Context: an optimization exercise on an open-source flow, tuned for small area. The choices shown serve that exercise and are no tape-out recipe. RTL that was checked went through simulation tests only; none was proved equivalent to the original. The series may have gaps, and a smaller design here may also do less where the tests do not look. The RTL of run 3 was laid out without a check of its function. The clock cells of runs 4 to 7 come from the design's own scripts or RTL, not from TritonCTS. The clock input has no modelled driver; a real chip could not lean on it and would need a root buffer or a full tree.

Run 1, met1 routing:
Scale bar: 50 um.
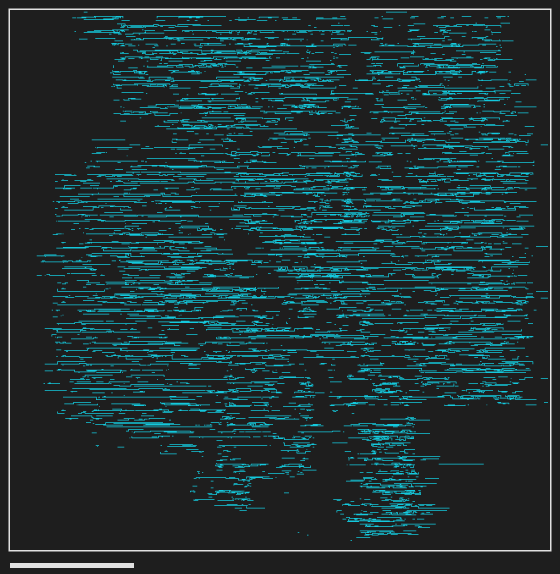
Run 1, metal 2:
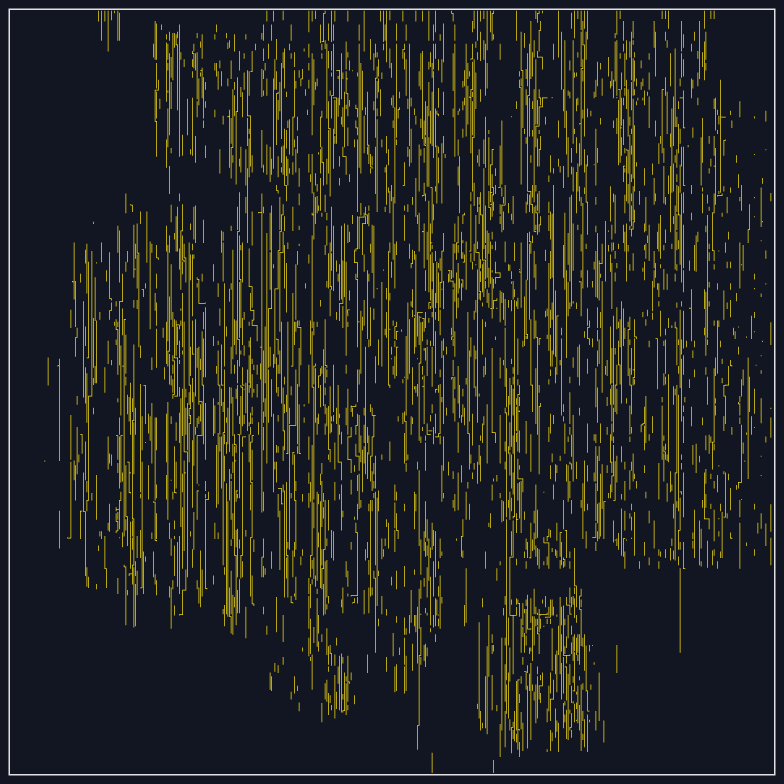
Run 1, signal wires on met3:
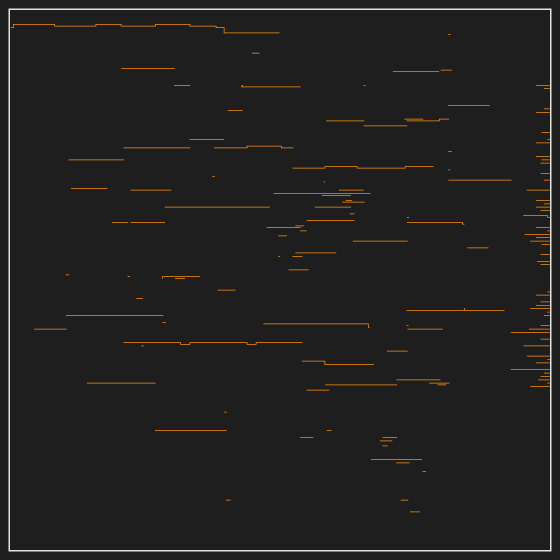
==> flow/design.v <==
module uartwb_top #(
  parameter [7:0] ADDR_WID = 32,
  parameter [7:0] DATA_WID = 32,
  parameter       BAUD_PER = 99
  )(
  input  wire clk_i,
  input  wire nrst_i,
  input  wire uart_rx,
  output wire uart_tx,
  output wire [ADDR_WID-1:0] m_wb_addr_o,
  output wire [DATA_WID-1:0] m_wb_data_o,
  input  wire [DATA_WID-1:0] m_wb_data_i,
  output wire                m_wb_we_o,
  output wire                m_wb_cyc_o,
  output wire                m_wb_stb_o,
  input  wire                m_wb_ack_i
  );
  wire [DATA_WID-1 : 0] uartwb_data_o;  
  wire [DATA_WID-1 : 0] uartwb_data_i;  
  wire [ADDR_WID-1 : 0] uartwb_addr_o;  
  wire wrapper_valid_o;
  wire wrapper_en_i;
  wire wrapper_wr_i;
  wire fifo_push_i;
  wire [7:0] fifo_data_i;
  wire [7:0] uartrx_data_o;
  wire uartrx_valid_o;
  uartrx #(
    .BAUD_PER (BAUD_PER)
    ) RX(
    .clk   (clk_i),
    .nrst  (nrst_i),
    .en    (1'b1),
    .rx    (uart_rx),
    .dout  (uartrx_data_o),
    .valid (uartrx_valid_o)
    );
  uartwb_control #(
    .ADDR_WID (ADDR_WID),
    .DATA_WID (DATA_WID)
    ) CONTROL(
    .clk_i           (clk_i),
    .nrst_i          (nrst_i),
    .uartrx_valid_i  (uartrx_valid_o),
    .uartrx_data_i   (uartrx_data_o),
    .uarttx_en_o     (fifo_push_i),
    .uarttx_data_o   (fifo_data_i),
    .wrapper_wr_o    (wrapper_wr_i),
    .wrapper_en_o    (wrapper_en_i),
    .wrapper_valid_i (wrapper_valid_o),
    .wrapper_addr_o  (uartwb_addr_o),
    .wrapper_data_o  (uartwb_data_o),
    .wrapper_data_i  (uartwb_data_i)
    );
  wb_wrapper_master #(
    .ADDR_WID (ADDR_WID),
    .DATA_WID (DATA_WID)
    ) WB(
    .clk_i       (clk_i),
    .nrst_i      (nrst_i),
    .wr          (wrapper_wr_i),
    .en          (wrapper_en_i),
    .addr        (uartwb_addr_o),
    .dout        (uartwb_data_o),
    .din         (uartwb_data_i),
    .valid       (wrapper_valid_o),
    .m_wb_clk_o  (),
    .m_wb_addr_o (m_wb_addr_o),
    .m_wb_data_o (m_wb_data_o),
    .m_wb_data_i (m_wb_data_i),
    .m_wb_we_o   (m_wb_we_o),
    .m_wb_cyc_o  (m_wb_cyc_o),
    .m_wb_stb_o  (m_wb_stb_o),
    .m_wb_ack_i  (m_wb_ack_i)
    );
  wire fifo_full_o;
  wire fifo_empty_o;
  wire [7:0] fifo_data_o;
  reg fifo_pop_i;
  fifo #(
    .DATA_WID (8),
    .DEPTH    (16),
    .DEPL2    (4)
    ) FIFO_TX( 
    .clk      (clk_i),
    .nrst     (nrst_i),
    .push     (fifo_push_i),
    .pop      (fifo_pop_i),
    .data_in  (fifo_data_i),
    .data_out (fifo_data_o),
    .full     (fifo_full_o),
    .empty    (fifo_empty_o)
    );
  wire uarttx_ready_o;
  reg uarttx_en_i;
  reg [1:0] txfifo_state;
  localparam TS_IDLE = 0;
  localparam TS_TXEN = 1;
  localparam TS_BUSY = 2;
  always@(posedge clk_i)
    if (!nrst_i)
      txfifo_state <= TS_IDLE;
    else
      case(txfifo_state)
        TS_IDLE:
          if (!fifo_empty_o && uarttx_ready_o)
            txfifo_state <= TS_TXEN;
          else
            txfifo_state <= TS_IDLE;
        TS_TXEN:
          txfifo_state <= TS_BUSY;
        TS_BUSY:
          if (uarttx_ready_o)
            txfifo_state <= TS_IDLE;
          else
            txfifo_state <= TS_BUSY;
        default:
          txfifo_state <= TS_IDLE;
      endcase
  always@(*)
    if ((txfifo_state == TS_IDLE) && uarttx_ready_o)
      fifo_pop_i <= 1'b1;
    else
      fifo_pop_i <= 0;
  always@(*)
    if (txfifo_state == TS_TXEN)
      uarttx_en_i <= 1'b1;
    else
      uarttx_en_i <= 0;
  uarttx #(
    .BAUD_PER (BAUD_PER)
    ) TX(
    .clk    (clk_i),
    .nrst   (nrst_i),
    .en     (uarttx_en_i),
    .din    (fifo_data_o),
    .tx     (uart_tx),
    .ready  (uarttx_ready_o)
    );
endmodule
module uartwb_control #(
  parameter [7:0] ADDR_WID = 32,
  parameter [7:0] DATA_WID = 32
  )(
  input  wire                  clk_i,
  input  wire                  nrst_i,
  input  wire                  uartrx_valid_i,   
  input  wire [7:0]            uartrx_data_i,
  output reg                   uarttx_en_o,      
  output reg  [7:0]            uarttx_data_o,
  output wire                  wrapper_wr_o,
  output reg                   wrapper_en_o,
  input  wire                  wrapper_valid_i,
  output wire [ADDR_WID-1 : 0] wrapper_addr_o,
  output wire [DATA_WID-1 : 0] wrapper_data_o,
  input  wire [DATA_WID-1 : 0] wrapper_data_i,
  output reg  [7:0]            cmdrx_ctr
  );
  localparam [4:0] ADDR_BYTES = ADDR_WID[7:3];
  localparam [4:0] DATA_BYTES = DATA_WID[7:3];
  reg [4:0] byte_ctr;
  reg [7:0] cmd;
  reg [ADDR_WID-1 : 0] addr;
  reg [DATA_WID-1 : 0] dout, din;
  reg [7:0] chksum, chksum_calc;
  reg wr;
  reg uartrx_valid_q;
  always@(posedge clk_i)
    if (!nrst_i)
      uartrx_valid_q <= 1'b1;
    else
      uartrx_valid_q <= uartrx_valid_i;
  wire uartrx_en;
  assign uartrx_en = (uartrx_valid_i & !uartrx_valid_q)? 1'b1 : 0;
  reg [2:0] state;
  localparam S_IDLE    = 0;
  localparam S_RX_ADDR = 1;
  localparam S_RX_DATA = 2;
  localparam S_RX_CHK  = 6;
  localparam S_CHK1    = 7;
  localparam S_CHK2    = 8;
  localparam S_WB_REQ  = 3;
  localparam S_TX_CMD  = 4;
  localparam S_TX_DATA = 5;
  always@(posedge clk_i)
    if (!nrst_i)
      state <= S_IDLE;
    else
      case(state)
        S_IDLE:
          if (uartrx_en)
            state <= S_RX_ADDR;
          else
            state <= S_IDLE;
        S_RX_ADDR:
          if (uartrx_en && (byte_ctr == (ADDR_BYTES-1)))
            state <= S_RX_DATA;
          else
            state <= S_RX_ADDR;
        S_RX_DATA:
          if (uartrx_en && (byte_ctr == (DATA_BYTES-1)))
            state <= S_RX_CHK;
          else
            state <= S_RX_DATA;
        S_RX_CHK:
          if (uartrx_en)
            state <= S_CHK1;
          else
            state <= S_RX_CHK;
        S_CHK1:
          if (chksum != chksum_calc)
            state <= S_TX_CMD;
          else
            state <= S_WB_REQ;
        S_WB_REQ:
          if (wrapper_valid_i)
            state <= S_TX_CMD;
          else
            state <= S_WB_REQ;
        S_TX_CMD:
          if (!wr)
            state <= S_TX_DATA;
          else
            state <= S_IDLE;
        S_TX_DATA:
          if (byte_ctr == (DATA_BYTES-1))
            state <= S_IDLE;
          else
            state <= S_TX_DATA;
        default:
          state <= S_IDLE;
      endcase
  always@(posedge clk_i)
    if (!nrst_i)
      byte_ctr <= 0;
    else
      case(state)
        S_RX_ADDR:
          if (uartrx_en)
            if (byte_ctr == (ADDR_BYTES-1))
              byte_ctr <= 0;
            else
              byte_ctr <= byte_ctr + 1;
          else
            byte_ctr <= byte_ctr;
        S_RX_DATA:
          if (uartrx_en)
            if (byte_ctr == (DATA_BYTES-1))
              byte_ctr <= 0;
            else
              byte_ctr <= byte_ctr + 1;
        S_TX_DATA:
          if (byte_ctr == (DATA_BYTES-1))
            byte_ctr <= 0;
          else
            byte_ctr <= byte_ctr + 1;
        default:
          byte_ctr <= 0;
      endcase
  always@(posedge clk_i)
    if (!nrst_i)
      wr <= 0;
    else
      if ((state == S_IDLE) && uartrx_en)
        if (uartrx_data_i == 8'd1)
          wr <= 1'b1;
        else
          wr <= 0;
      else if ((state == S_CHK1) && (chksum != chksum_calc))
        wr <= 1'b1;  
      else
        wr <= wr;
  always@(posedge clk_i)
    if (!nrst_i)
      cmd <= 0;
    else
      case(state)
        S_IDLE:
          if (uartrx_en)
            cmd <= uartrx_data_i;
          else
            cmd <= cmd;
        S_CHK1:
          if (chksum != chksum_calc)
            cmd <= 8'hff;
          else
            cmd <= cmd;
        default:
          cmd <= cmd;
      endcase
  always@(posedge clk_i)
    if (!nrst_i)
      addr <= 0;
    else
      if ((state == S_RX_ADDR) && uartrx_en)
        addr <= {addr[ADDR_WID-9 : 0], uartrx_data_i};
      else
        addr <= addr;
  always@(posedge clk_i)
    if (!nrst_i)
      dout <= 0;
    else
      if ((state == S_RX_DATA) && uartrx_en)
        dout <= {dout[DATA_WID-9 : 0], uartrx_data_i};
      else
        dout <= dout;
  always@(posedge clk_i)
    if (!nrst_i)
      chksum <= 0;
    else
      if ((state == S_RX_CHK) && uartrx_en)
        chksum <= uartrx_data_i;
      else
        chksum <= chksum;
  always@(posedge clk_i)
    if (!nrst_i)
      din <= 0;
    else
      case(state)
        S_WB_REQ:
          if (wrapper_valid_i)
            din <= wrapper_data_i;
        S_TX_DATA:
          din <= {din[DATA_WID-9 : 0], 8'd0};
        default:
          din <= din;
      endcase
  always@(*)
    case(state)
      S_TX_CMD:
        uarttx_data_o <= cmd;
      S_TX_DATA:
        uarttx_data_o <= din[DATA_WID-1 : DATA_WID-8]; 
      default:
        uarttx_data_o <= 0;
    endcase
  always@(*)
    case(state)
      S_TX_CMD, S_TX_DATA:
        uarttx_en_o <= 1'b1;
      default:
        uarttx_en_o <= 0;
    endcase
  assign wrapper_wr_o   = wr;
  assign wrapper_addr_o = addr;
  assign wrapper_data_o = dout;
  always@(posedge clk_i)
    if (!nrst_i)
      wrapper_en_o <= 0;
    else
      if ((state == S_CHK1) && (chksum == chksum_calc))
        wrapper_en_o <= 1'b1;
      else
        wrapper_en_o <= 0;
  always@(posedge clk_i)
    if (!nrst_i)
      cmdrx_ctr <= 0;
    else
      if ((state == S_IDLE) && uartrx_en)
        cmdrx_ctr <= cmdrx_ctr + 1;
      else
        cmdrx_ctr <= cmdrx_ctr;
  always@(posedge clk_i)
    if (!nrst_i)
      chksum_calc <= 8'hff;
    else
      case(state)
        S_IDLE, S_RX_ADDR, S_RX_DATA:
          if (uartrx_en)
            chksum_calc <= chksum_calc ^ uartrx_data_i;
          else
            chksum_calc <= chksum_calc;
        S_RX_CHK, S_CHK1, S_CHK2:
          chksum_calc <= chksum_calc;
        default:
          chksum_calc <= 8'hff;
      endcase
endmodule
module uartrx #(
  parameter [13:0] BAUD_PER = 99  
  )(
  input  wire       clk,
  input  wire       nrst,
  input  wire       en,
  input  wire       rx,
  output wire [7:0] dout,
  output wire       valid
  );
  reg [13:0] baud_ctr;
  reg baud_ctr_en;
  always@(posedge clk)
    if (!nrst) begin
      baud_ctr    <= 0;
      baud_ctr_en <= 0;
    end
    else if (baud_ctr < BAUD_PER) begin
      baud_ctr    <= baud_ctr + 1;
      baud_ctr_en <= 0;
    end
    else begin
      baud_ctr    <= 0;
      baud_ctr_en <= 1'b1;
    end
  wire en_sample;
  assign en_sample = en & baud_ctr_en;
  localparam [13:0] BAUD_HALF = {1'b0, BAUD_PER[13:1]};
  reg [13:0] rx_ctr;
  always@(posedge clk)
    if (!nrst)
      rx_ctr <= BAUD_PER;
    else
      if (rx)  
        if (rx_ctr == BAUD_PER)
          rx_ctr <= rx_ctr;
        else
          rx_ctr <= rx_ctr + 1;
      else     
        if (rx_ctr == 0)
          rx_ctr <= rx_ctr;
        else
          rx_ctr <= rx_ctr - 1;
  reg rx_filtered;
  always@(*)
    if (rx_ctr > BAUD_HALF)
      rx_filtered <= 1'b1;
    else
      rx_filtered <= 0;
  reg state;
  parameter S_IDLE = 1'd0;
  parameter S_SAMPLE = 1'd1;
  reg [2:0] sample_ctr;
  always@(posedge clk)
    if (!nrst)
      state <= S_IDLE;
    else
      if (en_sample)
        case(state)
          S_IDLE:
            if (rx_filtered == 0)
              state <= S_SAMPLE;
            else
              state <= S_IDLE;
          S_SAMPLE:
            if (sample_ctr == 3'd7)
              state <= S_IDLE;
            else
              state <= S_SAMPLE;
        endcase
  always@(posedge clk)
    if (!nrst)
      sample_ctr <= 0;
    else
      if (en_sample)
        case(state)
          S_SAMPLE:
            sample_ctr <= sample_ctr + 1;
          default:
            sample_ctr <= sample_ctr;
        endcase
  reg [7:0] rxsr;
  always@(posedge clk)
    if (!nrst)
      rxsr <= 0;
    else
      if (en_sample && (state == S_SAMPLE))
        rxsr <= {rx_filtered, rxsr[7:1]};
  assign dout  = rxsr;
  assign valid = (state == S_IDLE)? 1'b1 : 0;
endmodule
module uarttx #(
  parameter BAUD_PER = 99
  )(
  input  wire       clk,
  input  wire       nrst,
  input  wire       en,
  input  wire [7:0] din,
  output reg        tx,
  output wire       ready
  );
  reg [13:0] baud_ctr;
  reg baud_ctr_en;
  always@(posedge clk)
    if (!nrst) begin
      baud_ctr    <= 0;
      baud_ctr_en <= 0;
    end
    else if (baud_ctr < BAUD_PER) begin
      baud_ctr    <= baud_ctr + 1;
      baud_ctr_en <= 0;
    end
    else begin
      baud_ctr    <= 0;
      baud_ctr_en <= 1'b1;
    end
  reg [1:0] state;
  reg [2:0] bit_ctr;
  parameter S_IDLE  = 0;
  parameter S_SYNC  = 1;
  parameter S_START = 2;
  parameter S_DATA  = 3;
  always@(posedge clk)
    if (!nrst)
      state <= S_IDLE;
    else
      case(state)
        S_IDLE:
          if (en)
            state <= S_SYNC;
          else
            state <= S_IDLE;
        S_SYNC:
          if (baud_ctr_en)
            state <= S_START;
          else
            state <= S_SYNC;
        S_START:
          if (baud_ctr_en)
            state <= S_DATA;
          else
            state <= S_START;
        S_DATA:
          if (baud_ctr_en)
            if (bit_ctr == 3'd7)
              state <= S_IDLE;
            else
              state <= S_DATA;
          else
            state <= S_DATA;
        default:
          state <= S_IDLE;
      endcase
  always@(posedge clk)
    if (!nrst)
      bit_ctr <= 0;
    else
      case(state)
        S_DATA:
          if (baud_ctr_en)
            bit_ctr <= bit_ctr + 1;
          else
            bit_ctr <= bit_ctr;
        default:
          bit_ctr <= 0;
      endcase
  reg [7:0] sr;
  always@(posedge clk)
    if (!nrst)
      sr <= 0;
    else
      case(state)
        S_IDLE:
          if (en)
            sr <= din;
          else
            sr <= sr;
        S_DATA:
          if (baud_ctr_en)
            sr <= {1'b0, sr[7:1]};
          else
            sr <= sr;
        default:
          sr <= sr;
      endcase
  always@(*)
    case(state)
      S_START:
        tx <= 0;
      S_DATA:
        tx <= sr[0];
      default:
        tx <= 1'b1;
    endcase
  assign ready = (state == S_IDLE)? 1'b1 : 0;
endmodule
module fifo #(
  parameter DATA_WID = 8,
  parameter DEPTH    = 8,
  parameter DEPL2    = 3
  )(
  input  wire                  clk,
  input  wire                  nrst,
  input  wire                  push,
  input  wire                  pop,
  input  wire [DATA_WID-1 : 0] data_in,
  output reg  [DATA_WID-1 : 0] data_out,
  output reg                   full,
  output reg                   empty
);
  reg                   wr_en;
  reg  [DEPL2-1:0]      rd_addr,wr_addr;
  wire [DATA_WID-1 : 0] rf_out;
  reg [DATA_WID-1 : 0] store [0 : DEPTH-1];
  always@(posedge clk)
    if (wr_en)
      store[wr_addr] <= data_in;
  assign rf_out = store[rd_addr];
  wire [DEPL2-1:0] next_wr_addr, next_rd_addr;
  assign next_wr_addr = wr_addr + 1;
  assign next_rd_addr = rd_addr + 1;
  always@(*)
    if (!full && push)
      wr_en <= 1'b1;
  	else
      wr_en <= 0;
  always@(posedge clk)
    if (!nrst)
      wr_addr <= 0;
  	else
      if (!full && push)
        wr_addr <= next_wr_addr;
  always@(*)
    if (next_wr_addr == rd_addr)
      full <= 1'b1;
  	else
      full <= 0;
  always@(posedge clk)
    if (!nrst)
      rd_addr <= 0;
  	else
      if (!empty && pop)
        rd_addr <= next_rd_addr;
  always@(*)
    if (wr_addr == rd_addr)
      empty <= 1'b1;
  	else
      empty <= 0;
  always@(posedge clk)
    if (!nrst)
      data_out <= 0;
  	else
      if (!empty && pop)
        data_out <= rf_out;
endmodule
module wb_wrapper_master #(
  parameter CLKSCALE = 10,  
  parameter ADDR_WID = 32,
  parameter DATA_WID = 32
  )(
  input  wire                clk_i,
  input  wire                nrst_i,
  input  wire                wr,
  input  wire                en,
  input  wire [ADDR_WID-1:0] addr, 
  input  wire [DATA_WID-1:0] dout,
  output reg  [DATA_WID-1:0] din,
  output reg                 valid,
  output wire                m_wb_clk_o,  
  output wire [ADDR_WID-1:0] m_wb_addr_o,
  output wire [DATA_WID-1:0] m_wb_data_o,
  input  wire [DATA_WID-1:0] m_wb_data_i,
  output wire                m_wb_we_o,
  output wire                m_wb_cyc_o,
  output wire                m_wb_stb_o,
  input  wire                m_wb_ack_i
  );
  reg [2:0] state;
  localparam S_IDLE = 3'd0;
  localparam S_RD1  = 3'd2;
  localparam S_RD2  = 3'd3;
  localparam S_WR1   = 3'd1; 
  localparam S_WR2 = 3'd4;
  always@(posedge clk_i)
    if (!nrst_i)
      state <= S_IDLE;
    else
      case(state)
        S_IDLE:
          if (en)
            if (wr)
              state <= S_WR1;
            else
              state <= S_RD1;
          else
            state <= S_IDLE;
        S_WR1:
          if (m_wb_ack_i)
            state <= S_WR2;
          else
            state <= S_WR1;
        S_RD1:
          if (m_wb_ack_i)
            state <= S_RD2;
          else
            state <= S_RD1;
        default:
          state <= S_IDLE;
      endcase
  reg [ADDR_WID-1 : 0] m_wb_addr;
  reg [DATA_WID-1 : 0] m_wb_data;
  always@(posedge clk_i)
    if (!nrst_i) begin
      m_wb_addr <= 0;
      m_wb_data <= 0;
    end
    else
      if ((state == S_IDLE) && en) begin
        m_wb_addr <= addr;
        if (wr)
          m_wb_data <= dout;
        else
          m_wb_data <= m_wb_data;
      end
      else begin
        m_wb_addr <= m_wb_addr;
        m_wb_data <= m_wb_data;
      end
  reg m_wb_we;
  always@(posedge clk_i)
    if (!nrst_i)
      m_wb_we <= 0;
    else
      if ((state == S_IDLE) && en)
        m_wb_we <= wr;
      else
        m_wb_we <= m_wb_we;
  reg m_wb_cyc, m_wb_stb;
  always@(*)
    case(state)
      S_RD1, S_WR1: begin
        m_wb_cyc <= 1'b1;
        m_wb_stb <= 1'b1;
      end
      default: begin
        m_wb_cyc <= 0;
        m_wb_stb <= 0;
      end
    endcase
  always@(posedge clk_i)
    if (!nrst_i) begin
      din   <= 0;
      valid <= 0;
    end
    else
      if (((state == S_RD1) || (state == S_WR1)) && m_wb_ack_i) begin
        din   <= m_wb_data_i;
        valid <= 1'b1;
      end
      else begin
        din   <= din;
        valid <= 0;
      end
  assign m_wb_addr_o = m_wb_addr;
  assign m_wb_data_o = m_wb_data;
  assign m_wb_we_o   = m_wb_we;
  assign m_wb_cyc_o  = m_wb_cyc;
  assign m_wb_stb_o  = m_wb_stb;
  assign m_wb_clk_o  = clk_i;
endmodule
==> flow/run.sh <==
#!/bin/bash
# synth_recipe.tcl (not shown) runs the flow's synth.tcl, then flattens the netlist and writes it again
# the make line also repeats each setting of config.mk as NAME=value (left out here)
make -C /OpenROAD-flow-scripts/flow DESIGN_CONFIG=/design/flow/config.mk WORK_HOME=/design/flow/orfs CLKGATE_MAP_FILE= SYNTH_SCRIPT=/design/flow/synth_recipe.tcl finish
==> flow/config.mk <==
export PLATFORM = sky130hd
export DESIGN_NAME = uartwb_top
export DESIGN_NICKNAME = uartwb_top
export VERILOG_FILES = /design/flow/design.v
export SDC_FILE = /design/flow/constraint.sdc
export NUM_CORES = 4
export LEC_CHECK = 0
export CAP_MARGIN = 20
export CORE_MARGIN = 2
export CORE_UTILIZATION = 40
export SLEW_MARGIN = 20
==> flow/constraint.sdc <==
create_clock -name core_clock -period 10.0 [get_ports {clk_i}]
set_input_delay 2.0000 -clock core_clock [delete_from_list [all_inputs] [get_ports {clk_i}]]
set_output_delay 2.0000 -clock core_clock [all_outputs]
set_load 0.01 [all_outputs]
==> flow_metrics.env, run 1 <==
export IMPL_nonClkBufAreaFrac_pct=5.41
export IMPL_fin_crit_ns=4.39
export IMPL_synth_compound_area_share_pct=14.8
export IMPL_finalCritPeriodShare_pct=43.9
export IMPL_status="no timing/DRC/antenna violations"
export IMPL_final_cells=2406
export IMPL_insertedDiodeCount=0
export IMPL_rows=78
export IMPL_crit_path_end_kind="output pin"
export IMPL_largest_reg_flops=128
export IMPL_nNonClkInverters=16
export IMPL_cp_cell_sequence="ha_1 > mux2i_1 > clkdlybuf4s50_1"
export IMPL_place_inst=2322
export IMPL_hold_depth=1
export IMPL_die_h_um=217
export IMPL_largest_class="registers"
export IMPL_drive_above_1_share_pct=8.25
export IMPL_syn_mean_instance_area_sq_um=10.7
export IMPL_ys_seq_elements=447
export IMPL_m1WireLength_um=18000
export IMPL_tapCellCount=600
export IMPL_grt_use_met3_pct=3.07
export IMPL_routabilityCongestion=0.787
export IMPL_setup_worst_path_end="uart_tx"
export IMPL_fill_cells=4228
export IMPL_whs_ns=0.438
export IMPL_seq_cell_count=447
export IMPL_clock_fmax_ghz=0.228
export IMPL_critPathLaunch="TX.state[1]"
export IMPL_postRouteAntennaNets=0
export IMPL_cp_depth=3
export IMPL_ff_latch_area_sq_um=10200
export IMPL_yosys_area_share_simple_pct=15.1
export IMPL_criticalPathCategory="reg -> out"
export IMPL_synth_xor_area_share_pct=2.20
export IMPL_area_growth_pct=16.3
export IMPL_finish_net_count=1836
export IMPL_syn_area_sq_um=18100
export IMPL_synth_most_common_cell="nand2_1"
export IMPL_cp_required_ns=8.00
export IMPL_r2r_setup_slack_ns=7.17
export IMPL_reg2reg_from="CONTROL.state[2]"
export IMPL_pin_count=104
export IMPL_seq_share_pct=48.5
export IMPL_clk_share_pct=7.08
export IMPL_start_util_pct=40.2
export IMPL_crit_buf_inv=1
export IMPL_grt_pass1_vias=11800
## Picture notes: 'met1 routing'
nets with wire on the layer = 1740
wire length on this layer = 18000 um
global-route track usage on met1: 21.9%
total length of routed wires: 37500 um
DR vias: 12100

## Picture notes: 'metal 2'
share of all routed wire = 47%
nets with wire on the layer = 1448
main direction = vertical
wire length on this layer = 17500 um
longest straight run = 90.4 um
met2 Use GR: 26.5%

## Picture notes: 'signal wires on met3'
wire length on this layer = 1460 um
main direction = horizontal
longest straight run = 42.1 um
nets with wire on the layer = 89
share of all routed wire = 3.9%

-- run 1: stage by stage --
stage	cell area (sq um)	setup WS [ns]	util [%]
after floorplan	18200	6.23	-
after global placement	19500	5.37	43.3
after detailed placement	19600	5.32	43.4
after CTS	21100	5.52	46.7
after global routing	21100	5.46	46.7
final	21100	5.61	46.7
-- run 1: cell usage in the layout (no fill, tap or decap), types with 5 or more instances in the layout --
cell type        instances
nor4_1                  11
buf_4                   11
inv_1                   16
mux2i_1                 36
nor2b_1                 20
a21o_1                   9
a22o_1                   8
nand2b_1                 8
edfxtp_1               128
clkinv_2                 5
xnor2_1                 24
a22oi_1                 24
clkbuf_16               47
and3_1                  29
conb_1                  14
nand2_1                424
o21ai_0                 21
a21boi_1                48
dfxtp_1                318
o22ai_1                  8
o211a_1                  8
nand3_1                 25
a221oi_2                 7
a21boi_0               156
clkbuf_1                 8
ha_1                    29
nor2_1                  51
o21a_1                   5
clkdlybuf4s50_1        102
nor3_1                  10
mux4_2                  28
clkbuf_8                11
nor2_2                   7
a21oi_1                 34
xor2_1                  19
and2_1                  11
clkinv_1                 6
Run 1, clock nets:
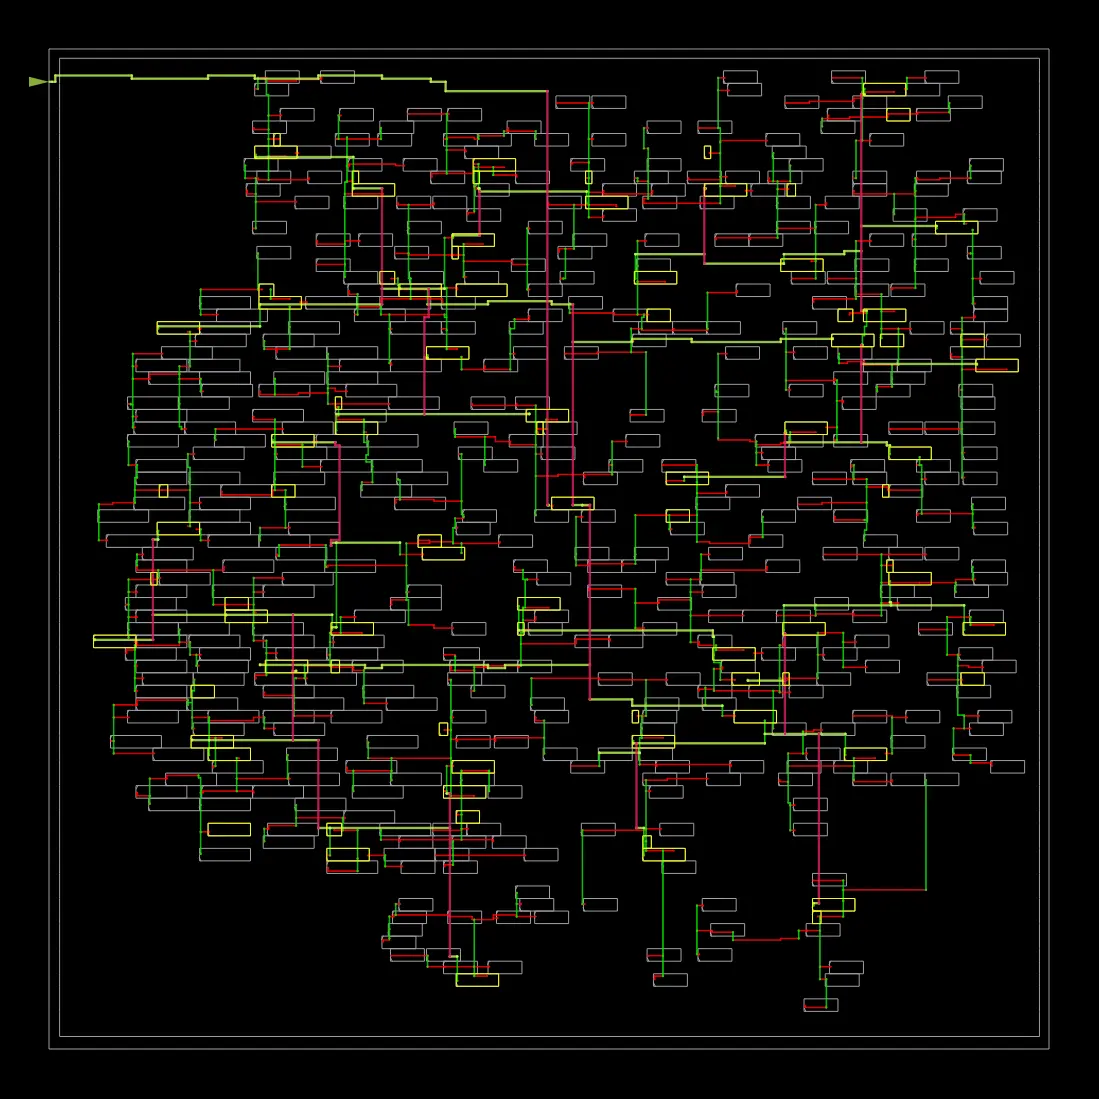

--- run 2 (changed files replaced; the others as in run 1) ---
==> flow/design.v <==
module uartwb_top (
  input  wire        clk_i,
  input  wire        nrst_i,
  input  wire        uart_rx,
  output wire        uart_tx,
  output wire [31:0] m_wb_addr_o,
  output wire [31:0] m_wb_data_o,
  input  wire [31:0] m_wb_data_i,
  output wire        m_wb_we_o,
  output wire        m_wb_cyc_o,
  output wire        m_wb_stb_o,
  input  wire        m_wb_ack_i
  );
  reg  [5:0] tmr;
  reg        ph;
  wire       half = tmr[5] & tmr[4] & tmr[0];    
  wire       full = half & ph;
  always @(posedge clk_i)
    if (!nrst_i) begin
      tmr <= 6'd0;
      ph  <= 1'b0;
    end else begin
      tmr <= half ? 6'd0 : tmr + 6'd1;
      ph  <= ph ^ half;
    end
  reg  [4:0] rc;
  reg  [3:0] bc;       
  reg  [7:0] acc;      
  reg  [7:0] cseg;     
  reg [31:0] aseg;     
  reg [31:0] wseg;     
  reg  [7:0] txsr;
  reg        cyc;
  reg  [3:0] txc;      
  reg  [2:0] left;     
  wire rc_end  = rc[4] & rc[0];                  
  wire samp    = half & ~rc[0] & (rc[4:1] != 4'd0);
  wire ok      = &acc;
  wire we      = (cseg == 8'h01);
  wire done    = half & rc_end & (bc == 4'd9);
  wire tx_go   = full & (bc == 4'd10) & ~cyc;
  wire ack     = cyc & m_wb_ack_i;
  wire txsh    = full & txc[3];
  always @(posedge clk_i)
    if (!nrst_i)
      rc <= 5'd0;
    else if (half)
      rc <= (((rc[4:1] == 4'd0) & uart_rx) | rc_end) ? 5'd0 : rc + 5'd1;
  always @(posedge clk_i)
    if (!nrst_i | tx_go)
      bc <= 4'd0;
    else if (half & rc_end & (bc != 4'd10))
      bc <= bc + 4'd1;
  always @(posedge clk_i)
    if (!nrst_i | tx_go)
      acc <= 8'd0;
    else if (samp)
      acc <= {acc[0] ^ uart_rx, acc[7:1]};
  always @(posedge clk_i)
    if (samp & (bc == 4'd0))
      cseg <= {uart_rx, cseg[7:1]};
  always @(posedge clk_i)
    if (samp & (bc >= 4'd1) & (bc <= 4'd4))
      aseg <= {uart_rx, aseg[31:1]};
  always @(posedge clk_i)
    if (ack)
      wseg <= {m_wb_data_i[7:0], m_wb_data_i[15:8], m_wb_data_i[23:16], m_wb_data_i[31:24]};
    else if ((samp & (bc >= 4'd5) & (bc <= 4'd8)) | txsh)
      wseg <= {uart_rx, wseg[31:1]};
  always @(posedge clk_i)
    if (!nrst_i)
      cyc <= 1'b0;
    else if (done)
      cyc <= ok;
    else if (m_wb_ack_i)
      cyc <= 1'b0;
  always @(posedge clk_i)
    if (tx_go)
      txsr <= cseg | {8{~ok}};
    else if (txsh)
      txsr <= {wseg[0], txsr[7:1]};
  always @(posedge clk_i)
    if (!nrst_i) begin
      txc  <= 4'd0;
      left <= 3'd0;
    end else if (full) begin
      if (txc != 4'd0)
        txc <= txc + 4'd1;
      else if (tx_go) begin
        txc  <= 4'd7;
        left <= (ok & ~we) ? 3'd4 : 3'd0;
      end else if (left != 3'd0) begin
        txc  <= 4'd7;
        left <= left - 3'd1;
      end
    end
  assign uart_tx     = txc[3] ? txsr[0] : (txc != 4'd7);
  assign m_wb_addr_o = {aseg[7:0], aseg[15:8], aseg[23:16], aseg[31:24]};
  assign m_wb_data_o = {wseg[7:0], wseg[15:8], wseg[23:16], wseg[31:24]};
  assign m_wb_we_o   = we;
  assign m_wb_cyc_o  = cyc;
  assign m_wb_stb_o  = cyc;
endmodule
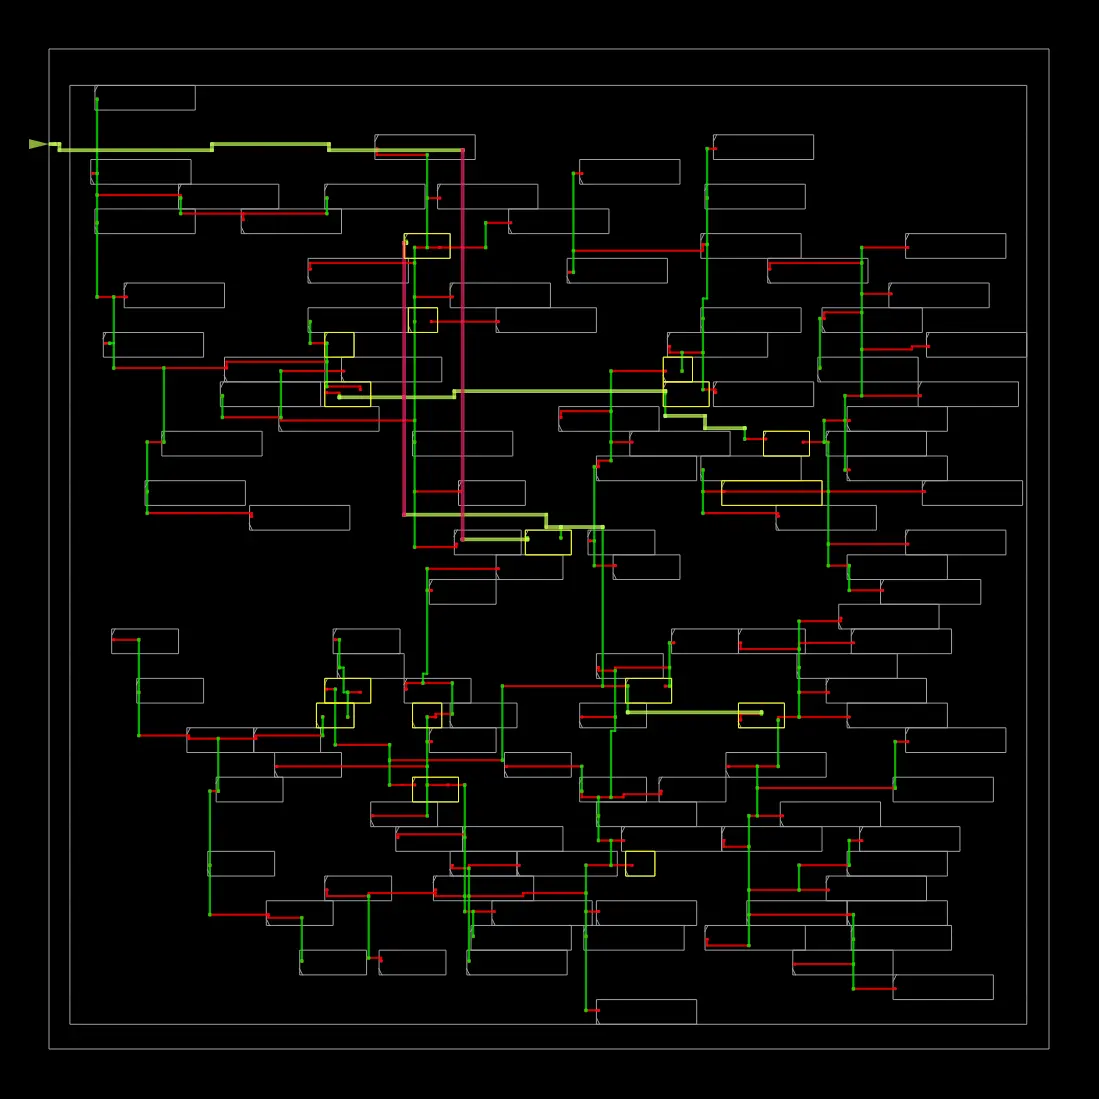
Run 2: clock nets
# clk buffers: 9
Clock Latency Late Sink: 0.37 ns
clk_skew: 0.0139 ns

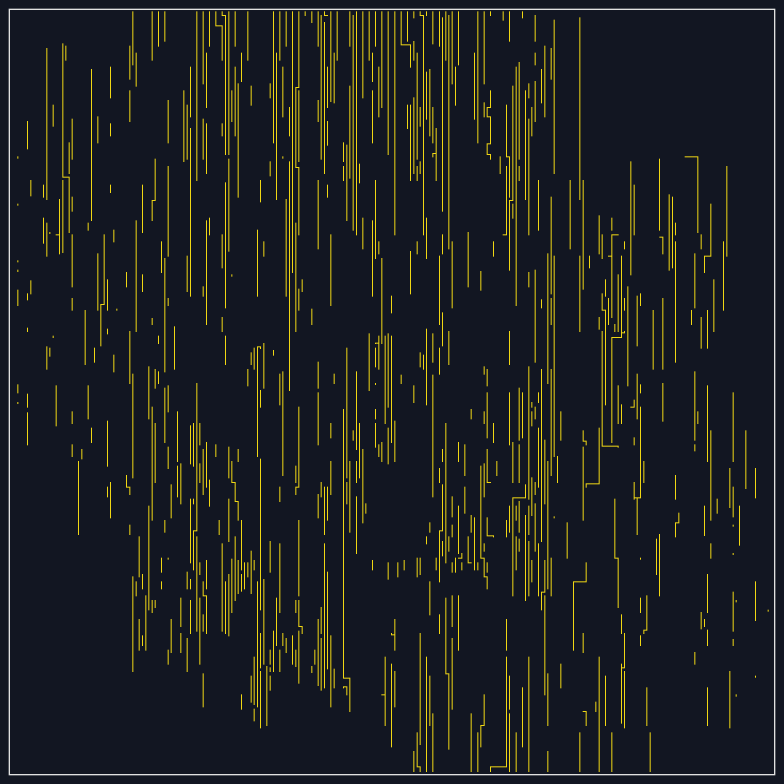
Run 2: metal 2
share of all routed wire = 49%
main direction = vertical
longest straight run = 38.7 um
wire length on this layer = 4210 um
DR vias: 2775
total length of routed wires: 8670 um

==> run 2 against run 1 <==
Clock skew down 0.012 ns. Non-clock buffer count down 9. Still clean on timing, DRC and antenna. Highest routed layer unchanged. Global-route usage down 1.4 points. Area after synthesis down 75%. Hold slack better by 0.020 ns. Final area down 72%. Setup slack better by 0.46 ns.
==> flow_metrics.env, run 2 <==
export IMPL_layout_common_cells="103 x clkdlybuf4s50_1, 80 x edfxtp_1, 33 x mux2_2"
export IMPL_insertedDiodeCount=0
export IMPL_grt_pass1_vias=2729
export IMPL_finish_net_count=456
export IMPL_cp_depth=3
export IMPL_final_core_util_pct=54.1
export IMPL_status="no timing/DRC/antenna violations"
export IMPL_yosys_area_share_simple_pct=9.48
export IMPL_fp_dieW_um=110
export IMPL_placed_area_sq_um=5680
export IMPL_final_cells=553
export IMPL_use_met2_pct=23.4
export IMPL_clock_fmax_ghz=0.255
export IMPL_reg2reg_from="tmr[0]"
export IMPL_criticalPathCategory="reg -> out"
export IMPL_start_util_pct=41.3
export IMPL_grt_use_met1_pct=19.3
export IMPL_crit_path_end_kind="output pin"
export IMPL_crit_buf_inv=1
export IMPL_synth_xor_area_share_pct=2.33
export IMPL_ys_seq_elements=112
export IMPL_routabilityCongestion=0.748
export IMPL_area_growth_pct=30.9
export IMPL_setup_worst_path_end="m_wb_we_o"
export IMPL_drive_above_1_share_pct=14.3
export IMPL_dp_slack_ns=6.19
export IMPL_syn_mean_instance_area_sq_um=15.0
export IMPL_die_h_um=110
export IMPL_final_common_cell="clkdlybuf4s50_1"
export IMPL_fin_ws_ns=6.08
export IMPL_pin_count=104
export IMPL_postRouteAntennaNets=0
export IMPL_syn_area_sq_um=4500
export IMPL_cp_required_ns=8.00
export IMPL_dieArea_sq_um=12100
export IMPL_synth_compound_area_share_pct=4.70
export IMPL_cp_cell_sequence="nor4_1 > and4b_1 > clkdlybuf4s50_1"
export IMPL_synth_edff_count=80
export IMPL_r2r_setup_slack_ns=7.77
export IMPL_place_inst=537
export IMPL_finalCritPeriodShare_pct=39.2
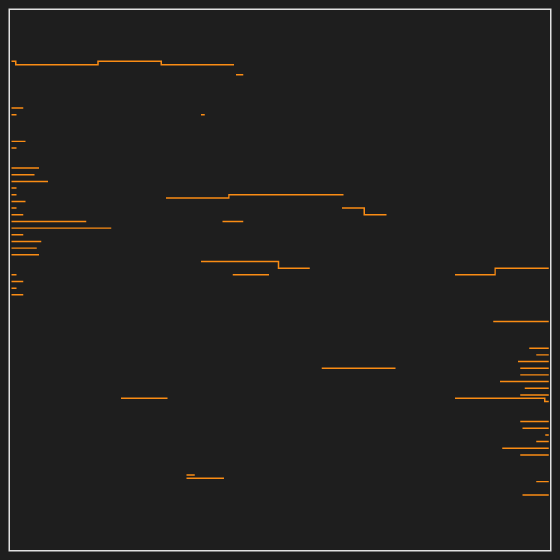
Run 2: signal wires on met3
longest straight run = 23.2 um
main direction = horizontal
met3 Use GR: 4.29%

==> run 2: cell count changes after synthesis, sizes merged, moves of 25 or more <==
cell	change
nand2	-418
mux2	+33
a21boi	-208
clkbuf	-60
a21oi	-31
mux4	-32
dfxtp	-287
buf	-39
edfxtp	-48
nor2	-34
mux2i	-26
and3	-25
==> run 2: layout make-up <==
type | count | area [sq um] | share of cell area [%]
Tap cell | 140 | 175 | 2.97
Multi-Input combinational cell | 169 | 1370 | 23.3
Inverter | 9 | 33.8 | 0.573
Clock inverter | 7 | 85.1 | 1.44
Sequential cell | 112 | 3040 | 51.6
Clock buffer | 9 | 124 | 2.10
Timing Repair Buffer | 107 | 1060 | 18.0
==> run 2: worst min path at each step <==
stage | endpoint | start | slack, ns | cells after the start
5_1_grt | aseg[22] | aseg[23] | 0.47 | 0
3_5_place_dp | aseg[15] | aseg[16] | 0.43 | 0
3_3_place_gp | aseg[23] | aseg[24] | 0.43 | 0
2_1_floorplan | tmr[0] | tmr[0] | 0.43 | 1
4_1_cts | aseg[8] | aseg[9] | 0.46 | 0
6_report | aseg[8] | aseg[9] | 0.46 | 0
Run 2, met1 routing:
Scale bar: 20 um.
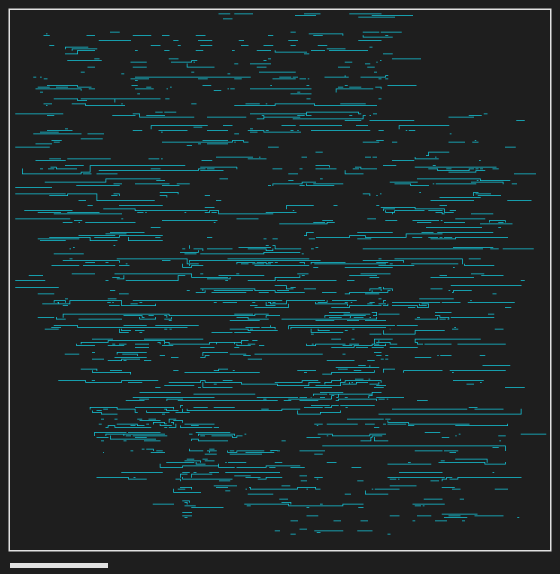

## Run 3: files that changed since run 2, shown whole
removed: flow/run.sh
==> flow/design.v <==
module uartwb_top (
  input  wire        clk_i,
  input  wire        nrst_i,
  input  wire        uart_rx,
  output wire        uart_tx,
  output wire [31:0] m_wb_addr_o,
  output wire [31:0] m_wb_data_o,
  input  wire [31:0] m_wb_data_i,
  output wire        m_wb_we_o,
  output wire        m_wb_cyc_o,
  output wire        m_wb_stb_o,
  input  wire        m_wb_ack_i
  );
  reg  [5:0] tmr;
  reg        ph;
  wire       half = tmr[5] & tmr[4] & tmr[0];    
  wire       full = half & ph;
  always @(posedge clk_i)
    if (!nrst_i) begin
      tmr <= 6'd0;
      ph  <= 1'b0;
    end else begin
      tmr <= half ? 6'd0 : tmr + 6'd1;
      ph  <= ph ^ half;
    end
  reg  [4:0] rc;
  reg  [3:0] bc;       
  reg  [7:0] acc;      
  reg [39:0] xs;       
  reg [31:0] ws;       
  reg        cyc;
  reg  [3:0] txc;      
  reg  [2:0] bs;       
  reg        txbit;    
  reg        pflag;    
  wire rc_end = rc[4] & rc[0];                   
  wire samp   = half & ~rc[0] & (rc[4:1] != 4'd0);
  wire ok     = &acc;
  wire we     = (xs[7:0] == 8'h01);
  wire done   = half & rc_end & (bc == 4'd9);
  wire tx_go  = full & (bc == 4'd10) & ~cyc & (txc == 4'd0);
  wire ack    = cyc & m_wb_ack_i;
  wire srcx   = bs[2] & (bs[1] ^ bs[0]);         
  wire srcw   = ~bs[2] & (bs[1:0] != 2'd0) | (bs == 3'd4);  
  wire txlat  = full & ((txc == 4'd7) | (txc[3] & (txc != 4'd15)));
  wire push   = samp & (bc <= 4'd4);
  wire pop    = full & srcx & txc[3] & ~pflag & ~push;
  wire xsh    = push | pop;
  always @(posedge clk_i)
    if (!nrst_i)
      rc <= 5'd0;
    else if (half)
      rc <= (((rc[4:1] == 4'd0) & uart_rx) | rc_end) ? 5'd0 : rc + 5'd1;
  always @(posedge clk_i)
    if (!nrst_i | tx_go)
      bc <= 4'd0;
    else if (half & rc_end & (bc != 4'd10))
      bc <= bc + 4'd1;
  always @(posedge clk_i)
    if (!nrst_i | tx_go)
      acc <= 8'd0;
    else if (samp)
      acc <= {acc[0] ^ uart_rx, acc[7:1]};
  always @(posedge clk_i)
    if (xsh)
      xs <= {uart_rx, xs[39:1]};
  wire wsh = (samp & (bc >= 4'd5) & (bc <= 4'd8)) | (txlat & srcw);
  always @(posedge clk_i)
    if (ack)
      ws <= {m_wb_data_i[7:0], m_wb_data_i[15:8], m_wb_data_i[23:16], m_wb_data_i[31:24]};
    else if (wsh)
      ws <= {uart_rx, ws[31:1]};
  always @(posedge clk_i)
    if (!nrst_i)
      cyc <= 1'b0;
    else if (done)
      cyc <= ok;
    else if (m_wb_ack_i)
      cyc <= 1'b0;
  always @(posedge clk_i)
    if (full & (txc != 4'd0))
      pflag <= 1'b0;
    else if (push)
      pflag <= 1'b1;
  always @(posedge clk_i)
    if (txlat)
      txbit <= srcx ? (xsh ? xs[1] : xs[0]) : ws[0];
  always @(posedge clk_i)
    if (!nrst_i) begin
      txc <= 4'd0;
      bs  <= 3'd0;
    end else if (full) begin
      if (txc == 4'd7)
        txc <= (bs != 3'd0) ? 4'd8 : 4'd0;
      else if (txc != 4'd0) begin
        txc <= txc + 4'd1;
        if (txc == 4'd15)
          bs <= (bs == 3'd6) ? 3'd0 : bs - 3'd1;
      end else if (tx_go) begin
        txc <= 4'd7;
        bs  <= ok ? (we ? 3'd6 : 3'd5) : 3'd0;
      end else if (bs != 3'd0)
        txc <= 4'd7;
    end
  assign uart_tx     = (txc == 4'd7) ? 1'b0 : (txc[3] ? txbit : 1'b1);
  assign m_wb_addr_o = {xs[15:8], xs[23:16], xs[31:24], xs[39:32]};
  assign m_wb_data_o = {ws[7:0], ws[15:8], ws[23:16], ws[31:24]};
  assign m_wb_we_o   = we;
  assign m_wb_cyc_o  = cyc;
  assign m_wb_stb_o  = cyc;
endmodule
==> flow/flow/run.sh <==
#!/bin/bash
set -e
export BUFFER_PORTS_ARGS="-buffer_cell sky130_fd_sc_hd__buf_1"
export CTS_ARGS="-sink_clustering_enable -repair_clock_nets -dont_use_dummy_load"
export PRE_CTS_TCL="$PWD/flow/clock_tree.tcl"
export MY_CLK_NBUF=${MY_CLK_NBUF:-4}
export MY_CLK_CELL=${MY_CLK_CELL:-sky130_fd_sc_hd__clkbuf_16}
bash standard.sh > standard.log 2>&1
==> flow/flow/clock_tree.tcl <==
# One-level clock tree: clk_i drives nb buffers, each driving the flip-flops
# of one region (sinks split into 2 columns by x, then rows by y).
proc my_clock_tree { nb cell } {
  set block [ord::get_db_block]
  set dbu [$block getDbUnitsPerMicron]
  set sinks {}
  foreach pin [get_pins -of_objects [get_nets clk_i]] {
    if {[get_property $pin direction] ne "input"} continue
    set it [sta::sta_to_db_pin $pin]
    if {$it eq "NULL" || $it eq ""} continue
    set loc [[$it getInst] getLocation]
    lappend sinks [list [lindex $loc 0] [lindex $loc 1] $pin]
  }
  set n [llength $sinks]
  set cols [expr {$nb >= 2 ? 2 : 1}]
  set rows [expr {$nb / $cols}]
  set byx [lsort -integer -index 0 $sinks]
  set per [expr {int(ceil(double($n) / $cols))}]
  set g 0
  for {set c 0} {$c < $cols} {incr c} {
    set col [lsort -integer -index 1 [lrange $byx [expr {$c*$per}] [expr {($c+1)*$per-1}]]]
    set pr [expr {int(ceil(double([llength $col]) / $rows))}]
    for {set r 0} {$r < $rows} {incr r} {
      set grp [lrange $col [expr {$r*$pr}] [expr {($r+1)*$pr-1}]]
      if {[llength $grp] == 0} continue
      set pins {}; set sx 0; set sy 0
      foreach s $grp { lappend pins [lindex $s 2]; set sx [expr {$sx + [lindex $s 0]}]; set sy [expr {$sy + [lindex $s 1]}] }
      set cx [expr {double($sx) / [llength $grp] / $dbu}]
      set cy [expr {double($sy) / [llength $grp] / $dbu}]
      puts "clock buffer $g: [llength $grp] sinks at $cx $cy"
      insert_buffer -buffer_cell $cell -net clk_i -load_pins $pins -location [list $cx $cy] -buffer_name clkleaf$g -net_name clknet$g
      incr g
    }
  }
}

# Run before ORFS's clock_tree_synthesis, which then leaves clk_i alone
# (its nets already have clock buffers).
my_clock_tree $::env(MY_CLK_NBUF) $::env(MY_CLK_CELL)
==> flow/standard.sh <==
#!/bin/bash
# synth_recipe.tcl (not shown) runs the flow's synth.tcl, then flattens the netlist and writes it again
# the make line also repeats each setting of config.mk as NAME=value (left out here)
make -C /OpenROAD-flow-scripts/flow DESIGN_CONFIG=/design/flow/config.mk WORK_HOME=/design/flow/orfs CLKGATE_MAP_FILE= SYNTH_SCRIPT=/design/flow/synth_recipe.tcl "${@:-finish}"
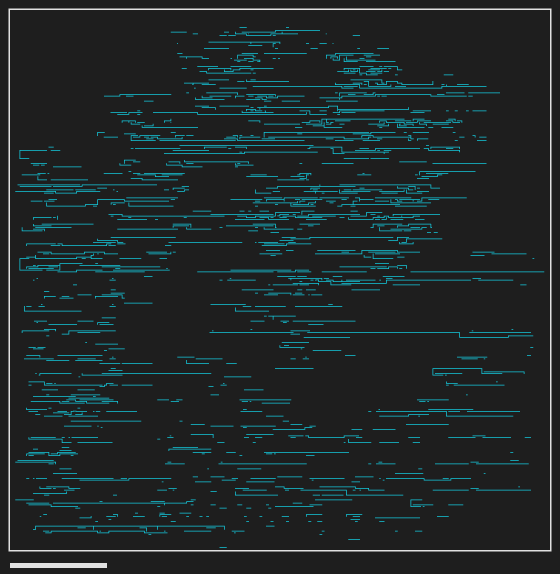
Run 3: met1 routing
Scale bar: 20 um.
nets with wire on the layer = 398
main direction = horizontal
share of all routed wire = 48%
longest straight run = 39.1 um
wire length on this layer = 3900 um

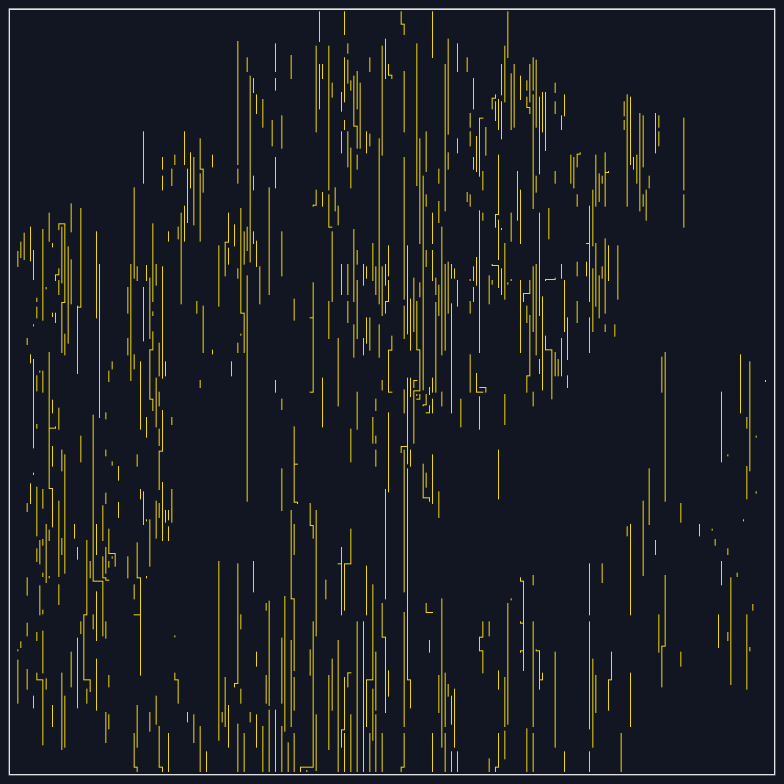
Run 3: metal 2
nets with wire on the layer = 399
longest straight run = 33.0 um
main direction = vertical
share of all routed wire = 43%
wire length on this layer = 3480 um
total length of routed wires: 8100 um
DR vias: 2746
met2 Use GR: 19.7%

==> run 3 against run 2 <==
Critical path depth stayed put. Still clean on timing, DRC and antenna. Largest cell class unchanged. Hold slack got worse by 0.0011 ns. First-iteration DRC count grew 27%. Fmax increased by 17%. Highest routed layer unchanged. Setup slack better by 0.57 ns.
==> flow_metrics.env, run 3 <==
export IMPL_status="no timing/DRC/antenna violations"
export IMPL_cp_cell_sequence="nor4_1 > and4b_1 > buf_1"
export IMPL_area_growth_pct=8.20
export IMPL_start_util_pct=40.9
export IMPL_initialDrtViolationCount=141
export IMPL_grt_pass1_wl_um=13500
export IMPL_place_inst=558
export IMPL_fin_ws_ns=6.65
export IMPL_slew_headroom_pct=33.3
export IMPL_fin_worst_skew_ns=0.00786
export IMPL_synth_compound_area_share_pct=5.43
export IMPL_die_h_um=112
export IMPL_rsz0062_at_grt="no"
export IMPL_insertedDiodeCount=0
export IMPL_dr_pass1_iters=4
export IMPL_muxShareOfSynthArea_pct=10.1
export IMPL_dr_wl_met2_um=3480
export IMPL_path_delay_family="simple AND/OR/NAND/NOR gates"
export IMPL_postLayoutCellArea_sq_um=5040
export IMPL_drive_above_1_share_pct=11.0
export IMPL_final_core_util_pct=44.3
export IMPL_rows=39
export IMPL_finish_net_count=471
export IMPL_ys_seq_elements=106
export IMPL_grt_use_met1_pct=18.4
export IMPL_grt_use_met3_pct=3.16
export IMPL_fp_dieW_um=112
export IMPL_synth_cells=352
export IMPL_largest_reg_flops=40
export IMPL_clock_fmax_ghz=0.298
export IMPL_postRouteAntennaNets=0
export IMPL_synth_edff_count=73
export IMPL_layout_common_cells="103 x buf_1, 73 x edfxtp_1, 33 x dfxtp_1"
export IMPL_regMostFlops="xs"
export IMPL_crit_buf_inv=1
export IMPL_yosys_area_share_simple_pct=9.81
export IMPL_insertion_delay_ns=0.16
export IMPL_pin_count=104
export IMPL_grt_overflow=0
export IMPL_yosysWarnings=1
export IMPL_criticalPathCategory="reg -> out"
export IMPL_placed_area_sq_um=4940
export IMPL_finalCritPeriodShare_pct=33.5
export IMPL_synth_most_common_cell="edfxtp_1"
export IMPL_synth_common_cells="73 x edfxtp_1, 34 x buf_4, 33 x dfxtp_1"
export IMPL_crit_path_end_kind="output pin"
export IMPL_routedWlPerCell_um=14.4
export IMPL_cp_required_ns=8.00
export IMPL_post_cts_resized=0
export IMPL_finalHoldViolations=0
export IMPL_syn_mean_instance_area_sq_um=13.2
export IMPL_dr_wl_met3_um=634
export IMPL_critPathSlowestCell="edfxtp_1"
export IMPL_ff_latch_area_sq_um=2850
export IMPL_synthTopCellsByArea="edfxtp_1 47%, dfxtp_1 14%, mux2_2 7.7%"
export IMPL_fill_cells=1074
export IMPL_dieArea_sq_um=12500
export IMPL_final_cells=562
export IMPL_grt_start_max_net_pins=41
export IMPL_synth_top_area_share_pct=47.1
export IMPL_dp_slack_ns=6.60
export IMPL_multi_input_area_sq_um=1440
export IMPL_syn_area_sq_um=4650
export IMPL_routabilityCongestion=0.740
export IMPL_synth_xor_area_share_pct=1.88
export IMPL_synth_cell_types=50
export IMPL_final_common_cell="buf_1"
export IMPL_synth_top_cell_by_area="edfxtp_1"
export IMPL_whs_ns=0.457
export IMPL_detailed_place_hpwl_um=5760
export IMPL_grt_pass1_vias=2672
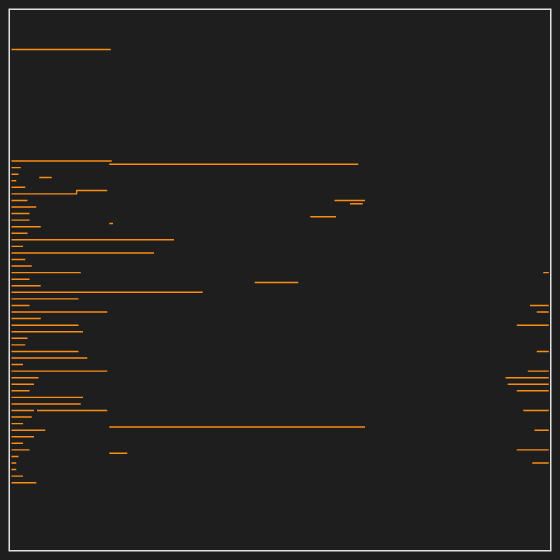
Run 3: signal wires on met3
longest straight run = 52.7 um
share of all routed wire = 7.8%
main direction = horizontal
nets with wire on the layer = 70

run 3: changes by cell type after synthesis, moves of 3 or more:
| cell | delta |
|---|---|
| a21oi_1 | +9 |
| xor2_1 | -3 |
| inv_1 | +7 |
| nand2_1 | +6 |
| o22a_1 | -8 |
| edfxtp_1 | -7 |
| nand2b_1 | -3 |
| nor2b_1 | +3 |
| buf_4 | +33 |
| nand3_1 | +8 |
run 3: worst register-to-register path, delay by kind of cell, from the launching register on:
kind | cells | cell delay (ns)
AO/OA/AOI/OAI | 1 | 0.81
adder cells (fa/ha/maj) | 1 | 0.37
flip-flops | 1 | 0.44
buffers and inverters | 2 | 0.33
AND/OR/NAND/NOR | 2 | 0.49
run 3: worst paths after layout:
kind           from   endpoint  slack (ns)  depth (start not counted)
min reg2reg  xs[10]      xs[9]        0.46                          0
max           xs[5]  m_wb_we_o        6.65                          3
max reg2reg  tmr[0]     xs[10]        7.15                          6
min          xs[10]      xs[9]        0.46                          0
run 3: final cells by class, without the clock buffers:
class                   instances  area share, %
well taps                     143           3.55
multi-input cells             189           28.6
flip-flops and latches        106           56.6
repair buffers                106           8.12
inverters                      14           1.04
Run 3, clock nets:
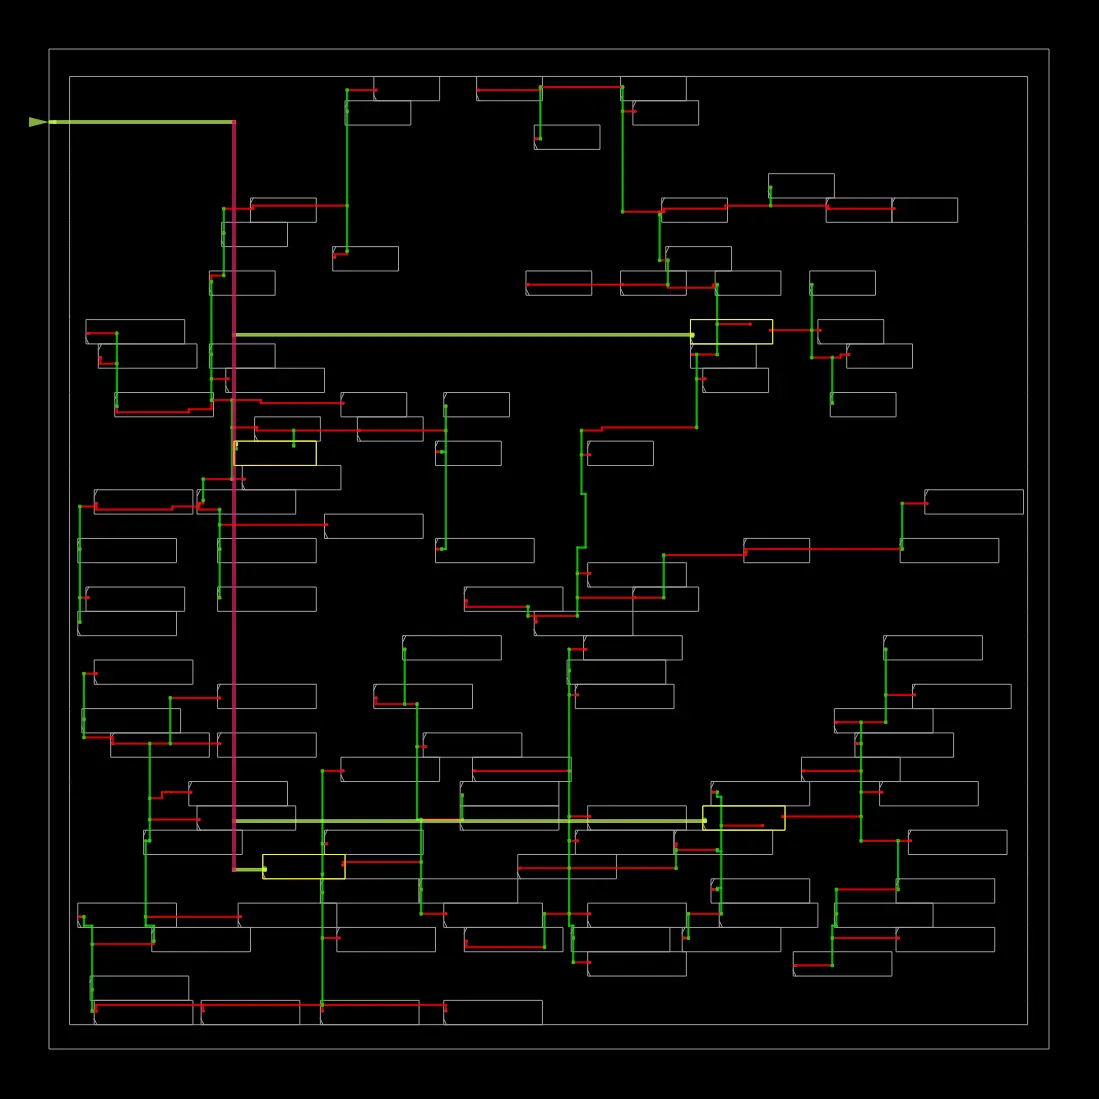

==> run 4: changes to the inputs <==
--- a/flow/design.v
+++ b/flow/design.v
@@ -14,14 +14,16 @@
   reg  [5:0] tmr;
   reg        ph;
-  wire       half = tmr[5] & tmr[4] & tmr[0];    
+  wire       half = tmr[0] & tmr[1] & tmr[4] & tmr[5];
   wire       full = half & ph;
   always @(posedge clk_i)
-    if (!nrst_i) begin
+    if (!nrst_i | half)
       tmr <= 6'd0;
-      ph  <= 1'b0;
-    end else begin
-      tmr <= half ? 6'd0 : tmr + 6'd1;
-      ph  <= ph ^ half;
-    end
+    else
+      tmr <= {tmr[4:0], ~(tmr[0] ^ tmr[5])};
+  always @(posedge clk_i)
+    if (!nrst_i)
+      ph <= 1'b0;
+    else
+      ph <= ph ^ half;
   reg  [4:0] rc;
   reg  [3:0] bc;       
@@ -57,9 +59,8 @@
     else if (half & rc_end & (bc != 4'd10))
       bc <= bc + 4'd1;
+  wire aclr = (bc == 4'd0) & (rc == 5'd0);
   always @(posedge clk_i)
-    if (!nrst_i | tx_go)
-      acc <= 8'd0;
-    else if (samp)
-      acc <= {acc[0] ^ uart_rx, acc[7:1]};
+    if (samp | aclr)
+      acc <= {(acc[0] ^ uart_rx) & ~aclr, acc[7:1]};
   always @(posedge clk_i)
     if (xsh)
@@ -67,8 +68,7 @@
   wire wsh = (samp & (bc >= 4'd5) & (bc <= 4'd8)) | (txlat & srcw);
   always @(posedge clk_i)
-    if (ack)
-      ws <= {m_wb_data_i[7:0], m_wb_data_i[15:8], m_wb_data_i[23:16], m_wb_data_i[31:24]};
-    else if (wsh)
-      ws <= {uart_rx, ws[31:1]};
+    if (ack | wsh)
+      ws <= ({m_wb_data_i[7:0], m_wb_data_i[15:8], m_wb_data_i[23:16], m_wb_data_i[31:24]} & {32{ack}})
+          | ({uart_rx, ws[31:1]} & {32{wsh}});
   always @(posedge clk_i)
     if (!nrst_i)
==> flow/flow/run.sh (replaced) <==
#!/bin/bash
set -e
export BUFFER_PORTS_ARGS="-buffer_cell sky130_fd_sc_hd__buf_1"
export PRE_CTS_TCL="$PWD/flow/clock_tree.tcl"
export MY_CLK_NBUF=4
export MY_CLK_CELL=sky130_fd_sc_hd__buf_12
export MY_CLK_ROOT=
bash standard.sh > standard.log 2>&1
==> flow/flow/clock_tree.tcl (replaced) <==
# Clock tree built by hand, before ORFS's clock tree step (which then skips
# clk_i, whose nets already have buffers).  The flip-flops are split by
# position into nb groups (2 columns, each cut into nb/2 rows); each group is
# driven by one leaf cell placed at its centre.  With an inverting leaf cell,
# clk_i drives one inverting root cell that drives the leaves, so the
# flip-flops see clk_i's polarity.
proc my_clock_tree { nb leaf_cell {root_cell ""} } {
  set block [ord::get_db_block]
  set dbu [$block getDbUnitsPerMicron]
  set clk [$block findNet clk_i]
  set sinks {}
  foreach it [$clk getITerms] {
    if {![$it isInputSignal] && [$it getIoType] ne "INPUT"} continue
    set loc [[$it getInst] getLocation]
    lappend sinks [list [lindex $loc 0] [lindex $loc 1] $it]
  }
  set n [llength $sinks]
  set cols [expr {$nb >= 2 ? 2 : 1}]
  set rows [expr {$nb / $cols}]
  set byx [lsort -integer -index 0 $sinks]
  set per [expr {int(ceil(double($n) / $cols))}]
  set lmaster [[ord::get_db] findMaster $leaf_cell]
  set src $clk
  if {$root_cell ne ""} {
    set rmaster [[ord::get_db] findMaster $root_cell]
    set root [odb::dbInst_create $block $rmaster clkroot]
    set src [odb::dbNet_create $block clknet_root]
    $src setSigType CLOCK
    [$root findITerm A] connect $clk
    [$root findITerm [expr {[$root findITerm Y] ne "NULL" ? "Y" : "X"}]] connect $src
  }
  set g 0
  set ax 0; set ay 0
  for {set c 0} {$c < $cols} {incr c} {
    set col [lsort -integer -index 1 [lrange $byx [expr {$c*$per}] [expr {($c+1)*$per-1}]]]
    set pr [expr {int(ceil(double([llength $col]) / $rows))}]
    for {set r 0} {$r < $rows} {incr r} {
      set grp [lrange $col [expr {$r*$pr}] [expr {($r+1)*$pr-1}]]
      if {[llength $grp] == 0} continue
      set sx 0; set sy 0
      foreach s $grp { set sx [expr {$sx + [lindex $s 0]}]; set sy [expr {$sy + [lindex $s 1]}] }
      set cx [expr {$sx / [llength $grp]}]
      set cy [expr {$sy / [llength $grp]}]
      set ax [expr {$ax + $cx}]; set ay [expr {$ay + $cy}]
      set leaf [odb::dbInst_create $block $lmaster clkleaf$g]
      set net [odb::dbNet_create $block clknet_leaf$g]
      $net setSigType CLOCK
      foreach s $grp { set it [lindex $s 2]; $it disconnect; $it connect $net }
      set out [expr {[$leaf findITerm Y] ne "NULL" ? "Y" : "X"}]
      [$leaf findITerm A] connect $src
      [$leaf findITerm $out] connect $net
      $leaf setLocation $cx $cy
      $leaf setPlacementStatus PLACED
      puts "clock leaf $g: [llength $grp] sinks at [expr {$cx/$dbu}] [expr {$cy/$dbu}]"
      incr g
    }
  }
  if {$root_cell ne ""} {
    $root setLocation [expr {$ax / $g}] [expr {$ay / $g}]
    $root setPlacementStatus PLACED
  }
}

# Sourced by ORFS's cts.tcl (PRE_CTS_TCL) just before its clock_tree_synthesis
# call: build the tree here, then let that call only mark the clock propagated.
my_clock_tree $::env(MY_CLK_NBUF) $::env(MY_CLK_CELL) $::env(MY_CLK_ROOT)
rename clock_tree_synthesis orfs_clock_tree_synthesis
proc clock_tree_synthesis {args} {
  puts "clock tree built by flow/clock_tree.tcl"
  set_propagated_clock [all_clocks]
}
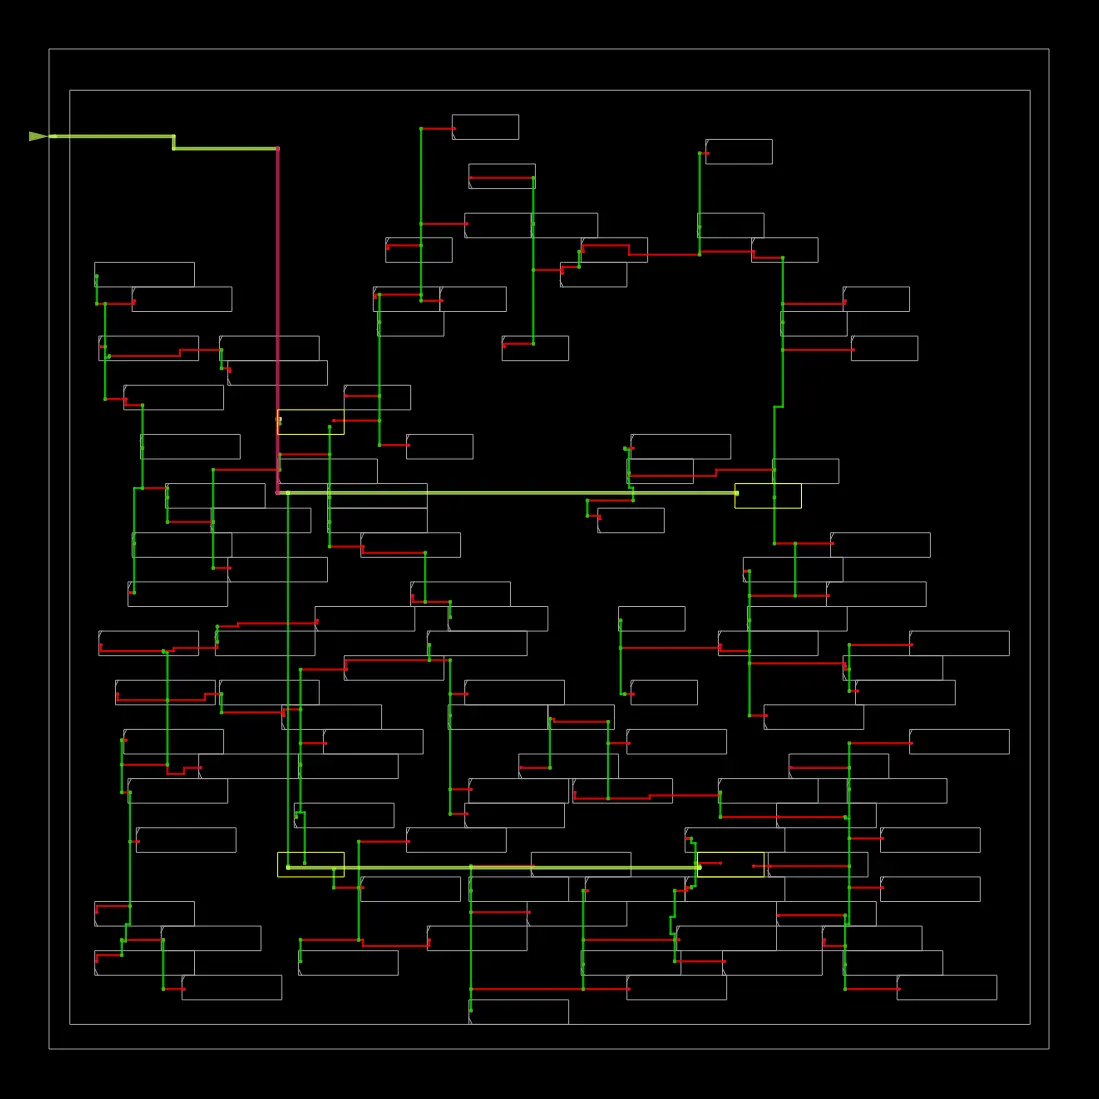
Run 4: clock nets
Clock Latency Late Sink: 0.14 ns
Seq cells: 106
clk_skew: 0.0118 ns

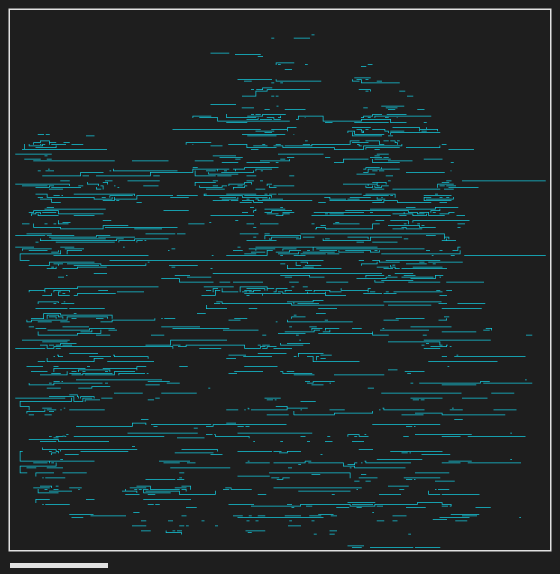
Run 4: met1 routing
Scale bar: 20 um.
global-route track usage on met1: 19.8%
total length of routed wires: 8550 um

==> run 4 against run 3 <==
Critical path depth increased by 2. Setup slack worse by 0.12 ns. First-iteration DRC count shrank 50%. Cell count fell by 4.4%. Routed wire length rose by 5.6%. Sequential cell count unchanged. Critical endpoint is now rc[3]. Highest routed layer unchanged.
==> flow_metrics.env, run 4 <==
export IMPL_fp_dieW_um=111
export IMPL_largestRegisters="xs: 40 flops, ws: 32 flops, acc: 8 flops"
export IMPL_finalCritPeriodShare_pct=34.7
export IMPL_use_met2_pct=21.3
export IMPL_synth_most_common_cell="edfxtp_1"
export IMPL_ys_seq_elements=106
export IMPL_path_delay_family="simple AND/OR/NAND/NOR gates"
export IMPL_place_inst=533
export IMPL_synth_flop_cell="edfxtp_1"
export IMPL_routabilityCongestion=0.816
export IMPL_yosysWarnings=1
export IMPL_crit_buf_inv=1
export IMPL_layout_common_cells="103 x buf_1, 81 x edfxtp_1, 32 x a22o_1"
export IMPL_synth_compound_area_share_pct=12.2
export IMPL_rows=38
export IMPL_dp_slack_ns=6.23
export IMPL_ff_latch_area_sq_um=2930
export IMPL_synth_xor_area_share_pct=1.35
export IMPL_critPathSlowestCell="or4b_2"
export IMPL_post_cts_resized=0
export IMPL_fin_ws_ns=6.53
export IMPL_dr_wl_met3_um=501
export IMPL_area_growth_pct=7.34
export IMPL_synth_edff_count=81
export IMPL_port_buffers=103
export IMPL_synth_cells=336
export IMPL_postLayoutCellArea_sq_um=4880
export IMPL_syn_mean_instance_area_sq_um=13.5
export IMPL_final_core_util_pct=44.5
export IMPL_syn_area_sq_um=4550
export IMPL_dr_wl_met2_um=3910
export IMPL_postRouteAntennaNets=0
export IMPL_status="no timing/DRC/antenna violations"
export IMPL_grt_pass1_wl_um=13800
export IMPL_synth_top_cell_by_area="edfxtp_1"
export IMPL_routedWlPerCell_um=15.9
export IMPL_fill_cells=1029
export IMPL_rsz0062_at_grt="no"
export IMPL_fin_crit_ns=3.47
export IMPL_start_util_pct=41.4
export IMPL_criticalPathCategory="in -> reg"
export IMPL_slew_headroom_pct=51.0
export IMPL_final_cells=537
export IMPL_regMostFlops="xs"
export IMPL_detailed_place_hpwl_um=6040
export IMPL_clock_fmax_ghz=0.288
export IMPL_synth_top_area_share_pct=53.5
export IMPL_pin_count=104
export IMPL_synth_common_cells="81 x edfxtp_1, 36 x buf_4, 33 x a22o_1"
export IMPL_grt_start_max_net_pins=34
export IMPL_finalHoldViolations=0
export IMPL_initialDrtViolationCount=71
export IMPL_dieArea_sq_um=12200
export IMPL_muxShareOfSynthArea_pct=1.10
export IMPL_finish_net_count=448
export IMPL_synth_cell_types=51
export IMPL_cp_cell_sequence="buf_1 > or4b_2 > o21a_1 > o21ai_0 > nor2_1"
export IMPL_worst_slew_pin_slew_ns=0.735
export IMPL_insertedDiodeCount=0
export IMPL_dr_pass1_iters=4
export IMPL_grt_pass1_vias=2680
export IMPL_placed_area_sq_um=4800
export IMPL_core_area_sq_um=11000
export IMPL_largest_reg_flops=40
export IMPL_synthTopCellsByArea="edfxtp_1 53%, dfxtp_1 11%, a22o_1 6.4%"
export IMPL_die_h_um=111
export IMPL_crit_path_end_kind="register"
export IMPL_drive_above_1_share_pct=4.03
export IMPL_multi_input_area_sq_um=1240
export IMPL_grt_overflow=0
export IMPL_final_common_cell="buf_1"
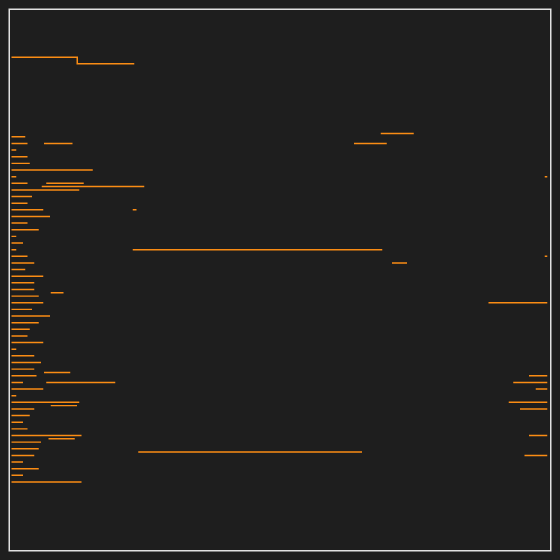
Run 4: signal wires on met3
met3 Use GR: 1.76%
DR vias: 2796

## run 4: cell count changes in the layout (fill, tap and decap cells not counted), moves of 4 or more
cell       previous run  this run
and3_1                2         6
clkbuf_16             4         0
mux2i_1              11         5
mux2_2               32         0
nand3_1              11         4
nor2_1               26        14
buf_12                0         4
edfxtp_1             73        81
a22o_1                0        32
a21oi_1              12        16
nand4_1               4         8
dfxtp_1              33        25
## run 4: final cells by class
class | count | share of cell area [%]
inverters | 13 | 0.999
flip-flops and latches | 106 | 60.1
multi-input cells | 169 | 25.5
plain buffers | 4 | 1.64
well taps | 140 | 3.59
repair buffers | 105 | 8.22
## run 4: path summary, 6_finish.rpt
kind / start / to / slack [ns] / depth (start not counted)
setup / recovery: uart_rx / rc[3] / 6.53 / 5
hold / removal: xs[34] / xs[33] / 0.45 / 0
setup reg to reg: tmr[0] / ws[13] / 6.64 / 6
hold reg to reg: xs[34] / xs[33] / 0.45 / 0
## run 4: kinds of logic after synthesis
kind of cell	count (synthesis)
AOI/OAI and AO/OA	71
xor gates and xnor gates	7
adders and majority gates	13
buffers and inverters	61
DFF	106
muxes	5
and+or+nand+nor	73
Run 4, metal 2:
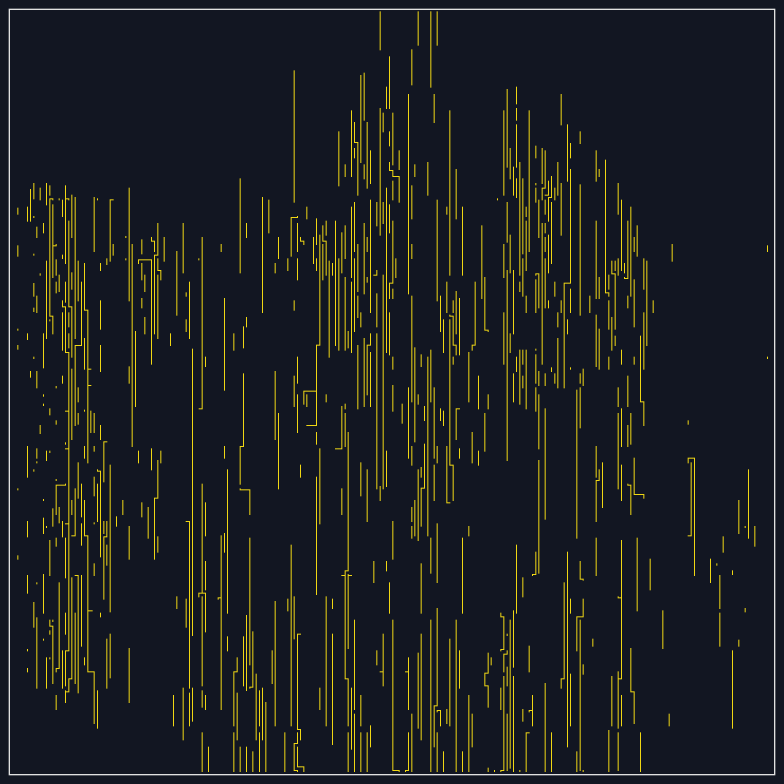

==> run 5: changes to the inputs <==
--- a/flow/design.v
+++ b/flow/design.v
@@ -28,5 +28,5 @@
   reg  [4:0] rc;
   reg  [3:0] bc;       
-  reg  [7:0] acc;      
+  reg        bad;      
   reg [39:0] xs;       
   reg [31:0] ws;       
@@ -35,8 +35,7 @@
   reg  [2:0] bs;       
   reg        txbit;    
-  reg        pflag;    
   wire rc_end = rc[4] & rc[0];                   
   wire samp   = half & ~rc[0] & (rc[4:1] != 4'd0);
-  wire ok     = &acc;
+  wire ok     = ~bad;
   wire we     = (xs[7:0] == 8'h01);
   wire done   = half & rc_end & (bc == 4'd9);
@@ -47,5 +46,6 @@
   wire txlat  = full & ((txc == 4'd7) | (txc[3] & (txc != 4'd15)));
   wire push   = samp & (bc <= 4'd4);
-  wire pop    = full & srcx & txc[3] & ~pflag & ~push;
+  wire pflag  = rc[0] & (rc[4:1] != 4'd0);
+  wire pop    = full & srcx & txc[3] & ~pflag;
   wire xsh    = push | pop;
   always @(posedge clk_i)
@@ -59,16 +59,21 @@
     else if (half & rc_end & (bc != 4'd10))
       bc <= bc + 4'd1;
-  wire aclr = (bc == 4'd0) & (rc == 5'd0);
+  wire rot  = samp & (bc == 4'd9);
+  wire colx = xs[0] ^ xs[8] ^ xs[16] ^ xs[24] ^ xs[32] ^ ws[0] ^ ws[8] ^ ws[16] ^ ws[24];
   always @(posedge clk_i)
-    if (samp | aclr)
-      acc <= {(acc[0] ^ uart_rx) & ~aclr, acc[7:1]};
+    if ((bc == 4'd0) & (rc == 5'd0))
+      bad <= 1'b0;
+    else if (rot & ~(colx ^ uart_rx))
+      bad <= 1'b1;
   always @(posedge clk_i)
-    if (xsh)
-      xs <= {uart_rx, xs[39:1]};
+    if (xsh | rot)
+      xs <= rot ? {xs[32], xs[39:33], xs[24], xs[31:25], xs[16], xs[23:17], xs[8], xs[15:9], xs[0], xs[7:1]}
+                : {uart_rx, xs[39:1]};
   wire wsh = (samp & (bc >= 4'd5) & (bc <= 4'd8)) | (txlat & srcw);
   always @(posedge clk_i)
-    if (ack | wsh)
+    if (ack | wsh | rot)
       ws <= ({m_wb_data_i[7:0], m_wb_data_i[15:8], m_wb_data_i[23:16], m_wb_data_i[31:24]} & {32{ack}})
-          | ({uart_rx, ws[31:1]} & {32{wsh}});
+          | ({uart_rx, ws[31:1]} & {32{wsh}})
+          | ({ws[24], ws[31:25], ws[16], ws[23:17], ws[8], ws[15:9], ws[0], ws[7:1]} & {32{rot}});
   always @(posedge clk_i)
     if (!nrst_i)
@@ -78,9 +83,4 @@
     else if (m_wb_ack_i)
       cyc <= 1'b0;
-  always @(posedge clk_i)
-    if (full & (txc != 4'd0))
-      pflag <= 1'b0;
-    else if (push)
-      pflag <= 1'b1;
   always @(posedge clk_i)
     if (txlat)
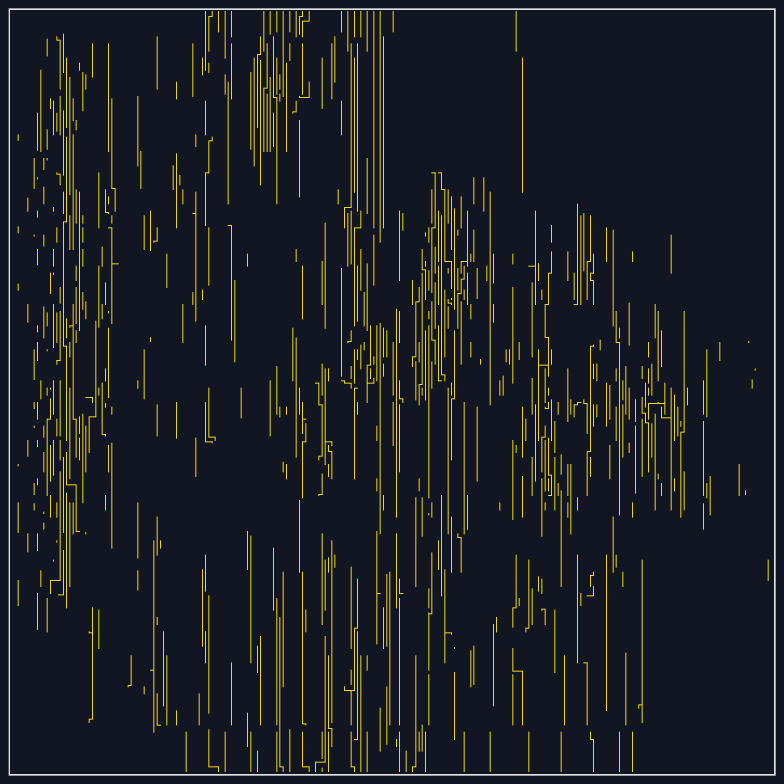
Run 5: metal 2
share of all routed wire = 46%
longest straight run = 32.8 um
wire length on this layer = 3870 um
main direction = vertical
nets with wire on the layer = 385

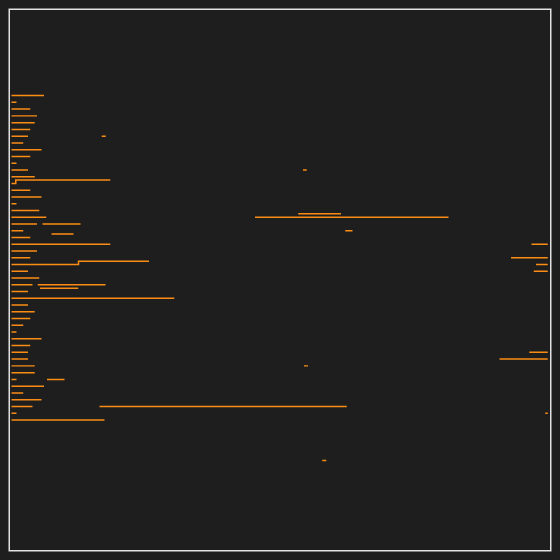
Run 5: signal wires on met3
met3 Use GR: 1.26%
total length of routed wires: 8450 um

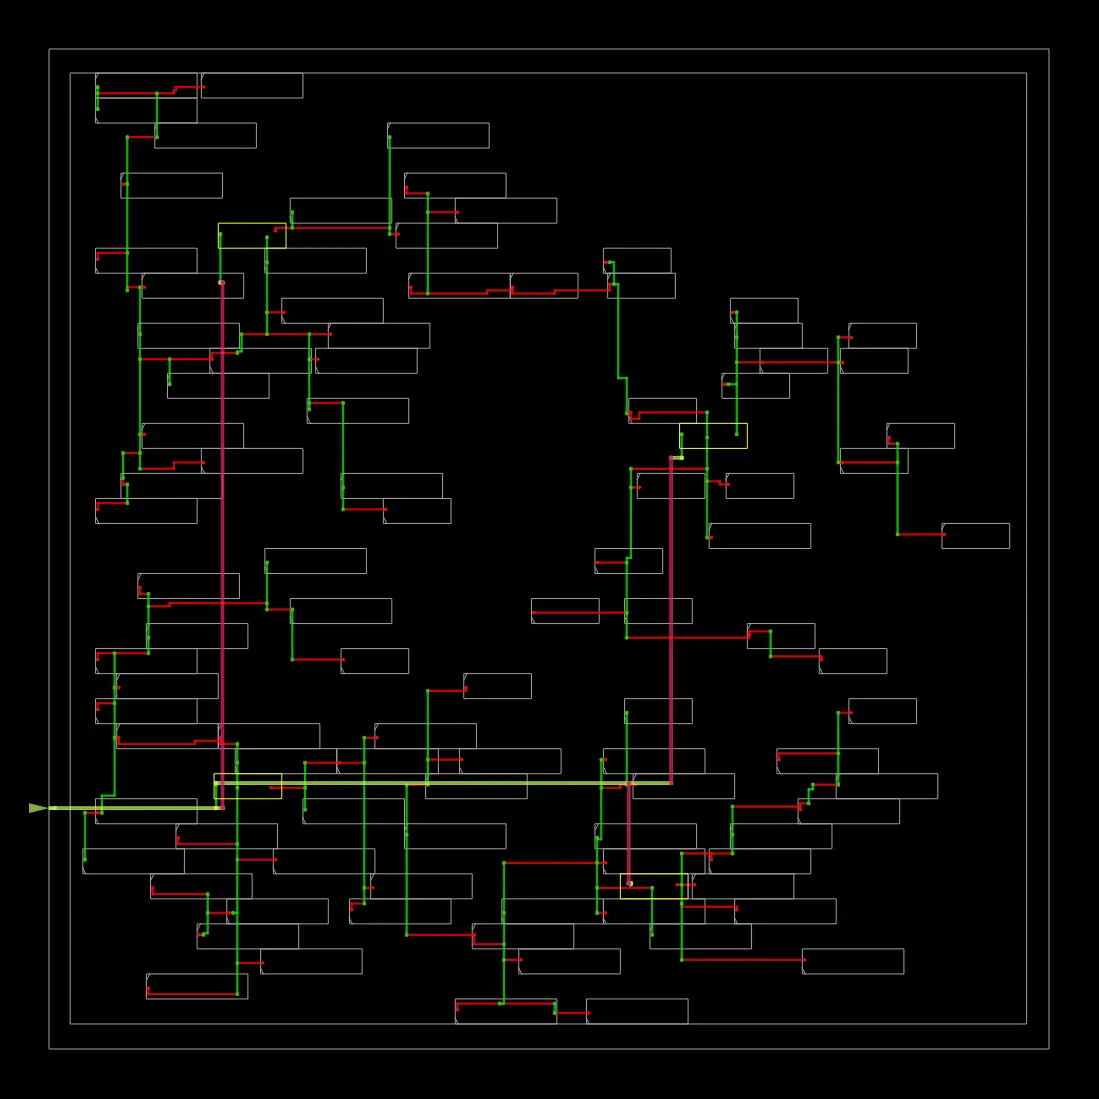
Run 5: clock nets
Seq cells: 98
Clock Latency Late Sink: 0.13 ns
clk_skew: 0.00632 ns

==> run 5 against run 4 <==
Fmax decreased by 7.1%. Routed wire length is 1.2% lower. Final area fell by 3.4%. Register-to-register slack lost 0.38 ns. Clock skew shrank 0.0055 ns. Area after synthesis down 3.6%. Via count down 2.1%. Synthesized cell count unchanged. Critical path type is now reg -> reg.
==> flow_metrics.env, run 5 <==
export IMPL_final_cells=537
export IMPL_core_area_sq_um=10700
export IMPL_synth_top_area_share_pct=50.0
export IMPL_grt_start_max_net_pins=41
export IMPL_use_met2_pct=21.9
export IMPL_vias_per_cell=5.10
export IMPL_cp_arrival_ns=3.51
export IMPL_post_cts_resized=0
export IMPL_postRouteAntennaNets=0
export IMPL_top_usage_layer="met2"
export IMPL_grt_overflow=0
export IMPL_insertedDiodeCount=0
export IMPL_clock_fmax_ghz=0.267
export IMPL_routabilityCongestion=0.830
export IMPL_synth_xor_area_share_pct=3.31
export IMPL_synthAdderAreaFrac_pct=3.42
export IMPL_fp_dieW_um=109
export IMPL_rows=38
export IMPL_critPathSlowestCell="or2_2"
export IMPL_largest_reg_flops=40
export IMPL_dr_wl_met2_um=3870
export IMPL_finish_net_count=447
export IMPL_vias=2738
export IMPL_dr_pass1_iters=4
export IMPL_ys_seq_elements=98
export IMPL_synth_most_common_cell="edfxtp_1"
export IMPL_cp_start_kind="register"
export IMPL_synth_cells=336
export IMPL_ys_seq_area_share_pct=61.4
export IMPL_slew_violations=0
export IMPL_drive_above_1_share_pct=4.03
export IMPL_cap_violations=0
export IMPL_start_util_pct=40.8
export IMPL_cp_cell_sequence="nand4_1 > inv_1 > ha_1 > o21a_1 > nand2_1 > nand2_1 > or2_2"
export IMPL_clk_pin_slew_ns=0.10
export IMPL_syn_mean_instance_area_sq_um=13.0
export IMPL_async_flop_share_pct=0
export IMPL_synth_compound_area_share_pct=12.0
export IMPL_layout_common_cells="103 x buf_1, 73 x edfxtp_1, 33 x a22o_1"
export IMPL_final_common_cell="buf_1"
export IMPL_postLayoutCellArea_sq_um=4720
export IMPL_dr_max_layer_used="met4"
export IMPL_cp_required_ns=9.77
export IMPL_cts_setup_buffers=0
export IMPL_syn_area_sq_um=4380
export IMPL_fin_ws_ns=6.26
export IMPL_yosys_area_share_simple_pct=9.50
export IMPL_grt_pass1_vias=2608
export IMPL_rsz0062_at_grt="no"
export IMPL_crit_path_end_kind="register"
export IMPL_detailed_place_hpwl_um=6040
export IMPL_synthTopCellsByArea="edfxtp_1 50%, dfxtp_1 11%, a22o_1 6.6%"
export IMPL_grt_use_met1_pct=21.1
export IMPL_place_inst=533
export IMPL_synth_top_cell_by_area="edfxtp_1"
export IMPL_whs_ns=0.456
export IMPL_cp_common_cell="nand2_1"
export IMPL_placed_area_sq_um=4640
export IMPL_grt_use_total_pct=13.8
export IMPL_drc=0
export IMPL_criticalPathCategory="reg -> reg"
export IMPL_synth_edff_count=73
export IMPL_largestRegisters="xs: 40 flops, ws: 32 flops, tmr: 6 flops"
export IMPL_status="no timing/DRC/antenna violations"
export IMPL_finalHoldViolations=0
export IMPL_setup_tns_ns=0
export IMPL_critPathMaxStageDelay_ns=0.76
export IMPL_routedWlPerCell_um=15.7
export IMPL_final_core_util_pct=43.9
export IMPL_synth_cell_types=48
export IMPL_area_growth_pct=7.56
export IMPL_dp_slack_ns=6.31
export IMPL_finalCritPeriodShare_pct=37.4
export IMPL_finalSetupViolations=0
export IMPL_hold_buffers=0
export IMPL_die_h_um=109
export IMPL_fin_crit_ns=3.74
export IMPL_worst_slew_pin_slew_ns=0.982
export IMPL_yosysWarnings=1
export IMPL_synth_common_cells="73 x edfxtp_1, 33 x a22o_1, 33 x buf_4"
export IMPL_synth_top_family_by_area="compound AO/OA/AOI/OAI gates"
export IMPL_dieArea_sq_um=11800
export IMPL_m1WireLength_um=4000
export IMPL_worstPathMaxFanout=32
export IMPL_regMostFlops="xs"
export IMPL_min_path_type="reg -> reg"
export IMPL_grt_pass1_wl_um=13200
export IMPL_pin_count=104
export IMPL_muxShareOfSynthArea_pct=2.00
export IMPL_antenna_found_initial=0
export IMPL_port_buffers=103
export IMPL_dr_wl_met3_um=438
export IMPL_slew_headroom_pct=34.4
export IMPL_synth_flop_cell="edfxtp_1"
export IMPL_initialDrtViolationCount=172
[run 5: cell types whose count changed after synthesis, moves of 4 or more]
cell / delta
o21ai_0: +4
nor2_1: +8
xnor2_1: +4
a21oi_1: -6
edfxtp_1: -8
mux2_2: +6
[run 5: worst paths after layout]
check	to	cells after the start	slack (ns)	startpoint
setup / recovery	ws[30]	7	6.26	tmr[0]
hold / removal	xs[29]	0	0.46	xs[30]
setup reg to reg	ws[30]	7	6.26	tmr[0]
hold reg to reg	xs[29]	0	0.46	xs[30]
[run 5: area by class of cell]
type | instances | area (sq um)
Sequential cell | 98 | 2690
Inverter | 12 | 45.0
Buffer | 4 | 80.1
Tap cell | 140 | 175
Multi-Input combinational cell | 179 | 1330
Timing Repair Buffer | 104 | 394
Fill cell | 1052 | 6030
[run 5: critical path: cells and delay by family (launching register included)]
family / cells / cell delay, ns
and+or+nand+nor: 4 / 2.04
adders and majority gates: 1 / 0.38
DFF: 1 / 0.37
buffers and inverters: 1 / 0.36
AOI/OAI and AO/OA: 1 / 0.20
Run 5, cells by drive strength:
Scale bar: 20 um.
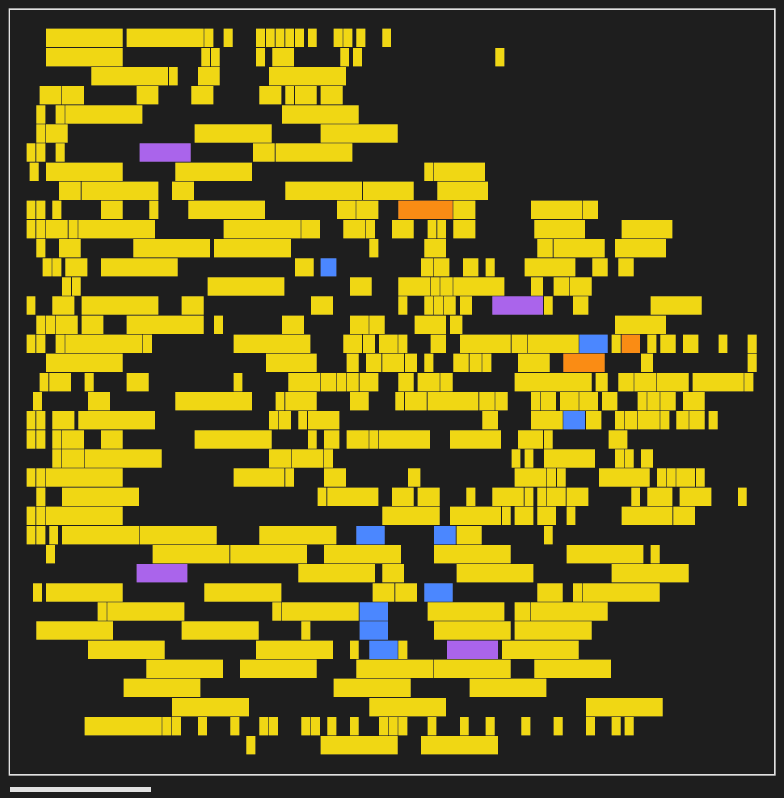

==> run 6: changes to the inputs <==
--- a/flow/flow/run.sh
+++ b/flow/flow/run.sh
@@ -1,4 +1,8 @@
 #!/bin/bash
 set -e
+rm -rf orfs_scripts
+cp -r "$FLOW_HOME/scripts" orfs_scripts
+cp flow/abc.script orfs_scripts/abc_speed.script
+export SCRIPTS_DIR="$PWD/orfs_scripts"
 export BUFFER_PORTS_ARGS="-buffer_cell sky130_fd_sc_hd__buf_1"
 export PRE_CTS_TCL="$PWD/flow/clock_tree.tcl"
==> flow/flow/abc.script (new file) <==
strash
dch
amap
strash
dch
amap
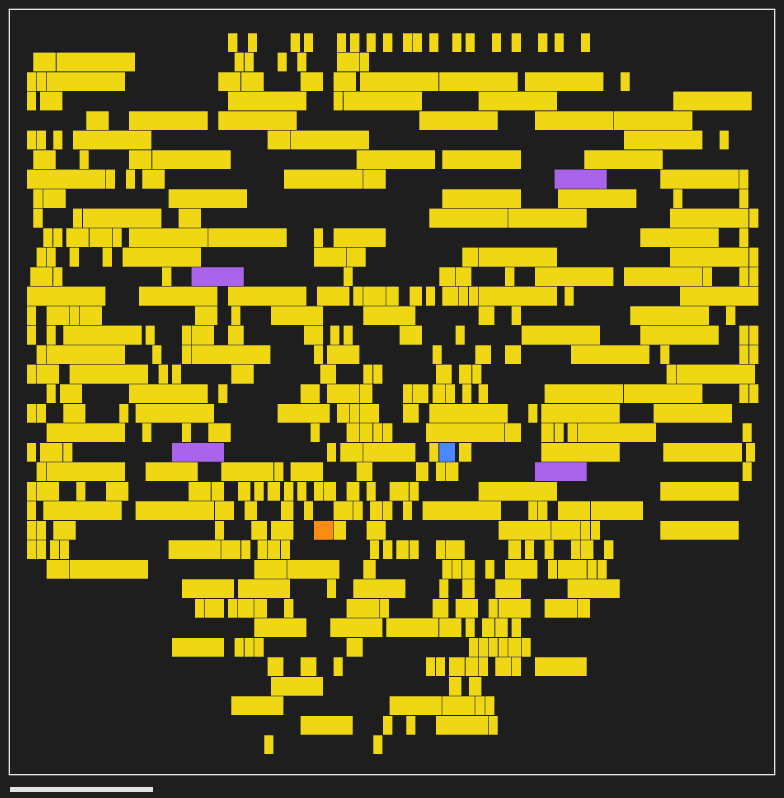
Run 6: cells by drive strength
Scale bar: 20 um.
drive 1 or less -> yellow  # cells 414, share 99%
drive 3 to 4 -> orange  # cells 1, share 0.24%
drive 6 and up -> purple  # cells 4, share 0.95%
drive 2 -> blue  # cells 1, share 0.24%
final worst slack: 6.50 ns
Design Area, Final: 4610 sq um
Layout area overhead: 9.49%

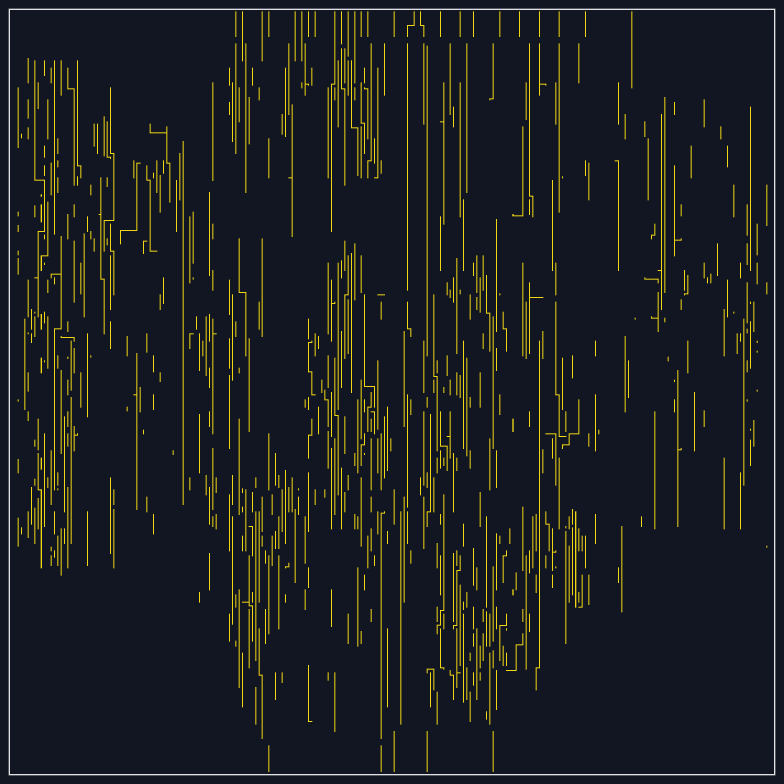
Run 6: metal 2
wire length on this layer = 3730 um
nets with wire on the layer = 411
share of all routed wire = 45%
longest straight run = 50.7 um

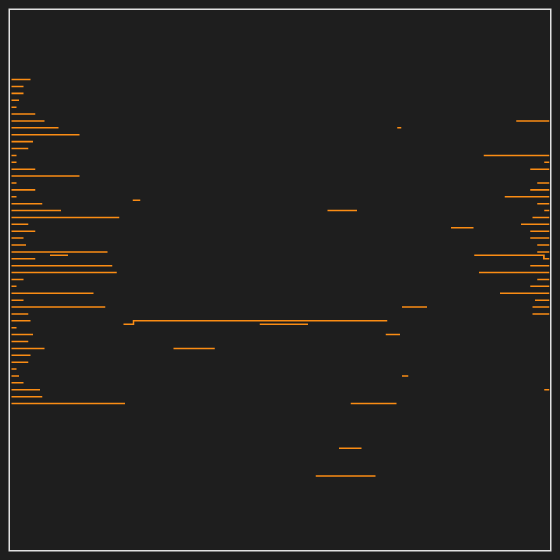
Run 6: signal wires on met3
share of all routed wire = 6.3%
wire length on this layer = 519 um
longest straight run = 49.9 um
nets with wire on the layer = 83

==> run 6 against run 5 <==
Sequential share of layout area rose by 1.4 points. Global-route usage rose by 0.47 points. Hold slack got worse by 0.023 ns. Highest routed layer unchanged. Critical path depth fell by 3. Die area fell by 3.9%. Routed wire length fell by 2.8%. Final area fell by 2.3%. Area after synthesis fell by 4.1%. Synthesized cell count rose by 2.7%. Register-to-register slack improved by 0.38 ns.
==> flow_metrics.env, run 6 <==
export IMPL_synth_top_family_by_area="compound AO/OA/AOI/OAI gates"
export IMPL_ff_latch_area_sq_um=2690
export IMPL_regMostFlops="xs"
export IMPL_yosys_area_share_simple_pct=8.27
export IMPL_seq_share_pct=58.5
export IMPL_min_path_type="reg -> reg"
export IMPL_synth_flop_cell="edfxtp_1"
export IMPL_async_flop_share_pct=0
export IMPL_multi_input_area_sq_um=1130
export IMPL_finalSetupViolations=0
export IMPL_drive_above_1_share_pct=1.43
export IMPL_grt_start_max_net_pins=41
export IMPL_layout_common_cells="103 x buf_1, 73 x edfxtp_1, 38 x clkinv_1"
export IMPL_vias_per_cell=5.18
export IMPL_yosysWarnings=1
export IMPL_reg2reg_from="tmr[0]"
export IMPL_routabilityCongestion=0.778
export IMPL_port_buffers=103
export IMPL_largest_reg_flops=40
export IMPL_multi_input_area_share_pct=24.4
export IMPL_detailed_place_hpwl_um=6000
export IMPL_final_cells=556
export IMPL_status="no timing/DRC/antenna violations"
export IMPL_nNonClkInverters=38
export IMPL_insertion_delay_ns=0.13
export IMPL_vias=2881
export IMPL_dieArea_sq_um=11400
export IMPL_synthAdderAreaFrac_pct=3.57
export IMPL_synth_edff_count=73
export IMPL_rsz0062_at_grt="no"
export IMPL_whs_ns=0.433
export IMPL_hold_buffers=0
export IMPL_wl_um=8210
export IMPL_grt_overflow=0
export IMPL_dp_slack_ns=6.28
export IMPL_worst_slew_pin_slew_ns=1.00
export IMPL_die_h_um=107
export IMPL_finalCritPeriodShare_pct=35.0
export IMPL_synth_most_common_cell="edfxtp_1"
export IMPL_seq_cell_count=98
export IMPL_num_multi_input_gates=176
export IMPL_path_delay_family="buffers and inverters"
export IMPL_postRouteAntennaNets=0
export IMPL_r2r_worst_path_cells=7
export IMPL_insertedDiodeCount=0
export IMPL_largestRegisters="xs: 40 flops, ws: 32 flops, tmr: 6 flops"
export IMPL_antenna_found_initial=0
export IMPL_clock_fmax_ghz=0.286
export IMPL_cp_cell_sequence="buf_1 > nand2_1 > clkinv_1 > a22o_1"
export IMPL_place_inst=552
export IMPL_placed_area_sq_um=4530
export IMPL_setup_tns_ns=0
export IMPL_fill_cells=1020
export IMPL_ys_seq_area_share_pct=64.0
export IMPL_grt_pass1_vias=2759
export IMPL_synth_cells=345
export IMPL_pin_count=104
export IMPL_synth_compound_area_share_pct=14.7
export IMPL_cp_start_kind="primary input"
export IMPL_crit_buf_inv=2
export IMPL_final_core_util_pct=44.8
export IMPL_tapCellCount=136
export IMPL_dr_pass1_iters=4
export IMPL_critPathMaxStageDelay_ns=0.69
export IMPL_fin_crit_ns=3.50
## run 6: changes by cell type after synthesis, moves of 7 or more
cell,previous run,this run
clkinv_1,1,38
inv_1,11,0
nand2_1,12,23
o22ai_1,0,11
nor2_1,22,30
clkbuf_1,7,0
xnor2_1,7,0
## run 6: worst max-delay path by stage
| stage | start | end | slack [ns] | cells after the start |
|---|---|---|---|---|
| after floorplan | m_wb_ack_i | ws[0] | 6.63 | 2 |
| after global placement | m_wb_ack_i | ws[20] | 6.36 | 4 |
| after detailed placement | m_wb_ack_i | ws[5] | 6.28 | 4 |
| after CTS | m_wb_ack_i | ws[2] | 6.45 | 4 |
| after global routing | tmr[0] | ws[2] | 6.24 | 7 |
| final | m_wb_ack_i | ws[2] | 6.50 | 4 |
## run 6: per-layer routing
metal,wire length [um],vias up,track usage [%]
li1,-,1391,-
met1,3870,1387,20.5
met5,0,-,0
met2,3730,97,24.1
met4,80,0,1.11
met3,518,6,1.96
Run 6, met1 routing:
Scale bar: 20 um.
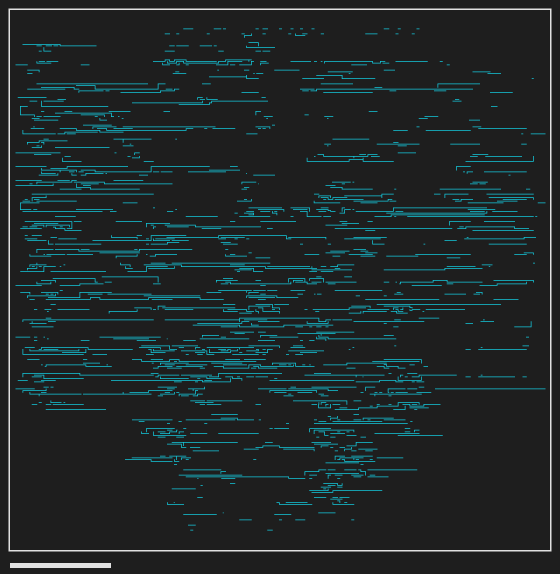

==> run 7: changes to the inputs <==
--- a/flow/design.v
+++ b/flow/design.v
@@ -68,12 +68,10 @@
   always @(posedge clk_i)
     if (xsh | rot)
-      xs <= rot ? {xs[32], xs[39:33], xs[24], xs[31:25], xs[16], xs[23:17], xs[8], xs[15:9], xs[0], xs[7:1]}
-                : {uart_rx, xs[39:1]};
+      xs <= {rot ? xs[8] : uart_rx, xs[39:9], rot ? xs[0] : xs[8], xs[7:1]};
   wire wsh = (samp & (bc >= 4'd5) & (bc <= 4'd8)) | (txlat & srcw);
   always @(posedge clk_i)
     if (ack | wsh | rot)
       ws <= ({m_wb_data_i[7:0], m_wb_data_i[15:8], m_wb_data_i[23:16], m_wb_data_i[31:24]} & {32{ack}})
-          | ({uart_rx, ws[31:1]} & {32{wsh}})
-          | ({ws[24], ws[31:25], ws[16], ws[23:17], ws[8], ws[15:9], ws[0], ws[7:1]} & {32{rot}});
+          | ({rot ? ws[0] : uart_rx, ws[31:1]} & {32{wsh | rot}});
   always @(posedge clk_i)
     if (!nrst_i)
@@ -104,6 +102,6 @@
     end
   assign uart_tx     = (txc == 4'd7) ? 1'b0 : (txc[3] ? txbit : 1'b1);
-  assign m_wb_addr_o = {xs[15:8], xs[23:16], xs[31:24], xs[39:32]};
-  assign m_wb_data_o = {ws[7:0], ws[15:8], ws[23:16], ws[31:24]};
+  assign m_wb_addr_o = {xs[39:32], xs[15:8], xs[23:16], xs[31:24]};
+  assign m_wb_data_o = {ws[31:24], ws[7:0], ws[15:8], ws[23:16]};
   assign m_wb_we_o   = we;
   assign m_wb_cyc_o  = cyc;
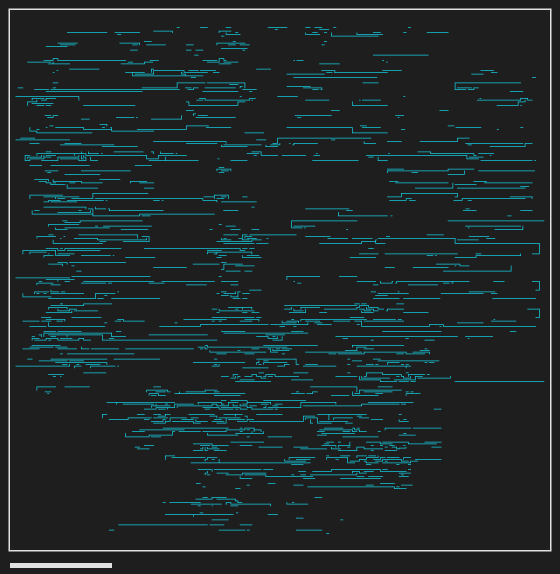
Run 7: met1 routing
Scale bar: 20 um.
main direction = horizontal
longest straight run = 25.3 um
total length of routed wires: 7910 um
DR vias: 2761
global-route track usage on met1: 20.6%

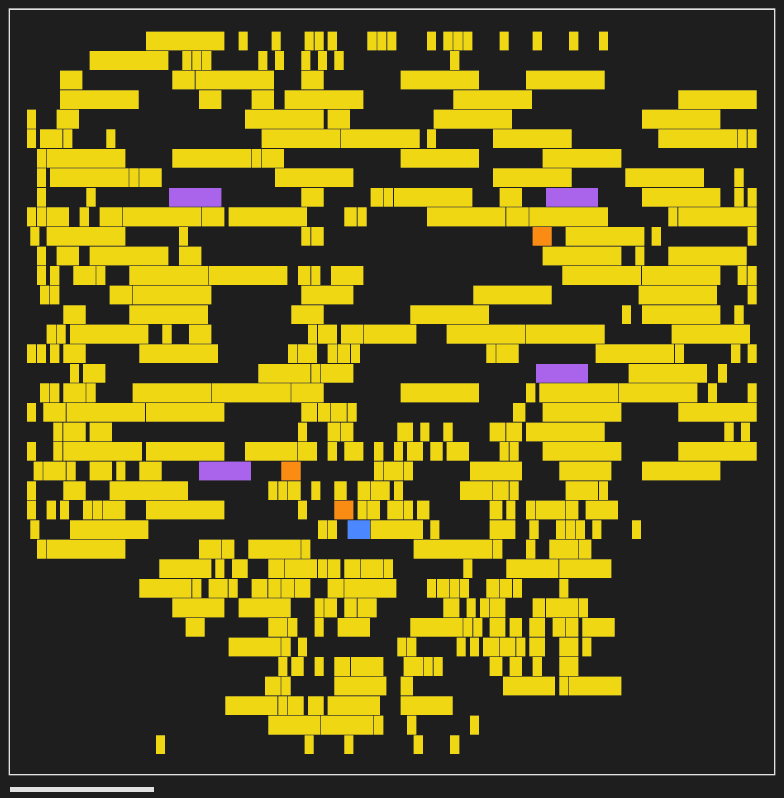
Run 7: cells by drive strength
Scale bar: 20 um.
drive 6 and up -> purple  # cells 4, share 0.97%
drive 2 -> blue  # cells 1, share 0.24%
drive 3 to 4 -> orange  # cells 3, share 0.72%
drive 1 or less -> yellow  # cells 406, share 98%
final worst slack: 6.39 ns
Layout area overhead: 9.92%

==> run 7 against run 6 <==
Synthesized cell count fell by 2.3%. Sequential cell count unchanged. Fmax decreased by 3.1%. Critical path depth grew 4. Highest routed layer unchanged. Hold slack got worse by 0.0057 ns. Setup slack got worse by 0.11 ns. Critical path type is now reg -> reg. Register-to-register slack worse by 0.25 ns.
==> flow_metrics.env, run 7 <==
export IMPL_status="no timing/DRC/antenna violations"
export IMPL_m1WireLength_um=3880
export IMPL_yosysWarnings=1
export IMPL_dr_max_layer_used="met4"
export IMPL_dr_wl_met3_um=488
export IMPL_cp_start_kind="register"
export IMPL_fin_crit_ns=3.61
export IMPL_dieArea_sq_um=11300
export IMPL_synth_top_family_by_area="compound AO/OA/AOI/OAI gates"
export IMPL_crit_buf_inv=4
export IMPL_top_usage_layer="met2"
export IMPL_dp_slack_ns=6.33
export IMPL_critPathSlowestCell="nor3_1"
export IMPL_routedWlPerCell_um=14.4
export IMPL_path_delay_family="simple AND/OR/NAND/NOR gates"
export IMPL_synth_cells=337
export IMPL_yosys_area_share_simple_pct=8.13
export IMPL_routabilityCongestion=0.816
export IMPL_reg2reg_from="tmr[4]"
export IMPL_min_path_type="reg -> reg"
export IMPL_synth_most_common_cell="edfxtp_1"
export IMPL_antenna_found_initial=0
export IMPL_synthAdderAreaFrac_pct=3.59
export IMPL_cp_required_ns=9.81
export IMPL_final_core_util_pct=45.0
export IMPL_critPathMaxStageDelay_ns=0.61
export IMPL_postRouteAntennaNets=0
export IMPL_synth_common_cells="73 x edfxtp_1, 34 x clkinv_1, 33 x buf_4"
export IMPL_regMostFlops="xs"
export IMPL_hold_path_startpoint="tmr[1]"
export IMPL_detailed_place_hpwl_um=5780
export IMPL_worst_slew_pin_slew_ns=0.853
export IMPL_port_buffers=103
export IMPL_grt_pass1_vias=2629
export IMPL_grt_start_max_net_pins=33
export IMPL_core_area_sq_um=10200
export IMPL_vias_per_cell=5.02
export IMPL_synth_flop_cell="edfxtp_1"
export IMPL_die_h_um=106
export IMPL_pin_count=104
export IMPL_hold_buffers=0
export IMPL_largest_reg_flops=40
export IMPL_placed_area_sq_um=4520
export IMPL_ys_seq_area_share_pct=64.3
export IMPL_insertedDiodeCount=0
export IMPL_r2r_worst_path_cells=8
export IMPL_synth_compound_area_share_pct=14.4
export IMPL_finish_net_count=464
export IMPL_cp_cell_sequence="clkinv_1 > nor3_1 > clkinv_1 > or3_1 > nor2_1 > clkinv_1 > nand2_1 > buf_4"
export IMPL_rows=37
export IMPL_use_met2_pct=21.7
export IMPL_grt_use_met3_pct=1.35
export IMPL_drive_above_1_share_pct=1.93
export IMPL_largestRegisters="xs: 40 flops, ws: 32 flops, tmr: 6 flops"
export IMPL_initialDrtViolationCount=94
export IMPL_setup_tns_ns=0
export IMPL_rsz0062_at_grt="no"
export IMPL_insertion_delay_ns=0.13
export IMPL_finalCritPeriodShare_pct=36.1
export IMPL_clock_fmax_ghz=0.277
export IMPL_finalSetupViolations=0
export IMPL_dr_pass1_iters=4
export IMPL_postLayoutCellArea_sq_um=4600
export IMPL_grt_overflow=0
export IMPL_crit_path_end_kind="register"
export IMPL_synth_edff_count=73
export IMPL_async_flop_share_pct=0
export IMPL_dr_wl_met2_um=3460
export IMPL_layout_common_cells="103 x buf_1, 73 x edfxtp_1, 34 x clkinv_1"
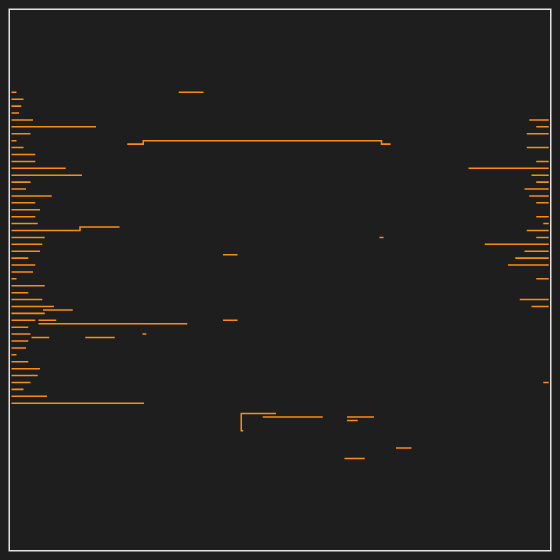
Run 7: signal wires on met3
share of all routed wire = 6.2%
main direction = horizontal
longest straight run = 46.9 um
wire length on this layer = 488 um

-- run 7: cell count changes in the layout (fill, tap and decap cells not counted), moves of 3 or more --
cell	before	now
nor2b_1	2	5
a22o_1	28	31
o221ai_1	4	1
o22ai_1	11	6
clkinv_1	38	34
nor2_1	30	24
or3_1	0	3
-- run 7: worst max-delay path by stage --
stage,startpoint,to,depth (start not counted)
2_1_floorplan,tmr[0],ws[0],7
3_3_place_gp,m_wb_ack_i,ws[8],4
3_5_place_dp,m_wb_ack_i,ws[4],4
4_1_cts,tmr[4],xs[27],8
5_1_grt,tmr[4],ws[7],11
6_report,tmr[4],xs[28],8
-- run 7: area by class of cell --
cell class | count | area (sq um)
Fill cell | 963 | 5630
Sequential cell | 98 | 2690
Multi-Input combinational cell | 172 | 1120
Timing Repair Buffer | 106 | 409
Tap cell | 136 | 170
Inverter | 34 | 128
Buffer | 4 | 80.1
-- run 7: through the flow --
step / hold WS, ns / std cells
6_report: 0.428 / 550
5_1_grt: 0.444 / 550
4_1_cts: 0.430 / 550
3_5_place_dp: 0.417 / 546
3_3_place_gp: 0.415 / 546
2_1_floorplan: 0.404 / 337

==> screenshots <==
Cells by drive strength.
Scale bar: 20 um.
image #1
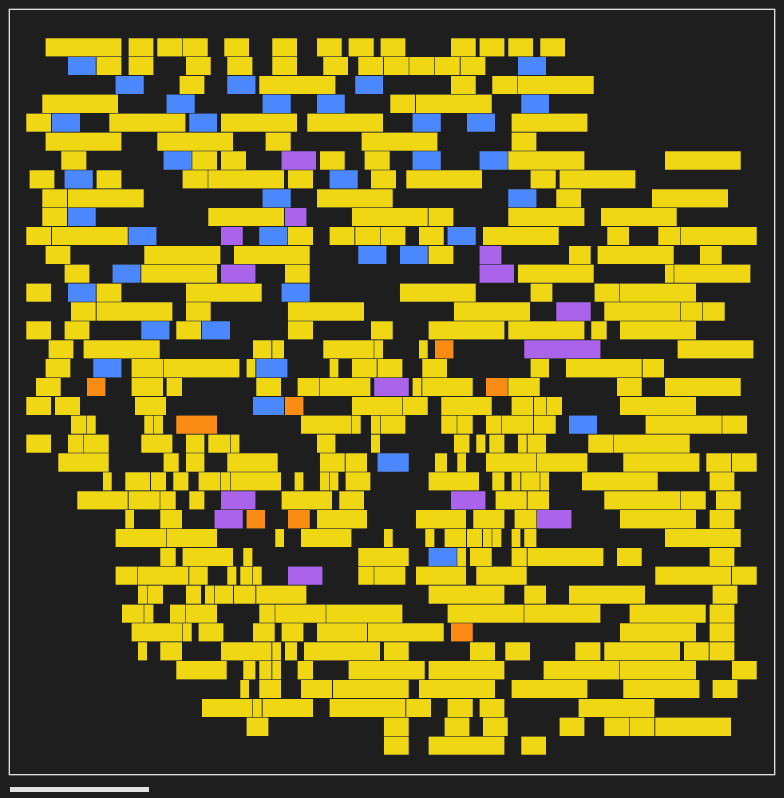
image #2
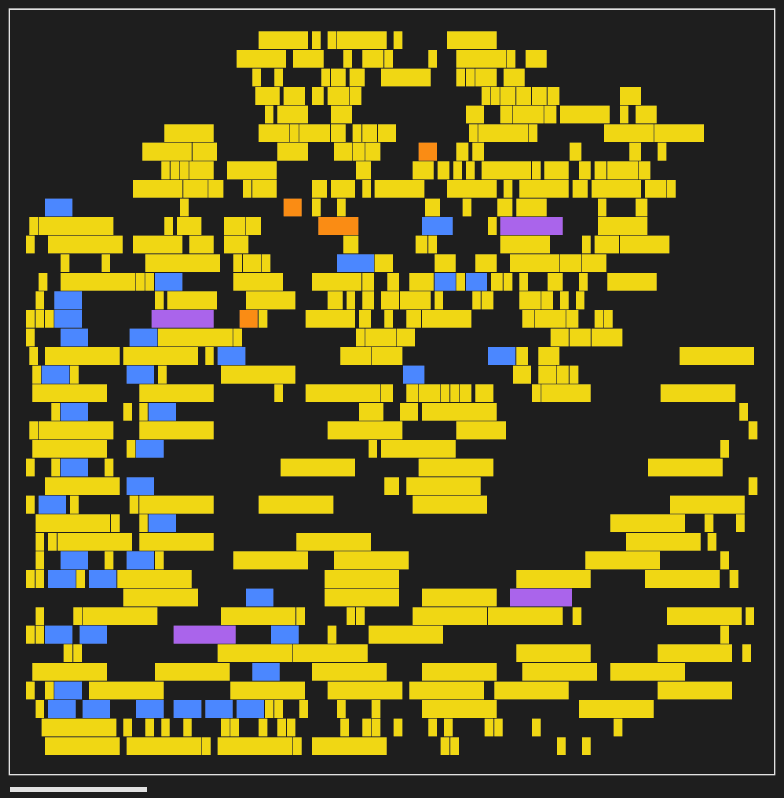
image #3
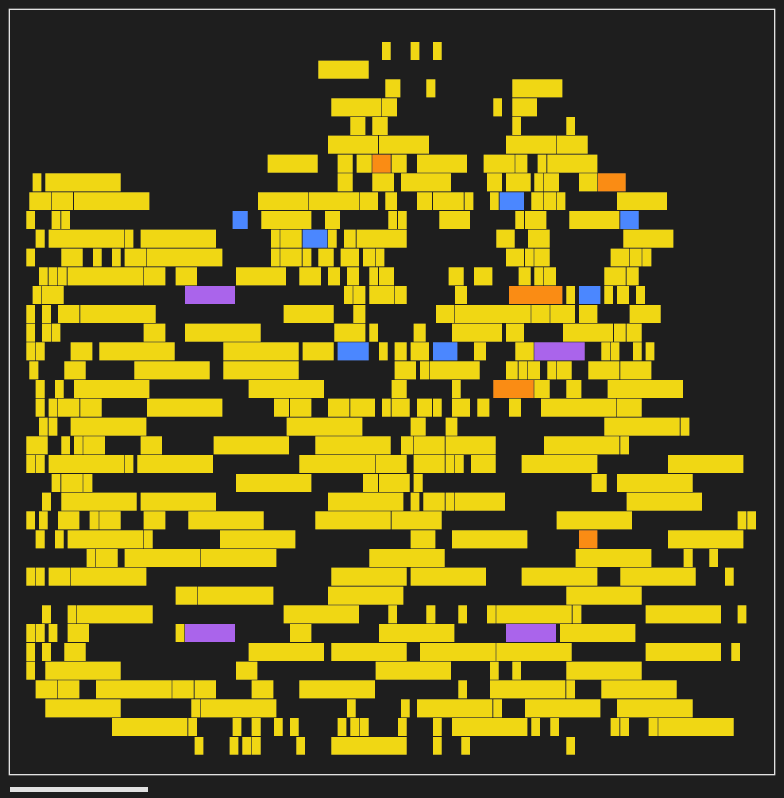
run 2: image #1
run 3: image #2
run 4: image #3

Key to image #1:
drive 1 or less -> yellow  # cells 354, share 86%
drive 3 to 4 -> orange  # cells 8, share 1.9%
drive 6 and up -> purple  # cells 14, share 3.4%
drive 2 -> blue  # cells 37, share 9.0%

==> what the ideal ports hide <==
Ports are ideal in the flow. The routed layouts listed here were re-timed in OpenROAD.
Step 1 assumes that a clkbuf_16 drives the clock port and a buf_2 every other input.
Step 2, shift: input delay + t, output delay - t, t = (earliest + latest rising clock arrival at the registers) / 2. This alone moves slack from input paths to output paths.
Slacks: ideal / step 1 / step 2; pairs: ideal / step 1.
run	t (ns)	slack for setup (ns)	worst slew at a driven data input, ns
run 1	0.622	5.614 / 5.559 / 5.309	0.05
run 2	0.401	6.077 / 6.043 / 6.226	0.05
run 3	0.240	6.648 / 6.566 / 6.572	0.04
run 4	0.221	6.528 / 6.487 / 6.361	0.05
run 5	0.211	6.262 / 6.262 / 6.262	0.06
run 6	0.212	6.498 / 6.562 / 6.350	0.05
run 7	0.208	6.388 / 6.388 / 6.380	0.04
After both steps every run listed still meets setup and hold. For run 1, which loses most, drivers alone change the setup slack by -0.055 ns; drivers and shift together by -0.305 ns.
